This design comes from an exercise in tuning for small area on the open sky130 flow, not from production work. Where RTL was checked, it was by simulation tests only, not by an equivalence proof against the original. Not every run is shown, and edits may drop behaviour that the tests do not exercise. No functional check of the RTL was part of run 2. Power figures rest on the tool's default switching activity, not on a simulated workload.

<file path="flow/design.v">
/*verilator lint_off WIDTH*/
/*verilator lint_off CASEX*/
/*verilator lint_off CASEINCOMPLETE*/
module KR580VM80ALite
(
    input               clock,
    input               reset_n,
    input               ce,
    output              m0,
    output      [15:0]  address,
    output reg  [ 7:0]  port,
    input       [ 7:0]  in,
    input       [ 7:0]  port_in,
    output reg  [ 7:0]  out,
    output reg          rd,
    output reg          we,
    output reg          port_we,
    output reg          iff1
);
assign address = sw ? cp : pc;
assign m0 = (t == 0);
localparam
    CF = 0, PF = 2, HF = 4, ZF = 6, SF = 7;
localparam
    ADD = 0, ADC = 1, SUB = 2, SBB = 3,
    AND = 4, XOR = 5, OR  = 6, CMP = 7;
reg [15:0]  pc;
reg [15:0]  bc, de, hl, sp;   
reg [ 7:0]  a, psw;           
reg         sw;      
reg [15:0]  cp;      
reg [ 7:0]  opcode;  
reg [ 4:0]  t;       
reg         b;       
reg         w;       
reg [16:0]  d;       
reg [ 2:0]  n;       
wire [ 7:0] opc = t ? opcode : in;
wire [15:0] r16 =
    opc[5:4] == 2'b00 ? bc :
    opc[5:4] == 2'b01 ? de :
    opc[5:4] == 2'b10 ? hl : sp;
wire [ 7:0] op53 =
    opc[5:3] == 3'b000 ? bc[15:8] : opc[5:3] == 3'b001 ? bc[ 7:0] :
    opc[5:3] == 3'b010 ? de[15:8] : opc[5:3] == 3'b011 ? de[ 7:0] :
    opc[5:3] == 3'b100 ? hl[15:8] : opc[5:3] == 3'b101 ? hl[ 7:0] :
    opc[5:3] == 3'b110 ? in       : a;
wire [ 7:0] op20 =
    opc[2:0] == 3'b000 ? bc[15:8] : opc[2:0] == 3'b001 ? bc[ 7:0] :
    opc[2:0] == 3'b010 ? de[15:8] : opc[2:0] == 3'b011 ? de[ 7:0] :
    opc[2:0] == 3'b100 ? hl[15:8] : opc[2:0] == 3'b101 ? hl[ 7:0] :
    opc[2:0] == 3'b110 ? in       : a;
wire [15:0] pcn = pc + 1;
wire [15:0] cpn = cp + 1;
wire        m53 = opc[5:3] == 3'b110;
wire        m20 = opc[2:0] == 3'b110;
wire        daa1 = psw[HF] || a[3:0] > 9;
wire        daa2 = psw[CF] || a[7:4] > 9 || (a[7:4] >= 9 && a[3:0] > 9);
wire [3:0]  cond = {psw[SF], psw[PF], psw[CF], psw[ZF]};
wire        ccc  = (cond[ opc[5:4] ] == opc[3]) || (opc == 8'hC9) || (opc == 8'hCD);
wire [8:0]  alur =
    opc[5:3] == ADD ? a + op20 :              
    opc[5:3] == ADC ? a + op20 + psw[CF] :    
    opc[5:3] == SBB ? a - op20 - psw[CF] :    
    opc[5:3] == AND ? a & op20 :              
    opc[5:3] == XOR ? a ^ op20 :              
    opc[5:3] == OR  ? a | op20 :              
                      a - op20;               
wire sf =   alur[7];
wire zf =   alur[7:0] == 0;
wire hf =   a[4] ^ op20[4] ^ alur[4];
wire af =  (a[4] | op20[4]) & (opc[5:3] == AND);
wire pf = ~^alur[7:0];
wire cf =   alur[8];
wire [7:0] aluf =
    opc[5:3] == AND || opc[5:3] == XOR || opc[5:3] == OR ?
        {sf, zf, 1'b0, af, 1'b0, pf, 1'b1, 1'b0} :  
        {sf, zf, 1'b0, hf, 1'b0, pf, 1'b1,   cf};   
always @(posedge clock)
if (reset_n == 0) begin
    t    <= 0;         
    sw   <= 0;         
    pc   <= 16'hF800;  
    iff1 <= 0;         
    rd   <= 1;
    psw  <= 8'b00000011;
    b    <= 0;
    w    <= 0;
    we   <= 0;
    port_we <= 0;
    port <= 0;
end
else if (ce) begin
    t  <= t + 1;     
    b  <= 0;         
    w  <= 0;         
    we <= 0;         
    rd <= 0;         
    port_we <= 0;    
    if (m0) begin opcode <= in; pc <= pcn; end
    casex (opc)
    8'b0000_0000: case (t)
        3: begin t <= 0; rd <= 1; end
    endcase
    8'b00xx_0001: case (t)
        0: begin rd <= 1; end
        1: begin pc <= pcn; d[ 7:0] <= in; n <= opcode[5:4]; rd <= 1; end
        2: begin pc <= pcn; d[15:8] <= in; w <= 1; end
        9: begin t <= 0; rd <= 1; end
    endcase
    8'b00xx_1001: case (t)
        0: begin d <= hl + r16; w <= 1; n <= 2; end
        1: begin psw[CF] <= d[16]; end
        9: begin t <= 0; rd <= 1; end
    endcase
    8'b000x_0010: case (t)
        0: begin we <= 1; out <= a; cp <= r16; sw <= 1; end
        6: begin sw <= 0; t <= 0; rd <= 1; end
    endcase
    8'b000x_1010: case (t)
        0: begin cp <= r16; sw <= 1; rd <= 1; end
        1: begin b  <= 1; n <= 7; d <= in; end
        6: begin sw <= 0; t <= 0; rd <= 1; end
    endcase
    8'b0010_0010: case (t)
        0: begin rd <= 1; end
        1: begin cp[ 7:0] <= in; pc <= pcn; rd <= 1; end
        2: begin cp[15:8] <= in; pc <= pcn; sw <= 1; end
        3: begin we <= 1; out <= hl[ 7:0]; end
        4: begin we <= 1; out <= hl[15:8]; cp <= cpn; end
        15: begin sw <= 0; t <= 0; rd <= 1; end
    endcase
    8'b0010_1010: case (t)
        0: begin rd <= 1; end
        1: begin cp[ 7:0] <= in; pc <= pcn; rd <= 1; end
        2: begin cp[15:8] <= in; pc <= pcn; rd <= 1; sw <= 1; end
        3: begin d [ 7:0] <= in; rd <= 1; cp <= cpn; end
        4: begin d [15:8] <= in; w <= 1; n <= 2; sw <= 0; end
        15: begin t <= 0; rd <= 1; end
    endcase
    8'b0011_x010: case (t)
        0: begin rd <= 1; end
        1: begin cp[ 7:0] <= in; pc <= pcn; rd <= 1; end
        2: begin cp[15:8] <= in; pc <= pcn; sw <= 1; we <= ~opc[3]; rd <= opc[3]; out <= a; end
        3: begin d <= in; b <= opc[3]; n <= 7; sw <= 0; end
        12: begin t <= 0; rd <= 1; end
    endcase
    8'b00xx_x011: case (t)
        0: begin w <= 1; n <= in[5:4]; d <= in[3] ? r16 - 1 : r16 + 1; end
        4: begin t <= 0; rd <= 1; end
    endcase
    8'b00xx_x10x: case (t)
        0: begin cp <= hl; sw <= 1; rd <= 1; end
        1: begin d <= opc[0] ? op53 - 1 : op53 + 1; end
        2: begin
            psw[SF] <= d[7];
            psw[ZF] <= d[7:0] == 0;
            psw[HF] <= d[3:0] == (opc[0] ? 4'hF : 4'h0);
            psw[PF] <= ~^d[7:0];
            n   <= opc[5:3];
            b   <= ~m53;         
            we  <= m53;          
            out <= d;
        end
        4: begin sw <= 0; t <= m53 ? 5 : 0; rd <= m53 ? 0 : 1; end
        9: begin t <= 0; rd <= 1; end
    endcase
    8'b00xx_x110: case (t)
        0: begin rd <= 1; end
        1: begin
            pc  <= pcn;       
            cp  <= hl;        
            n   <= opc[5:3];  
            b   <= !m53;      
            we  <= m53;       
            sw  <= m53;       
            d   <= in;        
            out <= in;        
        end
        6: begin t <= sw ? 7 : 0; sw <= 0; rd <= sw ? 0 : 1; end
        9: begin t <= 0; rd <= 1; end
    endcase
    8'b000x_x111: case (t)
        0: begin
            b <= 1;
            n <= 7;
            case (opc[4:3])
            2'b00: d <= {a[6:0],  a[7]};     
            2'b01: d <= {a[0],    a[7:1]};   
            2'b10: d <= {a[6:0],  psw[CF]};  
            2'b11: d <= {psw[CF], a[7:1]};   
            endcase
            psw[CF] <= a[opc[3] ? 0 : 7];
        end
        3: begin t <= 0; rd <= 1; end
    endcase
    8'b0010_0111: case (t)
        0: begin d[15:8] <= (daa1 ? 6 : 0) + (daa2 ? 8'h60 : 0); end
        1: begin d[ 7:0] <= a + d[15:8]; end
        2: begin
            psw[SF] <= d[7];
            psw[ZF] <= d[7:0] == 0;
            psw[HF] <= a[4] ^ d[4] ^ d[12];
            psw[PF] <= ~^d[7:0];
            psw[CF] <= daa2 | psw[0];
            b <= 1;
            n <= 7;
        end
        3: begin t <= 0; rd <= 1; end
    endcase
    8'b0010_1111: case (t)
        0: begin d <= ~a; b <= 1; n <= 7; end
        3: begin t <= 0; rd <= 1; end
    endcase
    8'b0011_x111: case (t)
        0: begin psw[CF] <= opc[3] ? ~psw[CF] : 1'b1; end
        3: begin t <= 0; rd <= 1; end
    endcase
    8'b01xx_xxxx: case (t)
        0: begin cp <= hl; sw <= 1; rd <= m20; if (m53 && m20) pc <= pc; end
        1: begin
            n   <= opc[5:3];
            b   <= !m53;
            we  <=  m53;
            d   <= op20;
            out <= op20;
        end
        4: begin sw <= 0; t <= (m53 || m20) ? 5 : 0; rd <= (m53 || m20) ? 0 : 1; end
        6: begin t <= 0; rd <= 1; end
    endcase
    8'b10xx_xxxx: case (t)
        0: begin cp <= hl; sw <= 1; rd <= m20; end
        1: begin d  <= alur; b <= (opc[5:3] != CMP); n <= 7; psw <= aluf; end
        4: begin sw <= 0; t <= m20 ? 5 : 0; rd <= m20 ? 0 : 1; end
        6: begin t  <= 0; rd <= 1; end
    endcase
    8'b11xx_x000,
    8'b1100_1001: case (t)
        0:  begin d <= sp + 2; w <= ccc; n <= 3; sw <= 1; cp <= sp; rd <= 1; end
        1:  begin d[ 7:0] <= in; cp <= cpn; rd <= 1; end
        2:  begin d[15:8] <= in; sw <= 0; end
        4:  begin t <= ccc ? 5 : 0; rd <= ccc ? 0 : 1; end
        10: begin t <= 0; pc <= d; rd <= 1; end
    endcase
    8'b11xx_0001: case (t)
        0:  begin d <= sp + 2; w <= 1; n <= 3; sw <= 1; cp <= sp; rd <= 1; end
        1:  begin d[ 7:0] <= in; cp <= cpn; rd <= 1;end
        2:  begin d[15:8] <= in; sw <= 0; n <= opc[5:4]; w <= opc[5:4] != 3; end
        3:  begin if (opc[5:4] == 3) begin d[7:0] <= d[15:8]; psw <= d[7:0]; b <= 1; n <= 7; end end
        10: begin t <= 0; rd <= 1; end
    endcase
    8'b1110_1001: case (t)
        4: begin pc <= hl; t <= 0; rd <= 1; end
    endcase
    8'b1111_1001: case (t)
        0: begin d <= hl; w <= 1; n <= 3; end
        4: begin t <= 0; end
    endcase
    8'b11xx_x010,
    8'b1100_0011: case (t)
        0: begin rd <= 1; end
        1: begin cp[ 7:0] <= in; pc <= pcn; rd <= 1;end
        2: begin cp[15:8] <= in; pc <= pcn; end
        9: begin t <= 0; rd <= 1; if (ccc || opc[0]) pc <= cp; end
    endcase
    8'b1111_x011: case (t)
        0: begin iff1 <= opc[3]; end
        3: begin t <= 0; rd <= 1; end
    endcase
    8'b1101_0011: case (t)
        0: begin rd <= 1; end
        1: begin port <= in; port_we <= 1; out <= a; pc <= pcn; end
        9: begin t <= 0; rd <= 1; end
    endcase
    8'b1101_1011: case (t)
        0: begin rd <= 1; end
        1: begin port <= in; pc <= pcn; end
        2: begin b <= 1; n <= 7; d <= port_in; end
        9: begin t <= 0; rd <= 1; end
    endcase
    8'b1110_0011: case (t)
        0: begin sw <= 1; cp <= sp; rd <= 1; end
        1: begin d[ 7:0] <= in; cp <= cpn; rd <= 1; end
        2: begin d[15:8] <= in; w <= 1; n <= 2; cp <= hl; end
        3: begin we <= 1; out <= cp[7:0]; d[7:0] <= cp[15:8]; cp <= sp; end
        4: begin we <= 1; out <= d[7:0]; cp <= cpn; end
        17: begin sw <= 0; t <= 0; rd <= 1; end
    endcase
    8'b1110_1011: case (t)
        0: begin d <= de; n <= 2; w <= 1; cp <= hl; end
        1: begin d <= cp; n <= 1; w <= 1; end
        3: begin t <= 0; rd <= 1; end
    endcase
    8'b11xx_x100,
    8'b1100_1101: case (t)
        0: begin rd <= 1; end
        1: begin d[ 7:0] <= in; pc <= pcn; rd <= 1; end
        2: begin d[15:8] <= in; pc <= pcn; end
        3: begin we <= ccc; out <= pc[ 7:0]; sw <= 1; cp <= sp - 2; end
        4: begin we <= ccc; out <= pc[15:8]; cp <= cpn; end
        5: begin if (ccc) pc <= d[15:0]; end
        6: begin w <= ccc; d <= sp - 2; n <= 3; end
        10: begin t <= ccc ? 11 : 0; rd <= ccc ? 0 : 1;end
        16: begin t <= 0; rd <= 1; end
    endcase
    8'b11xx_0101: case (t)
        0: begin d <= sp - 2; w <= 1; n <= 3; sw <= 1; cp <= sp - 2; end
        1: begin d <= opc[5:4] == 2'b11 ? {a, (psw & 8'b11010101) | 2'b10} : r16; end
        2: begin we <= 1; out <= d[ 7:0]; end
        3: begin we <= 1; out <= d[15:8]; cp <= cpn; end
        10: begin sw <= 0; t <= 0; rd <= 1; end
    endcase
    8'b11xx_x110: case (t)
        0: begin rd <= 1; end
        1: begin d <= alur; pc <= pcn; b <= (opc[5:3] != CMP); n <= 7; psw <= aluf; end
        6: begin t <= 0; end
    endcase
    8'b11xx_x111: case (t)
        1: begin we <= 1; d <= sp - 2; n <= 3; w <= 1; cp <= sp - 2; sw <= 1; out <= pc[7:0]; end
        2: begin we <= 1; out <= pc[15:8]; cp <= cpn; pc <= {opc[5:3], 3'b000}; end
        10: begin sw <= 0; t <= 0; rd <= 1; end
    endcase
    endcase
end
always @(posedge clock)
if (reset_n == 0) begin
    bc <= 16'h10FF;
    de <= 16'hBEEF;
    hl <= 16'hFF13;
    sp <= 16'h00FF;
    a  <= 8'h9A;
end
else if (ce) begin
    if (b)
    case (n)
    0: bc[15:8] <= d[7:0]; 1: bc[ 7:0] <= d[7:0];  
    2: de[15:8] <= d[7:0]; 3: de[ 7:0] <= d[7:0];  
    4: hl[15:8] <= d[7:0]; 5: hl[ 7:0] <= d[7:0];  
    7:  a       <= d[7:0];
    endcase
    if (w)
    case (n)
    2'b00: bc <= d[15:0];
    2'b01: de <= d[15:0];
    2'b10: hl <= d[15:0];
    2'b11: sp <= d[15:0];
    endcase
end
endmodule
</file>
<file path="flow/run.sh">
#!/bin/bash
# synth_recipe.tcl (not shown) runs the flow's synth.tcl, then flattens the netlist and writes it again
# the make line also repeats each setting of config.mk as NAME=value (left out here)
make -C /OpenROAD-flow-scripts/flow DESIGN_CONFIG=/design/flow/config.mk WORK_HOME=/design/flow/orfs CLKGATE_MAP_FILE= SYNTH_SCRIPT=/design/flow/synth_recipe.tcl finish
</file>
<file path="flow/config.mk">
export PLATFORM = sky130hd
export DESIGN_NAME = KR580VM80ALite
export DESIGN_NICKNAME = KR580VM80ALite
export VERILOG_FILES = /design/flow/design.v
export SDC_FILE = /design/flow/constraint.sdc
export NUM_CORES = 4
export LEC_CHECK = 0
export CAP_MARGIN = 20
export CORE_MARGIN = 2
export CORE_UTILIZATION = 40
export SLEW_MARGIN = 20
</file>
<file path="flow/constraint.sdc">
create_clock -name core_clock -period 10.0 [get_ports {clock}]
set_input_delay 2.0000 -clock core_clock [delete_from_list [all_inputs] [get_ports {clock}]]
set_output_delay 2.0000 -clock core_clock [all_outputs]
set_load 0.01 [all_outputs]
</file>
Figure 1. Selected gate families (run 1).
Bar = 50 um.
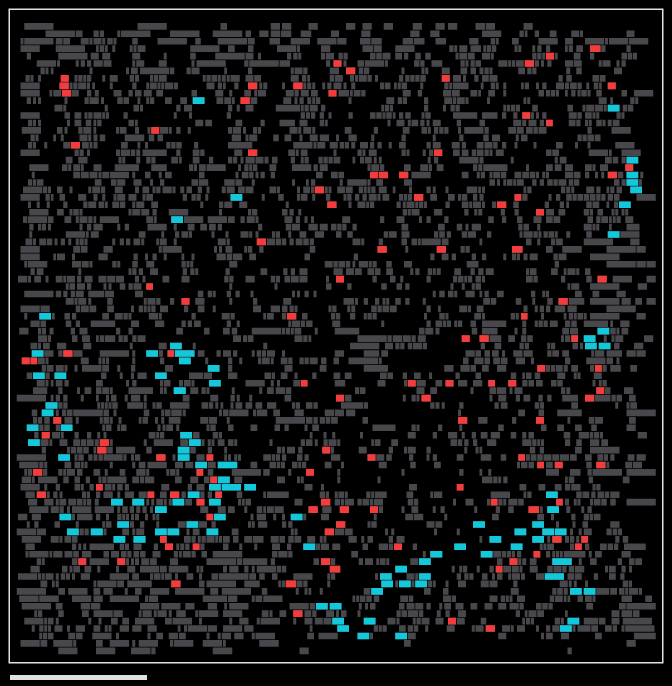
non-inverting ao/oa cells: drawn in red, cells 114, where all over the die. fa/ha/maj cells: drawn in cyan, cells 95.

Figure 2. Pin placement (run 1).
Pins as bars across the die edge, other pins in gray.
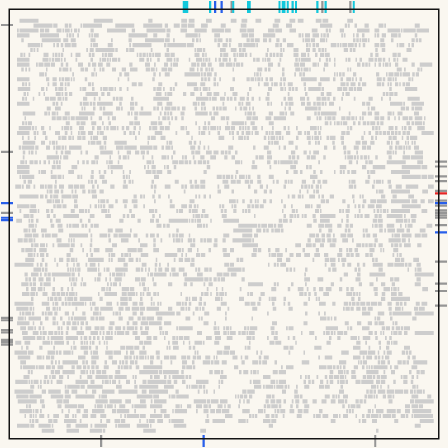
`address`: drawn in cyan, pins 16, direction output, edge north. `port_in`: drawn in blue, pins 8, direction input, edge 3 west, 2 east, 2 north, 1 south. `rd`: drawn in red, pins 1, direction output, edge east.
All pins by edge: 21 north, 19 east, 13 west, 3 south.
die width: 239 um
Die Y: 239 um

Figure 3. Congestion heat map (run 1).
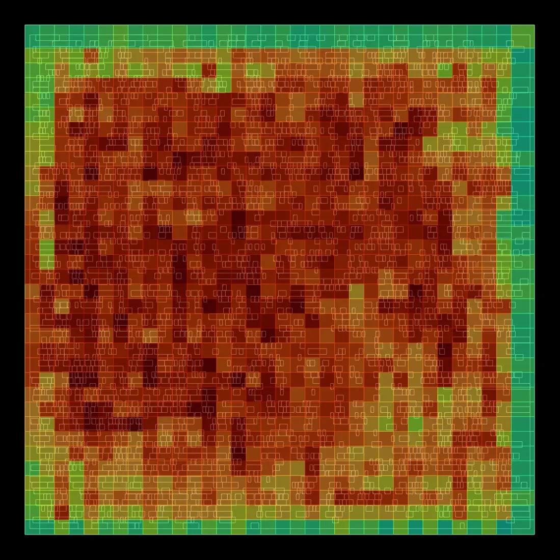
wire per inst: 39.7 um
met1 Use GR: 0.654
met2 usage: 0.692
M3 GR Usage: 0.231

==> metrics.md, run 1 <==
| Metric | Value |
|---|---|
| Outcome | `timing/DRC/antenna clean` |
| R2R Path Start | `t[0]` |
| Switching share of total power | `0.573` |
| Synth Instances | `3209` |
| FF-to-FF End | `d[3]` |
| Pwr dens | `241 nW/um^2` |
| Multi-input gates | `2668` |
| Fmax | `0.124 GHz` |
| Slew Limit Headroom | `0.0946` |
| Final Hold Vio Count | `0` |
| Post-route ant nets | `0` |
| Synth Net Count | `3323` |
| Clk cell area share | `0.0267` |
| FILL cells | `5667` |
| Vias in the first global route | `26720` |
| Ys flop type | `dfxtp_1` |
| CP Data Required Time | `10.24 ns` |
| Initial Util | `0.406` |
| Clock Root Buffer | `clkbuf_16` |
| PortBufs | `55` |
| CP Launch Point | `in[6]` |
| Signal buffers | `194` |
| Fin util | `0.444` |
| MaxCap Viol Count | `0` |
| GRT Total Usage | `0.523` |
| Cell family with most CP delay | `simple AND/OR/NAND/NOR gates` |
| Pre-CTS setup slack | `1.84 ns` |
| Top class by area | `multi-input combinational cells` |
| Slowest cell on crit path | `and2_1` |
| Warnings from Yosys | `1` |
| Compound-Gate Fraction of Synth Area | `0.336` |
| Sequential element share of the synthesized area | `0.174` |
| Layout area overhead | `9.26%` |
| Core area | `54100 um^2` |
| Met3 Routed Length | `24900 um` |
-- run 1: Yosys cell counts (57+ instances only) --
cell type / instances
a21oi_1: 261
a221oi_1: 57
a31oi_1: 82
clkbuf_1: 239
dfxtp_1: 113
ha_1: 90
inv_1: 79
mux2i_1: 96
nand2_1: 459
nand3_1: 92
nor2_1: 312
nor3_1: 72
o211ai_1: 57
o21ai_0: 220
xnor2_1: 92
-- run 1: worst min-delay path by stage --
| stage | end | depth (start not counted) | slack, ns |
|---|---|---|---|
| after CTS | port[2] | 2 | 0.51 |
| final | port[2] | 2 | 0.51 |
| after global placement | port[0] | 2 | 0.48 |
| after global routing | port[3] | 2 | 0.54 |
| after detailed placement | port[2] | 2 | 0.49 |
| after floorplan | bc[12] | 2 | 0.48 |
-- run 1: sequential cells by signal (all words and copies together), names as in the netlist --
signal,flops
hl,16
we,1
sp,16
de,16
psw,5
cp,16
b,1
d,17
bc,16
sw,1
rd,1
port_we,1
out,8
iff1,1
opcode,8
n,3
port,8
a,8
pc,16
w,1
t,5
-- run 1: stage by stage --
stage,total power [mW],cells
after floorplan,3.39,3209
after global placement,4.75,3802
after detailed placement,4.76,3802
after CTS,5.53,3834
after global routing,5.95,3838
final,5.80,3851
Figure 4. Clock wiring as the flow saved it (run 1).
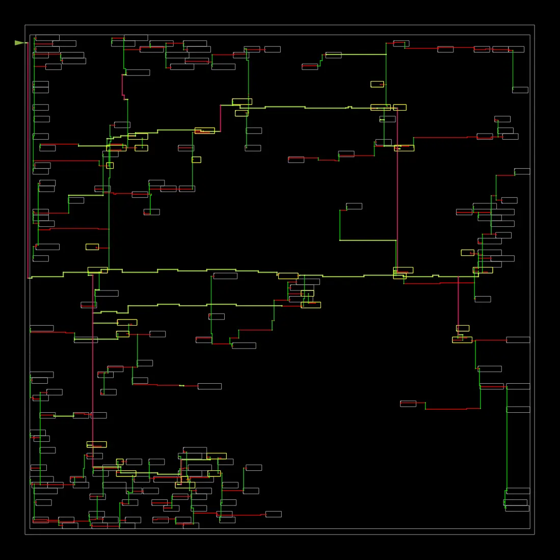

## Run 2: files that changed since run 1, shown whole
==> flow/design.v <==
/*verilator lint_off WIDTH*/
/*verilator lint_off CASEX*/
/*verilator lint_off CASEINCOMPLETE*/
module KR580VM80ALite
(
    input               clock,
    input               reset_n,
    input               ce,
    output              m0,
    output      [15:0]  address,
    output      [ 7:0]  port,
    input       [ 7:0]  in,
    input       [ 7:0]  port_in,
    output reg  [ 7:0]  out,
    output reg          rd,
    output reg          we,
    output reg          port_we,
    output reg          iff1
);
reg [15:0]  pc, cp;
reg [15:0]  bc, de, hl, sp;
reg [ 7:0]  a;
reg         fs, fz, fh, fp, fc;
reg         sw;
reg [ 7:0]  opcode;
reg [ 4:0]  t;
reg [ 7:0]  tmp;
assign address = sw ? cp : pc;
assign m0      = (t == 0);
assign port    = tmp;
wire [7:0] opc = m0 ? in : opcode;
reg       fin, nord;
reg       rd_n, we_n, pwe_n;
reg       sw_set, sw_clr;
reg       pc_inc, pc_u2, pc_lo_w8, pc_hi_w8, pc_rst;
reg       cp_u2, cp_lo_w8, cp_hi_w8;
reg       x_cp;              
reg [1:0] ridx;              
reg [2:0] dsel;              
reg       rpm;               
reg [2:0] rsel;
reg       wr8, wpm;
reg [2:0] widx;
reg [1:0] w8src;             
reg       wr16;
reg [1:0] wpair;
reg [1:0] asel;              
reg [1:0] bsel;              
reg [2:0] aop;               
reg       asub, acin_c, acin_1;
reg       fl_all, fl_szhp, fl_c_alu, fl_c_daa, fl_c_rot, fl_c_stc, fl_psw;
reg       h_inv;
reg       out_ld;
reg [2:0] out_src;           
reg       tmp_ld, tmp_out;
reg       iff_ld;
wire [3:0] cond = {fs, fp, fc, fz};
wire       ccc  = (cond[opc[5:4]] == opc[3]) || (opc == 8'hC9) || (opc == 8'hCD);
wire       m53  = opc[5:3] == 3'b110;
wire       m20  = opc[2:0] == 3'b110;
always @* begin
    fin = 0; nord = 0;
    rd_n = 0; we_n = 0; pwe_n = 0;
    sw_set = 0; sw_clr = 0;
    pc_inc = 0; pc_u2 = 0; pc_lo_w8 = 0; pc_hi_w8 = 0; pc_rst = 0;
    cp_u2 = 0; cp_lo_w8 = 0; cp_hi_w8 = 0;
    x_cp = 0; ridx = 2'b10; dsel = 0;
    rpm = 0; rsel = opc[2:0];
    wr8 = 0; wpm = 0; widx = opc[5:3]; w8src = 0;
    wr16 = 0; wpair = opc[5:4];
    asel = 0; bsel = 0; aop = 0; asub = 0; acin_c = 0; acin_1 = 0;
    fl_all = 0; fl_szhp = 0; fl_c_alu = 0; fl_c_daa = 0; fl_c_rot = 0; fl_c_stc = 0; fl_psw = 0;
    h_inv = 0;
    out_ld = 0; out_src = 0;
    tmp_ld = 0; tmp_out = 0;
    iff_ld = 0;
    if (m0) pc_inc = 1;
    casez (opc)
    8'b0000_0000: case (t)
        3: begin fin = 1; end
    endcase
    8'b00??_0001: case (t)
        0: rd_n = 1;
        1: begin pc_inc = 1; rd_n = 1; wr8 = 1; wpm = 1; widx = {opc[5:4], 1'b1}; rsel = 3'b110; end
        2: begin pc_inc = 1;           wr8 = 1; wpm = 1; widx = {opc[5:4], 1'b0}; rsel = 3'b110; end
        9: begin fin = 1; end
    endcase
    8'b00??_1001: case (t)
        1: begin rpm = 1; rsel = {opc[5:4], 1'b1}; ridx = opc[5:4]; asel = 3;
                 wr8 = 1; wpm = 1; widx = 3'b101; w8src = 1; fl_c_alu = 1; end
        2: begin rpm = 1; rsel = {opc[5:4], 1'b0}; ridx = opc[5:4]; asel = 3; acin_c = 1;
                 wr8 = 1; wpm = 1; widx = 3'b100; w8src = 1; fl_c_alu = 1; end
        9: begin fin = 1; end
    endcase
    8'b000?_0010: case (t)
        0: begin we_n = 1; out_ld = 1; rsel = 3'b111; ridx = opc[5:4]; cp_u2 = 1; sw_set = 1; end
        6: begin sw_clr = 1; fin = 1; end
    endcase
    8'b000?_1010: case (t)
        0: begin ridx = opc[5:4]; cp_u2 = 1; sw_set = 1; rd_n = 1; end
        1: begin wr8 = 1; widx = 3'b111; rsel = 3'b110; end
        6: begin sw_clr = 1; fin = 1; end
    endcase
    8'b0010_0010: case (t)
        0: rd_n = 1;
        1: begin cp_lo_w8 = 1; rsel = 3'b110; pc_inc = 1; rd_n = 1; end
        2: begin cp_hi_w8 = 1; rsel = 3'b110; pc_inc = 1; sw_set = 1; end
        3: begin we_n = 1; out_ld = 1; rsel = 3'b101; end
        4: begin we_n = 1; out_ld = 1; rsel = 3'b100; x_cp = 1; dsel = 1; cp_u2 = 1; end
        15: begin sw_clr = 1; fin = 1; end
    endcase
    8'b0010_1010: case (t)
        0: rd_n = 1;
        1: begin cp_lo_w8 = 1; rsel = 3'b110; pc_inc = 1; rd_n = 1; end
        2: begin cp_hi_w8 = 1; rsel = 3'b110; pc_inc = 1; rd_n = 1; sw_set = 1; end
        3: begin wr8 = 1; widx = 3'b101; rsel = 3'b110; rd_n = 1; x_cp = 1; dsel = 1; cp_u2 = 1; end
        4: begin wr8 = 1; widx = 3'b100; rsel = 3'b110; sw_clr = 1; end
        15: begin fin = 1; end
    endcase
    8'b0011_?010: case (t)
        0: begin rd_n = 1; out_ld = 1; rsel = 3'b111; end
        1: begin cp_lo_w8 = 1; rsel = 3'b110; pc_inc = 1; rd_n = 1; end
        2: begin cp_hi_w8 = 1; rsel = 3'b110; pc_inc = 1; sw_set = 1; we_n = ~opc[3]; rd_n = opc[3]; end
        3: begin wr8 = opc[3]; widx = 3'b111; rsel = 3'b110; sw_clr = 1; end
        12: begin fin = 1; end
    endcase
    8'b00??_?011: case (t)
        0: begin ridx = opc[5:4]; dsel = opc[3] ? 2 : 1; wr16 = 1; end
        4: begin fin = 1; end
    endcase
    8'b00??_?10?: case (t)
        0: begin cp_u2 = 1; sw_set = 1; rd_n = 1; end
        1: begin rsel = opc[5:3]; ridx = opc[5:4]; asel = opc[0] ? 2 : 1; acin_1 = ~opc[0]; h_inv = opc[0];
                 fl_szhp = 1; wr8 = ~m53; w8src = 1; out_ld = 1; out_src = 1; end
        2: begin we_n = m53; end
        4: begin sw_clr = 1; fin = ~m53; end
        9: begin fin = 1; end
    endcase
    8'b00??_?110: case (t)
        0: rd_n = 1;
        1: begin pc_inc = 1; cp_u2 = 1; rsel = 3'b110; wr8 = ~m53; we_n = m53; sw_set = m53; sw_clr = ~m53;
                 out_ld = 1; end
        6: begin fin = ~m53; sw_clr = 1; end
        9: begin fin = 1; end
    endcase
    8'b000?_?111: case (t)
        0: begin aop = 4; wr8 = 1; widx = 3'b111; w8src = 1; fl_c_rot = 1; end
        3: begin fin = 1; end
    endcase
    8'b0010_0111: case (t)
        0: begin bsel = 1; wr8 = 1; widx = 3'b111; w8src = 1; fl_szhp = 1; fl_c_daa = 1; end
        3: begin fin = 1; end
    endcase
    8'b0010_1111: case (t)
        0: begin bsel = 2; aop = 2; wr8 = 1; widx = 3'b111; w8src = 1; end
        3: begin fin = 1; end
    endcase
    8'b0011_?111: case (t)
        0: fl_c_stc = 1;
        3: begin fin = 1; end
    endcase
    8'b01??_????: case (t)
        0: begin cp_u2 = 1; sw_set = 1; rd_n = m20; if (m53 && m20) pc_inc = 0; end
        1: begin ridx = opc[2:1]; wr8 = ~m53; we_n = m53; out_ld = 1; end
        4: begin sw_clr = 1; fin = ~(m53 || m20); end
        6: begin fin = 1; end
    endcase
    8'b10??_????: case (t)
        0: begin cp_u2 = 1; sw_set = 1; rd_n = m20; end
        1: begin ridx = opc[2:1]; aop = (opc[5:3] == 4) ? 1 : (opc[5:3] == 5) ? 2 : (opc[5:3] == 6) ? 3 : 0;
                 asub = opc[4] & ~opc[5] | (opc[5:3] == 7); acin_c = opc[3] & ~opc[5];
                 wr8 = opc[5:3] != 7; widx = 3'b111; w8src = 1; fl_all = 1; end
        4: begin sw_clr = 1; fin = ~m20; end
        6: begin fin = 1; end
    endcase
    8'b11??_?000,
    8'b1100_1001: case (t)
        0: begin ridx = 3; cp_u2 = 1; sw_set = 1; rd_n = 1; end
        1: begin tmp_ld = 1; x_cp = 1; dsel = 1; cp_u2 = 1; rd_n = 1; end
        2: begin cp_hi_w8 = 1; rsel = 3'b110; sw_clr = 1; ridx = 3; dsel = 3; wr16 = ccc; wpair = 3; end
        3: begin cp_lo_w8 = 1; w8src = 2; end
        4: begin fin = ~ccc; end
        10: begin fin = 1; x_cp = 1; pc_u2 = 1; end
    endcase
    8'b11??_0001: case (t)
        0: begin ridx = 3; cp_u2 = 1; sw_set = 1; rd_n = 1; end
        1: begin x_cp = 1; dsel = 1; cp_u2 = 1; rd_n = 1; rsel = 3'b110;
                 wr8 = (opc[5:4] != 3); wpm = 1; widx = {opc[5:4], 1'b1}; fl_psw = (opc[5:4] == 3); end
        2: begin sw_clr = 1; rsel = 3'b110; wr8 = 1; wpm = (opc[5:4] != 3); widx = (opc[5:4] == 3) ? 3'b111 : {opc[5:4], 1'b0}; end
        3: begin ridx = 3; dsel = 3; wr16 = 1; wpair = 3; end
        10: begin fin = 1; end
    endcase
    8'b1110_1001: case (t)
        4: begin pc_u2 = 1; fin = 1; end
    endcase
    8'b1111_1001: case (t)
        0: begin wr16 = 1; wpair = 3; end
        4: begin fin = 1; nord = 1; end
    endcase
    8'b11??_?010,
    8'b1100_0011: case (t)
        0: rd_n = 1;
        1: begin cp_lo_w8 = 1; rsel = 3'b110; pc_inc = 1; rd_n = 1; end
        2: begin cp_hi_w8 = 1; rsel = 3'b110; pc_inc = 1; end
        9: begin fin = 1; x_cp = 1; pc_u2 = ccc | opc[0]; end
    endcase
    8'b1111_?011: case (t)
        0: iff_ld = 1;
        3: begin fin = 1; end
    endcase
    8'b1101_0011: case (t)
        0: rd_n = 1;
        1: begin tmp_ld = 1; pwe_n = 1; out_ld = 1; rsel = 3'b111; pc_inc = 1; end
        9: begin fin = 1; end
    endcase
    8'b1101_1011: case (t)
        0: rd_n = 1;
        1: begin tmp_ld = 1; pc_inc = 1; end
        2: begin wr8 = 1; widx = 3'b111; w8src = 3; end
        9: begin fin = 1; end
    endcase
    8'b1110_0011: case (t)
        0: begin ridx = 3; cp_u2 = 1; sw_set = 1; rd_n = 1; end
        1: begin tmp_ld = 1; x_cp = 1; dsel = 1; cp_u2 = 1; rd_n = 1; end
        2: begin cp_u2 = 1; out_ld = 1; rsel = 3'b101; wr8 = 1; widx = 3'b101; w8src = 2; tmp_ld = 1; end
        3: begin ridx = 3; cp_u2 = 1; we_n = 1; end
        4: begin we_n = 1; out_ld = 1; rsel = 3'b100; wr8 = 1; widx = 3'b100; w8src = 2; x_cp = 1; dsel = 1; cp_u2 = 1; end
        17: begin sw_clr = 1; fin = 1; end
    endcase
    8'b1110_1011: case (t)
        0: begin cp_u2 = 1; end
        1: begin ridx = 1; wr16 = 1; wpair = 2; end
        2: begin x_cp = 1; wr16 = 1; wpair = 1; end
        3: begin fin = 1; end
    endcase
    8'b11??_?100,
    8'b1100_1101: case (t)
        0: rd_n = 1;
        1: begin tmp_ld = 1; pc_inc = 1; rd_n = 1; end
        2: begin out_ld = 1; rsel = 3'b110; pc_inc = 1; end
        3: begin we_n = ccc; out_ld = 1; out_src = 2; sw_set = 1; ridx = 3; dsel = 4; cp_u2 = 1;
                 pc_lo_w8 = ccc; w8src = 2; tmp_ld = 1; tmp_out = 1; end
        4: begin we_n = ccc; out_ld = 1; out_src = 3; x_cp = 1; dsel = 1; cp_u2 = 1; pc_hi_w8 = ccc; w8src = 2; end
        6: begin ridx = 3; dsel = 4; wr16 = ccc; wpair = 3; end
        10: begin fin = ~ccc; end
        16: begin fin = 1; end
    endcase
    8'b11??_0101: case (t)
        0: begin ridx = 3; dsel = 4; wr16 = 1; wpair = 3; cp_u2 = 1; sw_set = 1; end
        2: begin we_n = 1; out_ld = 1; out_src = (opc[5:4] == 3) ? 5 : 0; rpm = 1; rsel = {opc[5:4], 1'b1}; ridx = opc[5:4]; end
        3: begin we_n = 1; out_ld = 1; rpm = (opc[5:4] != 3); rsel = (opc[5:4] == 3) ? 3'b111 : {opc[5:4], 1'b0}; ridx = opc[5:4];
                 x_cp = 1; dsel = 1; cp_u2 = 1; end
        10: begin sw_clr = 1; fin = 1; end
    endcase
    8'b11??_?110: case (t)
        0: rd_n = 1;
        1: begin aop = (opc[5:3] == 4) ? 1 : (opc[5:3] == 5) ? 2 : (opc[5:3] == 6) ? 3 : 0;
                 asub = opc[4] & ~opc[5] | (opc[5:3] == 7); acin_c = opc[3] & ~opc[5];
                 wr8 = opc[5:3] != 7; widx = 3'b111; w8src = 1; fl_all = 1; pc_inc = 1; end
        6: begin fin = 1; nord = 1; end
    endcase
    8'b11??_?111: case (t)
        1: begin we_n = 1; ridx = 3; dsel = 4; wr16 = 1; wpair = 3; cp_u2 = 1; sw_set = 1; out_ld = 1; out_src = 2; end
        2: begin we_n = 1; out_ld = 1; out_src = 3; x_cp = 1; dsel = 1; cp_u2 = 1; pc_rst = 1; end
        10: begin sw_clr = 1; fin = 1; end
    endcase
    endcase
end
function [16:0] radd16(input [15:0] x, input [15:0] y, input c0);
    integer i;
    reg c;
    begin
        c = c0;
        for (i = 0; i < 16; i = i + 1) begin
            radd16[i] = x[i] ^ y[i] ^ c;
            c = (x[i] & y[i]) | (c & (x[i] ^ y[i]));
        end
        radd16[16] = c;
    end
endfunction
function [8:0] radd8(input [7:0] x, input [7:0] y, input c0);
    integer i;
    reg c;
    begin
        c = c0;
        for (i = 0; i < 8; i = i + 1) begin
            radd8[i] = x[i] ^ y[i] ^ c;
            c = (x[i] & y[i]) | (c & (x[i] ^ y[i]));
        end
        radd8[8] = c;
    end
endfunction
function [15:0] rinc16(input [15:0] x);
    integer i;
    reg c;
    begin
        c = 1'b1;
        for (i = 0; i < 16; i = i + 1) begin
            rinc16[i] = x[i] ^ c;
            c = c & x[i];
        end
    end
endfunction
function [4:0] rinc5(input [4:0] x);
    integer i;
    reg c;
    begin
        c = 1'b1;
        for (i = 0; i < 5; i = i + 1) begin
            rinc5[i] = x[i] ^ c;
            c = c & x[i];
        end
    end
endfunction
wire [15:0] r16 = ridx == 0 ? bc : ridx == 1 ? de : ridx == 2 ? hl : sp;
wire [7:0]  R8 = (!rpm && rsel == 3'b110) ? in :
                 (!rpm && rsel == 3'b111) ? a  :
                 rsel[0] ? r16[7:0] : r16[15:8];
wire [15:0] u2x = x_cp ? cp : r16;
wire        u2dec = (dsel == 2) | (dsel == 4);
wire [15:0] u2d = {{14{u2dec}}, (dsel == 2) | (dsel == 3) | (dsel == 4), (dsel == 1) | (dsel == 2)};
wire [16:0] u2s = radd16(u2x, u2d, 1'b0);
wire [15:0] u2  = u2s[15:0];
wire        lo9  = a[3] & (a[2] | a[1]);
wire        daa1 = fh | lo9;
wire        daa2 = fc | (a[7] & (a[6] | a[5])) | (a[7] & (a[6] | a[5] | a[4]) & lo9);
wire [7:0]  corr = {1'b0, daa2, daa2, 1'b0, 1'b0, daa1, daa1, 1'b0};
wire [7:0]  A = asel == 0 ? a : asel == 1 ? 8'h00 : asel == 2 ? 8'hFF : (rsel[0] ? hl[7:0] : hl[15:8]);
wire [7:0]  B = bsel == 0 ? R8 : bsel == 1 ? corr : 8'hFF;
wire        cin = acin_1 | (acin_c ? (fc ^ asub) : asub);
wire [8:0]  sum = radd8(A, B ^ {8{asub}}, cin);
reg  [7:0]  rot;
always @*
    case (opc[4:3])
    2'b00: rot = {a[6:0], a[7]};
    2'b01: rot = {a[0], a[7:1]};
    2'b10: rot = {a[6:0], fc};
    2'b11: rot = {fc, a[7:1]};
    endcase
wire [7:0]  alu = aop == 0 ? sum[7:0] : aop == 1 ? (A & B) : aop == 2 ? (A ^ B) : aop == 3 ? (A | B) : rot;
wire        c_alu = (aop == 0) & (sum[8] ^ asub);
wire        h_alu = (aop == 0) ? (A[4] ^ B[4] ^ sum[4] ^ h_inv) : (aop == 1) & (A[4] | B[4]);
wire [7:0]  W8 = w8src == 0 ? R8 : w8src == 1 ? alu : w8src == 2 ? tmp : port_in;
wire [7:0]  flagsbyte = {fs, fz, 1'b0, fh, 1'b0, fp, 1'b1, fc};
wire w8a   = wr8 & ~wpm & (widx == 3'b111);
wire w8r   = wr8 & (wpm | ~widx[2] | ~widx[1]);
wire [1:0] w8pair = widx[2:1];
wire        wb_u2 = wr16 | pc_u2;
wire [15:0] WB = wb_u2 ? u2 : {W8, W8};
wire [3:0] en_hi, en_lo;
genvar gi;
generate for (gi = 0; gi < 4; gi = gi + 1) begin : g_en
    assign en_hi[gi] = (wr16 & (wpair == gi)) | (w8r & (w8pair == gi) & ~widx[0]);
    assign en_lo[gi] = (wr16 & (wpair == gi)) | (w8r & (w8pair == gi) &  widx[0]);
end endgenerate
always @(posedge clock)
if (reset_n == 0) begin
    bc <= 16'h10FF;
    de <= 16'hBEEF;
    hl <= 16'hFF13;
    sp <= 16'h00FF;
    a  <= 8'h9A;
    {fs, fz, fh, fp, fc} <= 5'b00001;
end
else if (ce) begin
    if (w8a) a <= W8;
    if (en_hi[0]) bc[15:8] <= WB[15:8];
    if (en_lo[0]) bc[ 7:0] <= WB[ 7:0];
    if (en_hi[1]) de[15:8] <= WB[15:8];
    if (en_lo[1]) de[ 7:0] <= WB[ 7:0];
    if (en_hi[2]) hl[15:8] <= WB[15:8];
    if (en_lo[2]) hl[ 7:0] <= WB[ 7:0];
    if (en_hi[3]) sp[15:8] <= WB[15:8];
    if (en_lo[3]) sp[ 7:0] <= WB[ 7:0];
    if (fl_all | fl_szhp) begin
        fs <= alu[7];
        fz <= alu == 0;
        fp <= ~^alu;
        fh <= h_alu;
    end
    if (fl_all | fl_c_alu) fc <= c_alu;
    if (fl_c_daa) fc <= daa2 | fc;
    if (fl_c_rot) fc <= opc[3] ? a[0] : a[7];
    if (fl_c_stc) fc <= opc[3] ? ~fc : 1'b1;
    if (fl_psw) {fs, fz, fh, fp, fc} <= {in[7], in[6], in[4], in[2], in[0]};
end
always @(posedge clock)
if (reset_n == 0) begin
    t       <= 0;
    sw      <= 0;
    pc      <= 16'hF800;
    iff1    <= 0;
    rd      <= 1;
    we      <= 0;
    port_we <= 0;
end
else if (ce) begin
    t       <= fin ? 5'd0 : rinc5(t);
    rd      <= rd_n | (fin & ~nord);
    we      <= we_n;
    port_we <= pwe_n;
    if (m0) opcode <= in;
    if (sw_set) sw <= 1; else if (sw_clr) sw <= 0;
    if (iff_ld) iff1 <= opc[3];
    if (pc_inc) pc <= rinc16(pc);
    if (pc_u2 | pc_lo_w8) pc[ 7:0] <= WB[ 7:0];
    if (pc_u2 | pc_hi_w8) pc[15:8] <= WB[15:8];
    if (pc_rst) pc <= {10'b0, opc[5:3], 3'b000};
    if (cp_u2) cp <= u2;
    if (cp_lo_w8) cp[ 7:0] <= W8;
    if (cp_hi_w8) cp[15:8] <= W8;
    if (out_ld) case (out_src)
        0: out <= R8;
        1: out <= alu;
        2: out <= pc[7:0];
        3: out <= pc[15:8];
        default: out <= flagsbyte;
    endcase
    if (tmp_ld) tmp <= tmp_out ? out : in;
end
endmodule
==> flow/config.mk <==
export PLATFORM = sky130hd
export DESIGN_NAME = KR580VM80ALite
export DESIGN_NICKNAME = KR580VM80ALite
export VERILOG_FILES = /design/flow/design.v
export SDC_FILE = /design/flow/constraint.sdc
export NUM_CORES = 4
export LEC_CHECK = 0
export ABC_AREA = 1
export CAP_MARGIN = 20
export CORE_MARGIN = 2
export CORE_UTILIZATION = 40
export SLEW_MARGIN = 20
Figure 5. Clock wiring as the flow saved it (run 2).
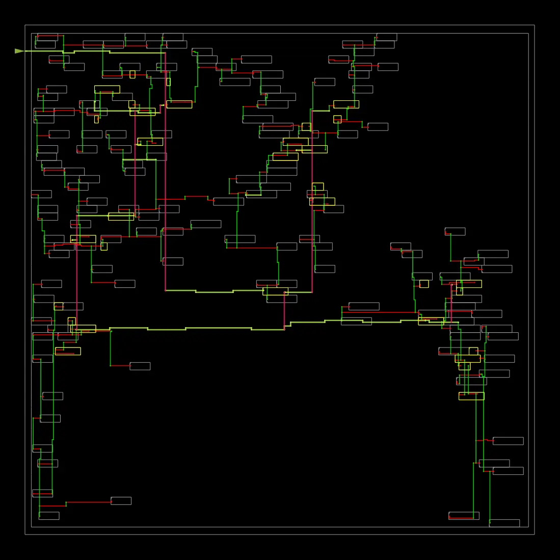
clock buffer count from CTS: 17
seq_cells: 143
worst skew pair latency: 0.45 ns
# clock sinks: 143

Figure 6. Pin placement (run 2).
Pins as bars across the die edge, other pins in gray.
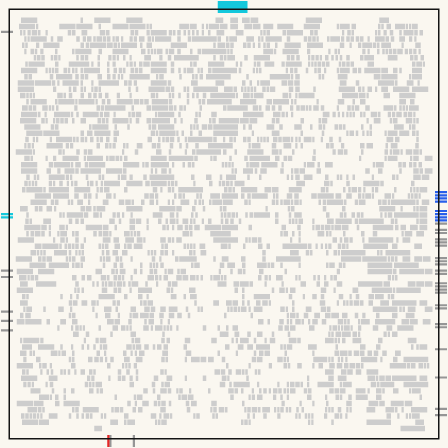
`address`: drawn in cyan, pins 16, direction output, edge 14 north, 2 west. `rd`: drawn in red, pins 1, direction output, edge south. `port_in`: drawn in blue, pins 8, direction input, edge east.
All pins by edge: 31 east, 14 north, 8 west, 3 south.
Die Y: 185 um
die width: 185 um

==> run 2 against run 1 <==
- fmax fell by 16%
- global-route usage fell by 13 points
- cell area fell by 35%
- critical path type unchanged
- critical endpoint is now cp[15]
- largest cell class unchanged
- highest routed layer unchanged
==> metrics.md, run 2 <==
| Metric | Value |
|---|---|
| Core area | `32500 um^2` |
| Sequential element share of the synthesized area | `0.248` |
| Layout area overhead | `19.4%` |
| Flop pwr share | `0.212` |
| Warnings from Yosys | `1` |
| FILL cells | `3449` |
| Most frequent cells in the layout | `458 x nand2_1, 216 x inv_1, 175 x nor2_1, 170 x nand3_1, 162 x o21ai_0` |
| Most frequent cell after synthesis | `nand2_1` |
| Post-route ant nets | `0` |
| Pint | `1.63 mW` |
| Fin. max-slew vios | `0` |
| CP Launch Point | `in[3]` |
| Clock Root Buffer | `clkbuf_16` |
| Reg area | `3260 um^2` |
| Final Wtd Congestion | `1.11` |
| Switching share of total power | `0.491` |
| Pwr dens | `204 nW/um^2` |
| Fmax | `0.104 GHz` |
| H-tree depth | `4` |
| Placement Rows | `66` |
| Fin util | `0.484` |
| Clock slew at reported path FFs | `0.07 ns` |
| PortBufs | `55` |
| Slowest cell on crit path | `clkdlybuf4s50_1` |
| Slew Limit Headroom | `0.190` |
| Wire per inst | `25.3 um` |
| Ys flop type | `dfxtp_1` |
| Multi-input gates | `1529` |
| Initial Util | `0.405` |
| Dpl cells | `2570` |
| Final Hold Vio Count | `0` |
| Non-filler cells, final | `2606` |
| R2R Path Start | `t[0]` |
| Clk cell area share | `0.0353` |
| Cell family with most CP delay | `adder cells` |
| Synth Instances | `1983` |
| DRT iter0 DRCs | `1952` |
| CP Data Required Time | `10.18 ns` |
| Power, Total | `3.21 mW` |
| Setup crit end kind | `register` |
| Outcome | `timing/DRC/antenna clean` |
| Top class by area | `multi-input combinational cells` |
| MaxCap Viol Count | `0` |
| Synth cell count leaders | `458 x nand2_1, 216 x inv_1, 177 x nor2_1` |
| Final instance area | `15700 um^2` |
| GRT Total Usage | `0.389` |
| Pre-CTS setup slack | `0.0463 ns` |
| Clock Power Share | `0.195` |
| Vias in the first global route | `14327` |
| Signal buffers | `211` |
| Synth Net Count | `2069` |
==> run 2: timing repair <==
action,in CTS,in global routing
gates resized for setup,0,10
setup buffers,0,4
endpoints found under the setup margin,0,11
==> run 2: final timing paths <==
check / slack, ns / cells after the start / end
setup reg to reg: 1.13 / 42 / cp[15]
setup / recovery: 0.42 / 40 / cp[15]
hold / removal: 0.45 / 2 / iff1
hold reg to reg: 0.45 / 2 / iff1
==> run 2: cell families (layout without fill, tap and decap cells) <==
kind of cell | count (synthesis) | count (layout) | synth area share
AND/OR/NAND/NOR | 1013 | 1013 | 0.373
AO/OA/AOI/OAI | 429 | 429 | 0.191
buffers and inverters | 311 | 492 | 0.0978
flip-flops | 143 | 143 | 0.248
adder cells (fa/ha/maj) | 67 | 67 | 0.0763
XOR/XNOR | 16 | 16 | 0.0107
multiplexers | 4 | 4 | 0.00343
==> run 2: routing by layer <==
layer,GRT usage,share of wire,up-vias
met4,0.148,0.039,2
met1,0.525,0.43,7137
met2,0.560,0.41,883
li1,-,-,6977
met5,0,0.00020,-
met3,0.143,0.12,151
==> run 2: tightest hold or removal path, stage by stage (launching register included) <==
cell and delay [ns]:
dfxtp_1 0.31, inv_1 0.05, a21oi_1 0.05
Figure 7. Congestion heat map (run 2).
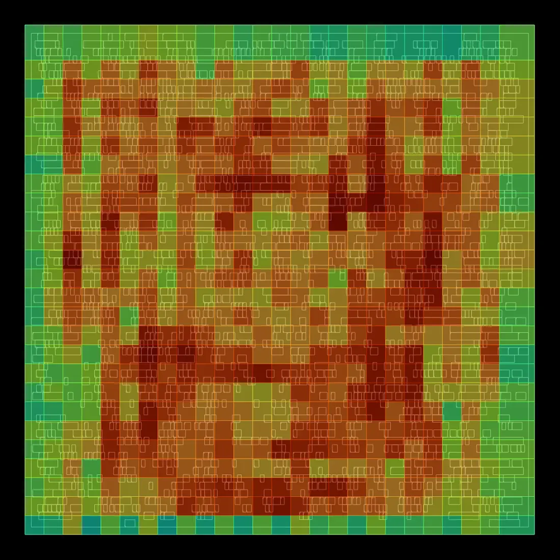

==> run 3: a larger rewrite; changed files in full <==
==> flow/design.v <==
/*verilator lint_off WIDTH*/
/*verilator lint_off CASEX*/
/*verilator lint_off CASEINCOMPLETE*/
module KR580VM80ALite
(
    input               clock,
    input               reset_n,
    input               ce,
    output              m0,
    output      [15:0]  address,
    output      [ 7:0]  port,
    input       [ 7:0]  in,
    input       [ 7:0]  port_in,
    output reg  [ 7:0]  out,
    output reg          rd,
    output reg          we,
    output reg          port_we,
    output reg          iff1
);
reg [15:0]  pc, cp;
reg [15:0]  bc, de, hl, sp;
reg [ 7:0]  a;
reg         fs, fz, fh, fp, fc;
reg         sw;
reg [ 7:0]  opcode;
reg [ 4:0]  t;
reg [ 7:0]  tmp;
assign address = sw ? cp : pc;
assign m0      = (t == 0);
assign port    = tmp;
wire [7:0] opc = m0 ? in : opcode;
reg [4:0] t_nx;
reg       rd_n, we_n, pwe_n;
reg       sw_set, sw_clr;
reg       pc_inc, pc_u2, pc_lo_out, pc_hi_tmp, pc_rst;
reg       cp_u2, cp_lo_in, cp_hi_in, cp_lo_tmp;
reg       x_cp;              
reg [1:0] ridx;              
reg [2:0] dsel;              
reg       rpm;               
reg [2:0] rsel;
reg       wr8, wpm;
reg [2:0] widx;
reg [1:0] w8src;             
reg       wr16;
reg [1:0] wpair;
reg [1:0] asel;              
reg [1:0] bsel;              
reg [2:0] aop;               
reg       asub, acin_c, acin_1;
reg       fl_all, fl_szhp, fl_c_alu, fl_c_daa, fl_c_rot, fl_c_stc, fl_psw;
reg       h_inv;
reg       out_ld;
reg [2:0] out_src;           
reg       tmp_ld, tmp_cph;
reg       iff_ld;
wire [3:0] cond = {fs, fp, fc, fz};
wire       ccc  = (cond[opc[5:4]] == opc[3]) || (opc == 8'hC9) || (opc == 8'hCD);
wire       m53  = opc[5:3] == 3'b110;
wire       m20  = opc[2:0] == 3'b110;
always @* begin
    t_nx = t + 1;
    rd_n = 0; we_n = 0; pwe_n = 0;
    sw_set = 0; sw_clr = 0;
    pc_inc = 0; pc_u2 = 0; pc_lo_out = 0; pc_hi_tmp = 0; pc_rst = 0;
    cp_u2 = 0; cp_lo_in = 0; cp_hi_in = 0; cp_lo_tmp = 0;
    x_cp = 0; ridx = 2'b10; dsel = 0;
    rpm = 0; rsel = opc[2:0];
    wr8 = 0; wpm = 0; widx = opc[5:3]; w8src = 0;
    wr16 = 0; wpair = opc[5:4];
    asel = 0; bsel = 0; aop = 0; asub = 0; acin_c = 0; acin_1 = 0;
    fl_all = 0; fl_szhp = 0; fl_c_alu = 0; fl_c_daa = 0; fl_c_rot = 0; fl_c_stc = 0; fl_psw = 0;
    h_inv = 0;
    out_ld = 0; out_src = 0;
    tmp_ld = 0; tmp_cph = 0;
    iff_ld = 0;
    if (m0) pc_inc = 1;
    casez (opc)
    8'b0000_0000: case (t)
        3: begin t_nx = 0; rd_n = 1; end
    endcase
    8'b00??_0001: case (t)
        0: rd_n = 1;
        1: begin pc_inc = 1; rd_n = 1; wr8 = 1; wpm = 1; widx = {opc[5:4], 1'b1}; rsel = 3'b110; end
        2: begin pc_inc = 1;           wr8 = 1; wpm = 1; widx = {opc[5:4], 1'b0}; rsel = 3'b110; end
        9: begin t_nx = 0; rd_n = 1; end
    endcase
    8'b00??_1001: case (t)
        1: begin rpm = 1; rsel = {opc[5:4], 1'b1}; ridx = opc[5:4]; asel = 3;
                 wr8 = 1; wpm = 1; widx = 3'b101; w8src = 1; fl_c_alu = 1; end
        2: begin rpm = 1; rsel = {opc[5:4], 1'b0}; ridx = opc[5:4]; asel = 3; acin_c = 1;
                 wr8 = 1; wpm = 1; widx = 3'b100; w8src = 1; fl_c_alu = 1; end
        9: begin t_nx = 0; rd_n = 1; end
    endcase
    8'b000?_0010: case (t)
        0: begin we_n = 1; out_ld = 1; rsel = 3'b111; ridx = opc[5:4]; cp_u2 = 1; sw_set = 1; end
        6: begin sw_clr = 1; t_nx = 0; rd_n = 1; end
    endcase
    8'b000?_1010: case (t)
        0: begin ridx = opc[5:4]; cp_u2 = 1; sw_set = 1; rd_n = 1; end
        1: begin wr8 = 1; widx = 3'b111; rsel = 3'b110; end
        6: begin sw_clr = 1; t_nx = 0; rd_n = 1; end
    endcase
    8'b0010_0010: case (t)
        0: rd_n = 1;
        1: begin cp_lo_in = 1; pc_inc = 1; rd_n = 1; end
        2: begin cp_hi_in = 1; pc_inc = 1; sw_set = 1; end
        3: begin we_n = 1; out_ld = 1; rsel = 3'b101; end
        4: begin we_n = 1; out_ld = 1; rsel = 3'b100; x_cp = 1; dsel = 1; cp_u2 = 1; end
        15: begin sw_clr = 1; t_nx = 0; rd_n = 1; end
    endcase
    8'b0010_1010: case (t)
        0: rd_n = 1;
        1: begin cp_lo_in = 1; pc_inc = 1; rd_n = 1; end
        2: begin cp_hi_in = 1; pc_inc = 1; rd_n = 1; sw_set = 1; end
        3: begin wr8 = 1; widx = 3'b101; rsel = 3'b110; rd_n = 1; x_cp = 1; dsel = 1; cp_u2 = 1; end
        4: begin wr8 = 1; widx = 3'b100; rsel = 3'b110; sw_clr = 1; end
        15: begin t_nx = 0; rd_n = 1; end
    endcase
    8'b0011_?010: case (t)
        0: rd_n = 1;
        1: begin cp_lo_in = 1; pc_inc = 1; rd_n = 1; end
        2: begin cp_hi_in = 1; pc_inc = 1; sw_set = 1; we_n = ~opc[3]; rd_n = opc[3];
                 out_ld = 1; rsel = 3'b111; end
        3: begin wr8 = opc[3]; widx = 3'b111; rsel = 3'b110; sw_clr = 1; end
        12: begin t_nx = 0; rd_n = 1; end
    endcase
    8'b00??_?011: case (t)
        0: begin ridx = opc[5:4]; dsel = opc[3] ? 2 : 1; wr16 = 1; end
        4: begin t_nx = 0; rd_n = 1; end
    endcase
    8'b00??_?10?: case (t)
        0: begin cp_u2 = 1; sw_set = 1; rd_n = 1; end
        1: begin rsel = opc[5:3]; ridx = opc[5:4]; asel = opc[0] ? 2 : 1; acin_1 = ~opc[0]; h_inv = opc[0];
                 fl_szhp = 1; wr8 = ~m53; w8src = 1; out_ld = 1; out_src = 1; end
        2: begin we_n = m53; end
        4: begin sw_clr = 1; t_nx = m53 ? 5 : 0; rd_n = ~m53; end
        9: begin t_nx = 0; rd_n = 1; end
    endcase
    8'b00??_?110: case (t)
        0: rd_n = 1;
        1: begin pc_inc = 1; cp_u2 = 1; rsel = 3'b110; wr8 = ~m53; we_n = m53; sw_set = m53; sw_clr = ~m53;
                 out_ld = 1; end
        6: begin t_nx = m53 ? 7 : 0; sw_clr = 1; rd_n = ~m53; end
        9: begin t_nx = 0; rd_n = 1; end
    endcase
    8'b000?_?111: case (t)
        0: begin aop = 4; wr8 = 1; widx = 3'b111; w8src = 1; fl_c_rot = 1; end
        3: begin t_nx = 0; rd_n = 1; end
    endcase
    8'b0010_0111: case (t)
        0: begin bsel = 1; wr8 = 1; widx = 3'b111; w8src = 1; fl_szhp = 1; fl_c_daa = 1; end
        3: begin t_nx = 0; rd_n = 1; end
    endcase
    8'b0010_1111: case (t)
        0: begin bsel = 2; aop = 2; wr8 = 1; widx = 3'b111; w8src = 1; end
        3: begin t_nx = 0; rd_n = 1; end
    endcase
    8'b0011_?111: case (t)
        0: fl_c_stc = 1;
        3: begin t_nx = 0; rd_n = 1; end
    endcase
    8'b01??_????: case (t)
        0: begin cp_u2 = 1; sw_set = 1; rd_n = m20; if (m53 && m20) pc_inc = 0; end
        1: begin ridx = opc[2:1]; wr8 = ~m53; we_n = m53; out_ld = 1; end
        4: begin sw_clr = 1; t_nx = (m53 || m20) ? 5 : 0; rd_n = ~(m53 || m20); end
        6: begin t_nx = 0; rd_n = 1; end
    endcase
    8'b10??_????: case (t)
        0: begin cp_u2 = 1; sw_set = 1; rd_n = m20; end
        1: begin ridx = opc[2:1]; aop = (opc[5:3] == 4) ? 1 : (opc[5:3] == 5) ? 2 : (opc[5:3] == 6) ? 3 : 0;
                 asub = opc[4] & ~opc[5] | (opc[5:3] == 7); acin_c = opc[3] & ~opc[5];
                 wr8 = opc[5:3] != 7; widx = 3'b111; w8src = 1; fl_all = 1; end
        4: begin sw_clr = 1; t_nx = m20 ? 5 : 0; rd_n = ~m20; end
        6: begin t_nx = 0; rd_n = 1; end
    endcase
    8'b11??_?000,
    8'b1100_1001: case (t)
        0: begin ridx = 3; cp_u2 = 1; sw_set = 1; rd_n = 1; end
        1: begin tmp_ld = 1; x_cp = 1; dsel = 1; cp_u2 = 1; rd_n = 1; end
        2: begin cp_lo_tmp = 1; cp_hi_in = 1; sw_clr = 1; ridx = 3; dsel = 3; wr16 = ccc; wpair = 3; end
        4: begin t_nx = ccc ? 5 : 0; rd_n = ~ccc; end
        10: begin t_nx = 0; x_cp = 1; pc_u2 = 1; rd_n = 1; end
    endcase
    8'b11??_0001: case (t)
        0: begin ridx = 3; cp_u2 = 1; sw_set = 1; rd_n = 1; end
        1: begin x_cp = 1; dsel = 1; cp_u2 = 1; rd_n = 1; rsel = 3'b110;
                 wr8 = (opc[5:4] != 3); wpm = 1; widx = {opc[5:4], 1'b1}; fl_psw = (opc[5:4] == 3); end
        2: begin sw_clr = 1; rsel = 3'b110; wr8 = 1; wpm = (opc[5:4] != 3); widx = (opc[5:4] == 3) ? 3'b111 : {opc[5:4], 1'b0};
                 ridx = 3; dsel = 3; wr16 = 1; wpair = 3; end
        10: begin t_nx = 0; rd_n = 1; end
    endcase
    8'b1110_1001: case (t)
        4: begin pc_u2 = 1; t_nx = 0; rd_n = 1; end
    endcase
    8'b1111_1001: case (t)
        0: begin wr16 = 1; wpair = 3; end
        4: t_nx = 0;
    endcase
    8'b11??_?010,
    8'b1100_0011: case (t)
        0: rd_n = 1;
        1: begin cp_lo_in = 1; pc_inc = 1; rd_n = 1; end
        2: begin cp_hi_in = 1; pc_inc = 1; end
        9: begin t_nx = 0; rd_n = 1; x_cp = 1; pc_u2 = ccc | opc[0]; end
    endcase
    8'b1111_?011: case (t)
        0: iff_ld = 1;
        3: begin t_nx = 0; rd_n = 1; end
    endcase
    8'b1101_0011: case (t)
        0: rd_n = 1;
        1: begin tmp_ld = 1; pwe_n = 1; out_ld = 1; rsel = 3'b111; pc_inc = 1; end
        9: begin t_nx = 0; rd_n = 1; end
    endcase
    8'b1101_1011: case (t)
        0: rd_n = 1;
        1: begin tmp_ld = 1; pc_inc = 1; end
        2: begin wr8 = 1; widx = 3'b111; w8src = 3; end
        9: begin t_nx = 0; rd_n = 1; end
    endcase
    8'b1110_0011: case (t)
        0: begin ridx = 3; cp_u2 = 1; sw_set = 1; rd_n = 1; end
        1: begin tmp_ld = 1; x_cp = 1; dsel = 1; cp_u2 = 1; rd_n = 1; end
        2: begin cp_u2 = 1; out_ld = 1; rsel = 3'b101; wr8 = 1; widx = 3'b101; w8src = 2; tmp_ld = 1; end
        3: begin ridx = 3; cp_u2 = 1; wr8 = 1; widx = 3'b100; w8src = 2; tmp_ld = 1; tmp_cph = 1; we_n = 1; end
        4: begin we_n = 1; out_ld = 1; out_src = 4; x_cp = 1; dsel = 1; cp_u2 = 1; end
        17: begin sw_clr = 1; t_nx = 0; rd_n = 1; end
    endcase
    8'b1110_1011: case (t)
        0: begin cp_u2 = 1; end
        1: begin ridx = 1; wr16 = 1; wpair = 2; end
        2: begin x_cp = 1; wr16 = 1; wpair = 1; end
        3: begin t_nx = 0; rd_n = 1; end
    endcase
    8'b11??_?100,
    8'b1100_1101: case (t)
        0: rd_n = 1;
        1: begin out_ld = 1; rsel = 3'b110; pc_inc = 1; rd_n = 1; end
        2: begin tmp_ld = 1; pc_inc = 1; end
        3: begin we_n = ccc; out_ld = 1; out_src = 2; sw_set = 1; ridx = 3; dsel = 4; cp_u2 = 1; pc_lo_out = ccc; end
        4: begin we_n = ccc; out_ld = 1; out_src = 3; x_cp = 1; dsel = 1; cp_u2 = 1; pc_hi_tmp = ccc; end
        6: begin ridx = 3; dsel = 4; wr16 = ccc; wpair = 3; end
        10: begin t_nx = ccc ? 11 : 0; rd_n = ~ccc; end
        16: begin t_nx = 0; rd_n = 1; end
    endcase
    8'b11??_0101: case (t)
        0: begin ridx = 3; dsel = 4; wr16 = 1; wpair = 3; cp_u2 = 1; sw_set = 1; end
        2: begin we_n = 1; out_ld = 1; out_src = (opc[5:4] == 3) ? 5 : 0; rpm = 1; rsel = {opc[5:4], 1'b1}; ridx = opc[5:4]; end
        3: begin we_n = 1; out_ld = 1; rpm = (opc[5:4] != 3); rsel = (opc[5:4] == 3) ? 3'b111 : {opc[5:4], 1'b0}; ridx = opc[5:4];
                 x_cp = 1; dsel = 1; cp_u2 = 1; end
        10: begin sw_clr = 1; t_nx = 0; rd_n = 1; end
    endcase
    8'b11??_?110: case (t)
        0: rd_n = 1;
        1: begin aop = (opc[5:3] == 4) ? 1 : (opc[5:3] == 5) ? 2 : (opc[5:3] == 6) ? 3 : 0;
                 asub = opc[4] & ~opc[5] | (opc[5:3] == 7); acin_c = opc[3] & ~opc[5];
                 wr8 = opc[5:3] != 7; widx = 3'b111; w8src = 1; fl_all = 1; pc_inc = 1; end
        6: t_nx = 0;
    endcase
    8'b11??_?111: case (t)
        1: begin we_n = 1; ridx = 3; dsel = 4; wr16 = 1; wpair = 3; cp_u2 = 1; sw_set = 1; out_ld = 1; out_src = 2; end
        2: begin we_n = 1; out_ld = 1; out_src = 3; x_cp = 1; dsel = 1; cp_u2 = 1; pc_rst = 1; end
        10: begin sw_clr = 1; t_nx = 0; rd_n = 1; end
    endcase
    endcase
end
wire [15:0] r16 = ridx == 0 ? bc : ridx == 1 ? de : ridx == 2 ? hl : sp;
wire [7:0]  R8 = (!rpm && rsel == 3'b110) ? in :
                 (!rpm && rsel == 3'b111) ? a  :
                 rsel[0] ? r16[7:0] : r16[15:8];
wire [15:0] u2x = x_cp ? cp : r16;
wire [15:0] u2d = dsel == 1 ? 16'h0001 : dsel == 2 ? 16'hFFFF : dsel == 3 ? 16'h0002 : dsel == 4 ? 16'hFFFE : 16'h0000;
wire [15:0] u2  = u2x + u2d;
wire        daa1 = fh || a[3:0] > 9;
wire        daa2 = fc || a[7:4] > 9 || (a[7:4] >= 9 && a[3:0] > 9);
wire [7:0]  corr = {1'b0, daa2, daa2, 1'b0, 1'b0, daa1, daa1, 1'b0};
wire [7:0]  A = asel == 0 ? a : asel == 1 ? 8'h00 : asel == 2 ? 8'hFF : (rsel[0] ? hl[7:0] : hl[15:8]);
wire [7:0]  B = bsel == 0 ? R8 : bsel == 1 ? corr : 8'hFF;
wire        cin = acin_1 | (acin_c ? (fc ^ asub) : asub);
wire [8:0]  sum = A + (B ^ {8{asub}}) + cin;
reg  [7:0]  rot;
always @*
    case (opc[4:3])
    2'b00: rot = {a[6:0], a[7]};
    2'b01: rot = {a[0], a[7:1]};
    2'b10: rot = {a[6:0], fc};
    2'b11: rot = {fc, a[7:1]};
    endcase
wire [7:0]  alu = aop == 0 ? sum[7:0] : aop == 1 ? (A & B) : aop == 2 ? (A ^ B) : aop == 3 ? (A | B) : rot;
wire        c_alu = (aop == 0) & (sum[8] ^ asub);
wire        h_alu = (aop == 0) ? (A[4] ^ B[4] ^ sum[4] ^ h_inv) : (aop == 1) & (A[4] | B[4]);
wire [7:0]  W8 = w8src == 0 ? R8 : w8src == 1 ? alu : w8src == 2 ? tmp : port_in;
wire [7:0]  flagsbyte = {fs, fz, 1'b0, fh, 1'b0, fp, 1'b1, fc};
wire w8a   = wr8 & ~wpm & (widx == 3'b111);
wire w8r   = wr8 & (wpm | ~widx[2] | ~widx[1]);
wire [1:0] w8pair = widx[2:1];
always @(posedge clock)
if (reset_n == 0) begin
    bc <= 16'h10FF;
    de <= 16'hBEEF;
    hl <= 16'hFF13;
    sp <= 16'h00FF;
    a  <= 8'h9A;
    {fs, fz, fh, fp, fc} <= 5'b00001;
end
else if (ce) begin
    if (w8a) a <= W8;
    if (w8r) case (w8pair)
        0: if (widx[0]) bc[7:0] <= W8; else bc[15:8] <= W8;
        1: if (widx[0]) de[7:0] <= W8; else de[15:8] <= W8;
        2: if (widx[0]) hl[7:0] <= W8; else hl[15:8] <= W8;
        3: if (widx[0]) sp[7:0] <= W8; else sp[15:8] <= W8;
    endcase
    if (wr16) case (wpair)
        0: bc <= u2;
        1: de <= u2;
        2: hl <= u2;
        3: sp <= u2;
    endcase
    if (fl_all | fl_szhp) begin
        fs <= alu[7];
        fz <= alu == 0;
        fp <= ~^alu;
        fh <= h_alu;
    end
    if (fl_all | fl_c_alu) fc <= c_alu;
    if (fl_c_daa) fc <= daa2 | fc;
    if (fl_c_rot) fc <= opc[3] ? a[0] : a[7];
    if (fl_c_stc) fc <= opc[3] ? ~fc : 1'b1;
    if (fl_psw) {fs, fz, fh, fp, fc} <= {in[7], in[6], in[4], in[2], in[0]};
end
always @(posedge clock)
if (reset_n == 0) begin
    t       <= 0;
    sw      <= 0;
    pc      <= 16'hF800;
    iff1    <= 0;
    rd      <= 1;
    we      <= 0;
    port_we <= 0;
end
else if (ce) begin
    t       <= t_nx;
    rd      <= rd_n;
    we      <= we_n;
    port_we <= pwe_n;
    if (m0) opcode <= in;
    if (sw_set) sw <= 1; else if (sw_clr) sw <= 0;
    if (iff_ld) iff1 <= opc[3];
    if (pc_inc) pc <= pc + 1;
    if (pc_u2) pc <= u2;
    if (pc_lo_out) pc[7:0] <= out;
    if (pc_hi_tmp) pc[15:8] <= tmp;
    if (pc_rst) pc <= {10'b0, opc[5:3], 3'b000};
    if (cp_u2) cp <= u2;
    if (cp_lo_in) cp[7:0] <= in;
    if (cp_hi_in) cp[15:8] <= in;
    if (cp_lo_tmp) cp[7:0] <= tmp;
    if (out_ld) case (out_src)
        0: out <= R8;
        1: out <= alu;
        2: out <= pc[7:0];
        3: out <= pc[15:8];
        4: out <= tmp;
        default: out <= flagsbyte;
    endcase
    if (tmp_ld) tmp <= tmp_cph ? cp[15:8] : in;
end
endmodule
==> flow/config.mk <==
export PLATFORM = sky130hd
export DESIGN_NAME = KR580VM80ALite
export DESIGN_NICKNAME = KR580VM80ALite
export VERILOG_FILES = /design/flow/design.v
export SDC_FILE = /design/flow/constraint.sdc
export NUM_CORES = 4
export LEC_CHECK = 0
export CAP_MARGIN = 20
export CORE_MARGIN = 2
export CORE_UTILIZATION = 40
export SLEW_MARGIN = 20
Figure 8. Congestion heat map (run 3).
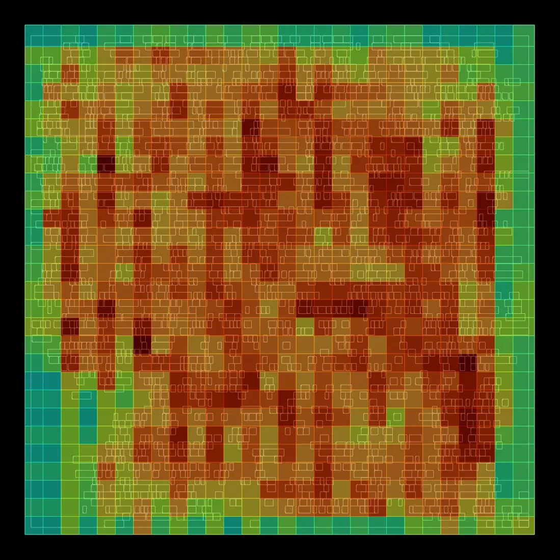
fin util: 0.459
GRT Total Usage: 0.400
met2 usage: 0.581
grt peak-use layer: met2
M3 GR Usage: 0.0909

Figure 9. Clock wiring as the flow saved it (run 3).
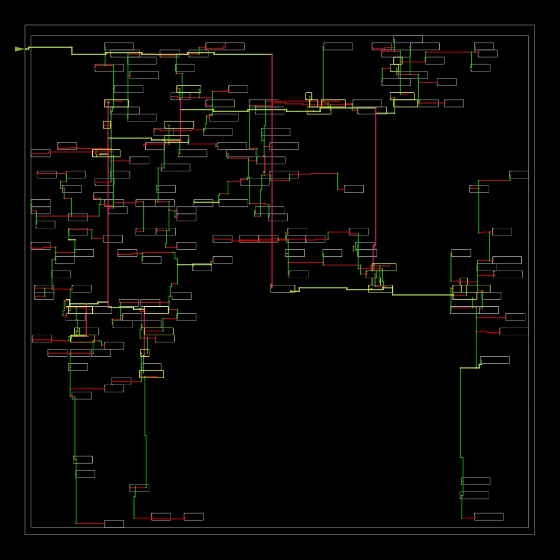
clock skew: 0.0193 ns
CLK BUF: 18
Clock group: 684 uW
worst skew pair latency: 0.46 ns

==> run 3 against run 2 <==
- worst setup slack improved by 0.35 ns
- total power up 35%
- critical path depth fell by 11
- clock power rose by 9.1%
- sequential power is 7.9% higher
- via count increased by 14%
- cell area grew 4.3%
- die area rose by 10%
- largest cell class unchanged
- largest power group unchanged
- highest routed layer is now met4
==> metrics.md, run 3 <==
| Metric | Value |
|---|---|
| Outcome | `timing/DRC/antenna clean` |
| R2R Path Start | `t[0]` |
| Mux cell area share after synthesis | `0.0884` |
| Final instance area | `16400 um^2` |
| PortBufs | `55` |
| CP Launch Point | `in[6]` |
| Power, Total | `4.33 mW` |
| Slew Limit Headroom | `0.158` |
| Post-Synth XOR/XNOR Area | `0.0311` |
| Most frequent cells in the layout | `201 x o21ai_0, 192 x nand2_1, 161 x nor2_1, 125 x a21oi_1, 103 x dfxtp_1` |
| CP Data Required Time | `10.30 ns` |
| Resized cells post-CTS | `0` |
| Vias in the first global route | `15770` |
| Compound-Gate Fraction of Synth Area | `0.292` |
| Die footprint | `37800 um^2` |
| # clock sinks | `143` |
| Pwr dens | `264 nW/um^2` |
| Slowest cell on crit path | `a21oi_1` |
| H-tree depth | `4` |
| Non-filler cells, final | `2440` |
| Core area | `35700 um^2` |
| Comb pwr share | `0.672` |
| Largest family of logic cells by synthesized area | `compound AO/OA/AOI/OAI gates` |
| Post-route ant nets | `0` |
| Placement Rows | `69` |
| Layout area overhead | `12.8%` |
| Switching share of total power | `0.527` |
| Cells on Worst Hold Path | `2` |
| Clock Root Buffer | `clkbuf_16` |
| FILL cells | `3688` |
| Die Y | `194 um` |
| Ys flop type | `dfxtp_1` |
| Die width | `194 um` |
| Clock buffer count from CTS | `17` |
| FF-to-FF End | `sp[7]` |
| Clock Power Share | `0.158` |
| Postcts setup bufs | `0` |
| Post-Synth Simple-Gate Area | `0.252` |
| Worst path bufs/invs | `3` |
| Reg area | `3260 um^2` |
| Hold Path End | `bc[13]` |
| Fraction of registers with async set/reset | `0` |
| Warnings from Yosys | `1` |
| Initial Util | `0.407` |
| Wire per inst | `31.5 um` |
| Final Hold Vio Count | `0` |
| Setup crit end kind | `register` |
| Crit path capture | `sp[7]` |
| Stages on worst setup path | `29` |
| DRT iter0 DRCs | `2613` |
| Worst reg2reg setup slack | `0.90 ns` |
| Pre-CTS setup slack | `0.539 ns` |
| Most frequent cell after synthesis | `o21ai_0` |
| Flop pwr share | `0.170` |
| Most common cell after layout, fill and taps aside | `o21ai_0` |
| Dpl cells | `2405` |
| Pint | `2.05 mW` |
| Sequential element share of the synthesized area | `0.225` |
| MaxCap Viol Count | `0` |
-- run 3: changes by cell type after synthesis, sizes merged, moves of 21 or more --
cell    delta
nor4      +21
a221oi    +27
nand3    -117
xnor2     +25
nand2    -330
nor3      +24
nor2      -52
nand2b    +22
mux2i     +55
and2      +25
inv      -169
clkbuf    +69
mux2      +45
-- run 3: cell families (layout without fill, tap and decap cells) --
group / count (synthesis) / after routing
and+or+nand+nor: 713 / 713
AOI/OAI and AO/OA: 649 / 649
buffers and inverters: 216 / 257
DFF: 143 / 143
muxes: 111 / 111
adders and majority gates: 56 / 56
xor gates and xnor gates: 50 / 50
-- run 3: per-layer routing --
layer | part of all wire | up-vias | global-route usage
met3 | 0.13 | 239 | 0.0909
met2 | 0.41 | 1301 | 0.581
met5 | 0 | - | 0
met1 | 0.41 | 8380 | 0.565
li1 | - | 7358 | -
met4 | 0.045 | 0 | 0.169
-- run 3: layout make-up --
type | count | share of cell area
Clock buffer | 18 | 0.0262
Sequential cell | 143 | 0.199
Multi-Input combinational cell | 1579 | 0.637
Clock inverter | 14 | 0.00940
Tap cell | 461 | 0.0352
Timing Repair Buffer | 145 | 0.0748
Inverter | 80 | 0.0183

==> layout pictures side by side <==
M2 wires.
Bar = 50 um.
(a)
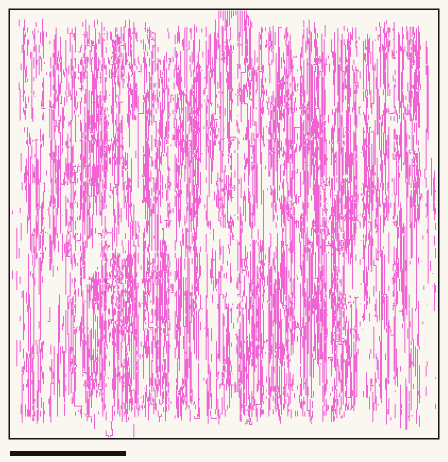
(b)
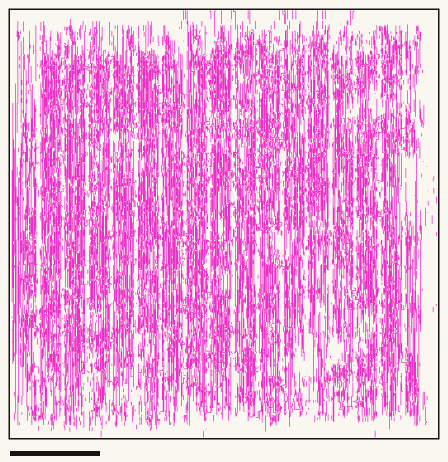
(c)
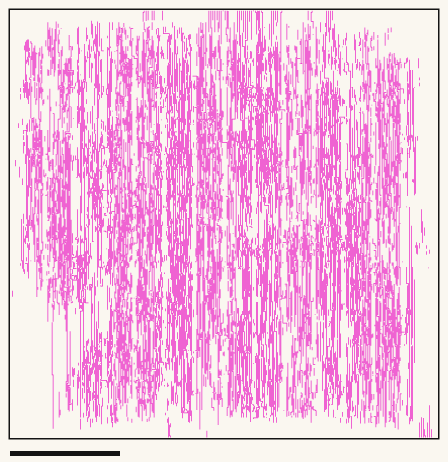
Of these, largest die: (b)
run 2: (a)
run 1: (b)
run 3: (c)

Key to (c):
The longest straight run is 92.1 um. The layer holds 41% of the routed length. 1677 nets have wire on it.


==> notes/layouts.md <==
Pictures saved along the way, in no particular order.

Clock distribution.
Bar = 50 um.
image #1
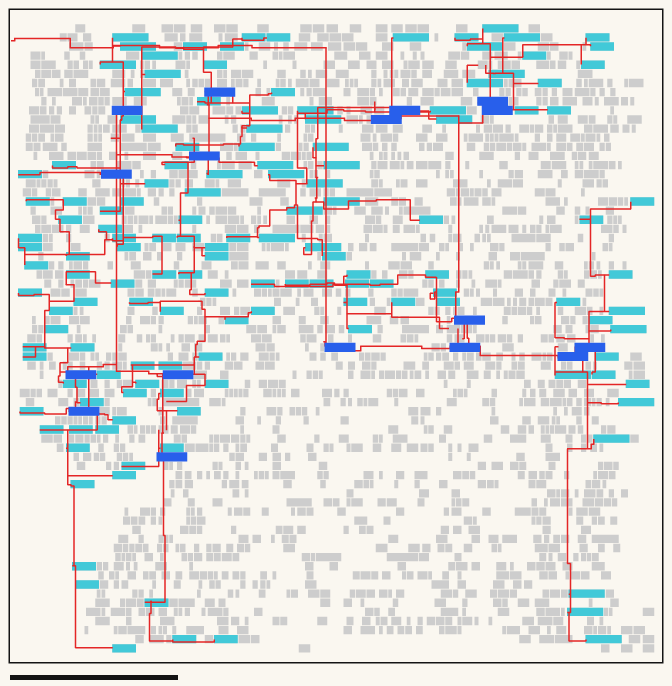
image #2
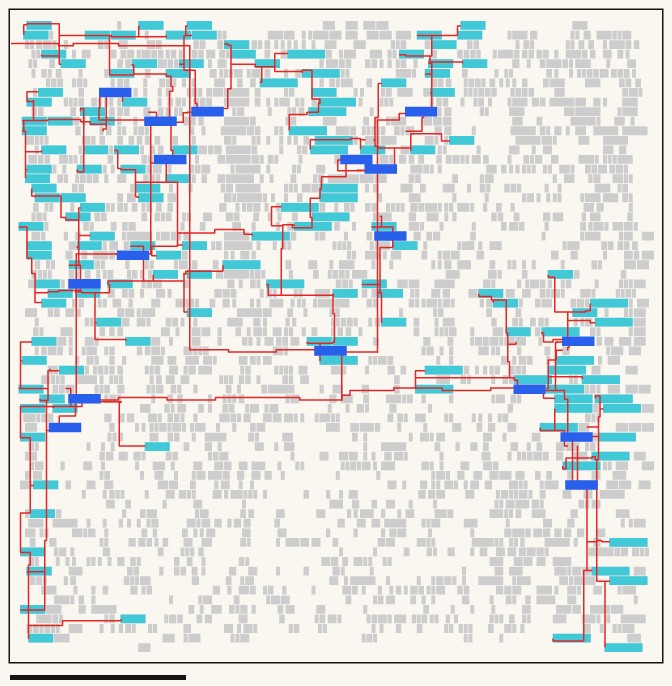
image #3
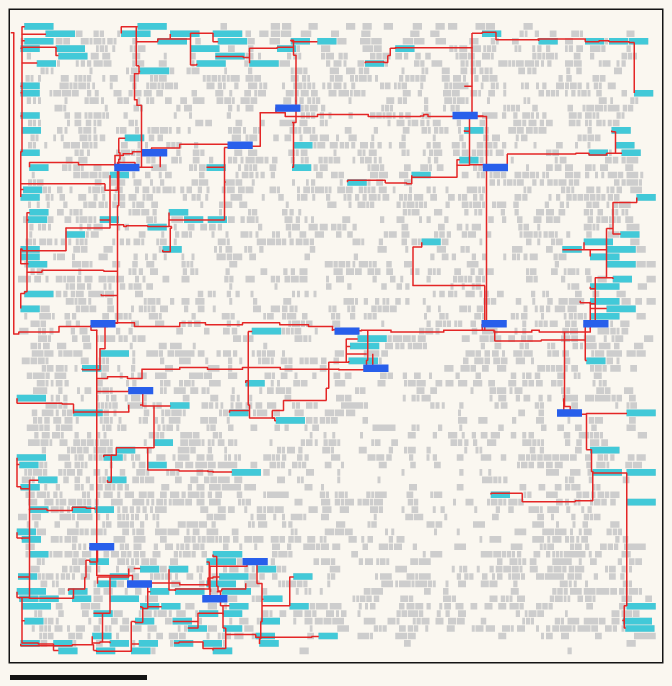
image #1: run 3
image #3: run 1
image #2: run 2

==> port drivers added, routing unchanged <==
No port has a modelled driver above. Below, the same layouts with a new extraction and two added sets of constraints.
Step 1 (the two cells are an assumption about what drives the block):
set clk [get_ports {clock}]
set_driving_cell -lib_cell sky130_fd_sc_hd__clkbuf_16 $clk
set_driving_cell -lib_cell sky130_fd_sc_hd__buf_2 [delete_from_list [all_inputs] $clk]
Step 2 moves the port delays by t, midway between the first and last clock arrival at a register: inputs arrive t later, outputs are due t later. That takes back most of the time a late clock gives input paths.
a / b / c = no drivers / after step 1 / after step 2; a / b = the first two.
| run | t (ns) | setup WS [ns] | worst setup path after step 2 |
|---|---|---|---|
| run 1 | 0.579 | 1.938 / 1.980 / 1.402 | input to register |
| run 2 | 0.502 | 0.419 / 0.452 / -0.050 | input to register |
| run 3 | 0.512 | 0.773 / 0.806 / 0.295 | input to register |
With both steps, setup timing fails in run 2, where it was met with ideal ports. The setup slack of run 1, which loses most, moves by +0.042 ns with the drivers and by -0.536 ns with both steps.
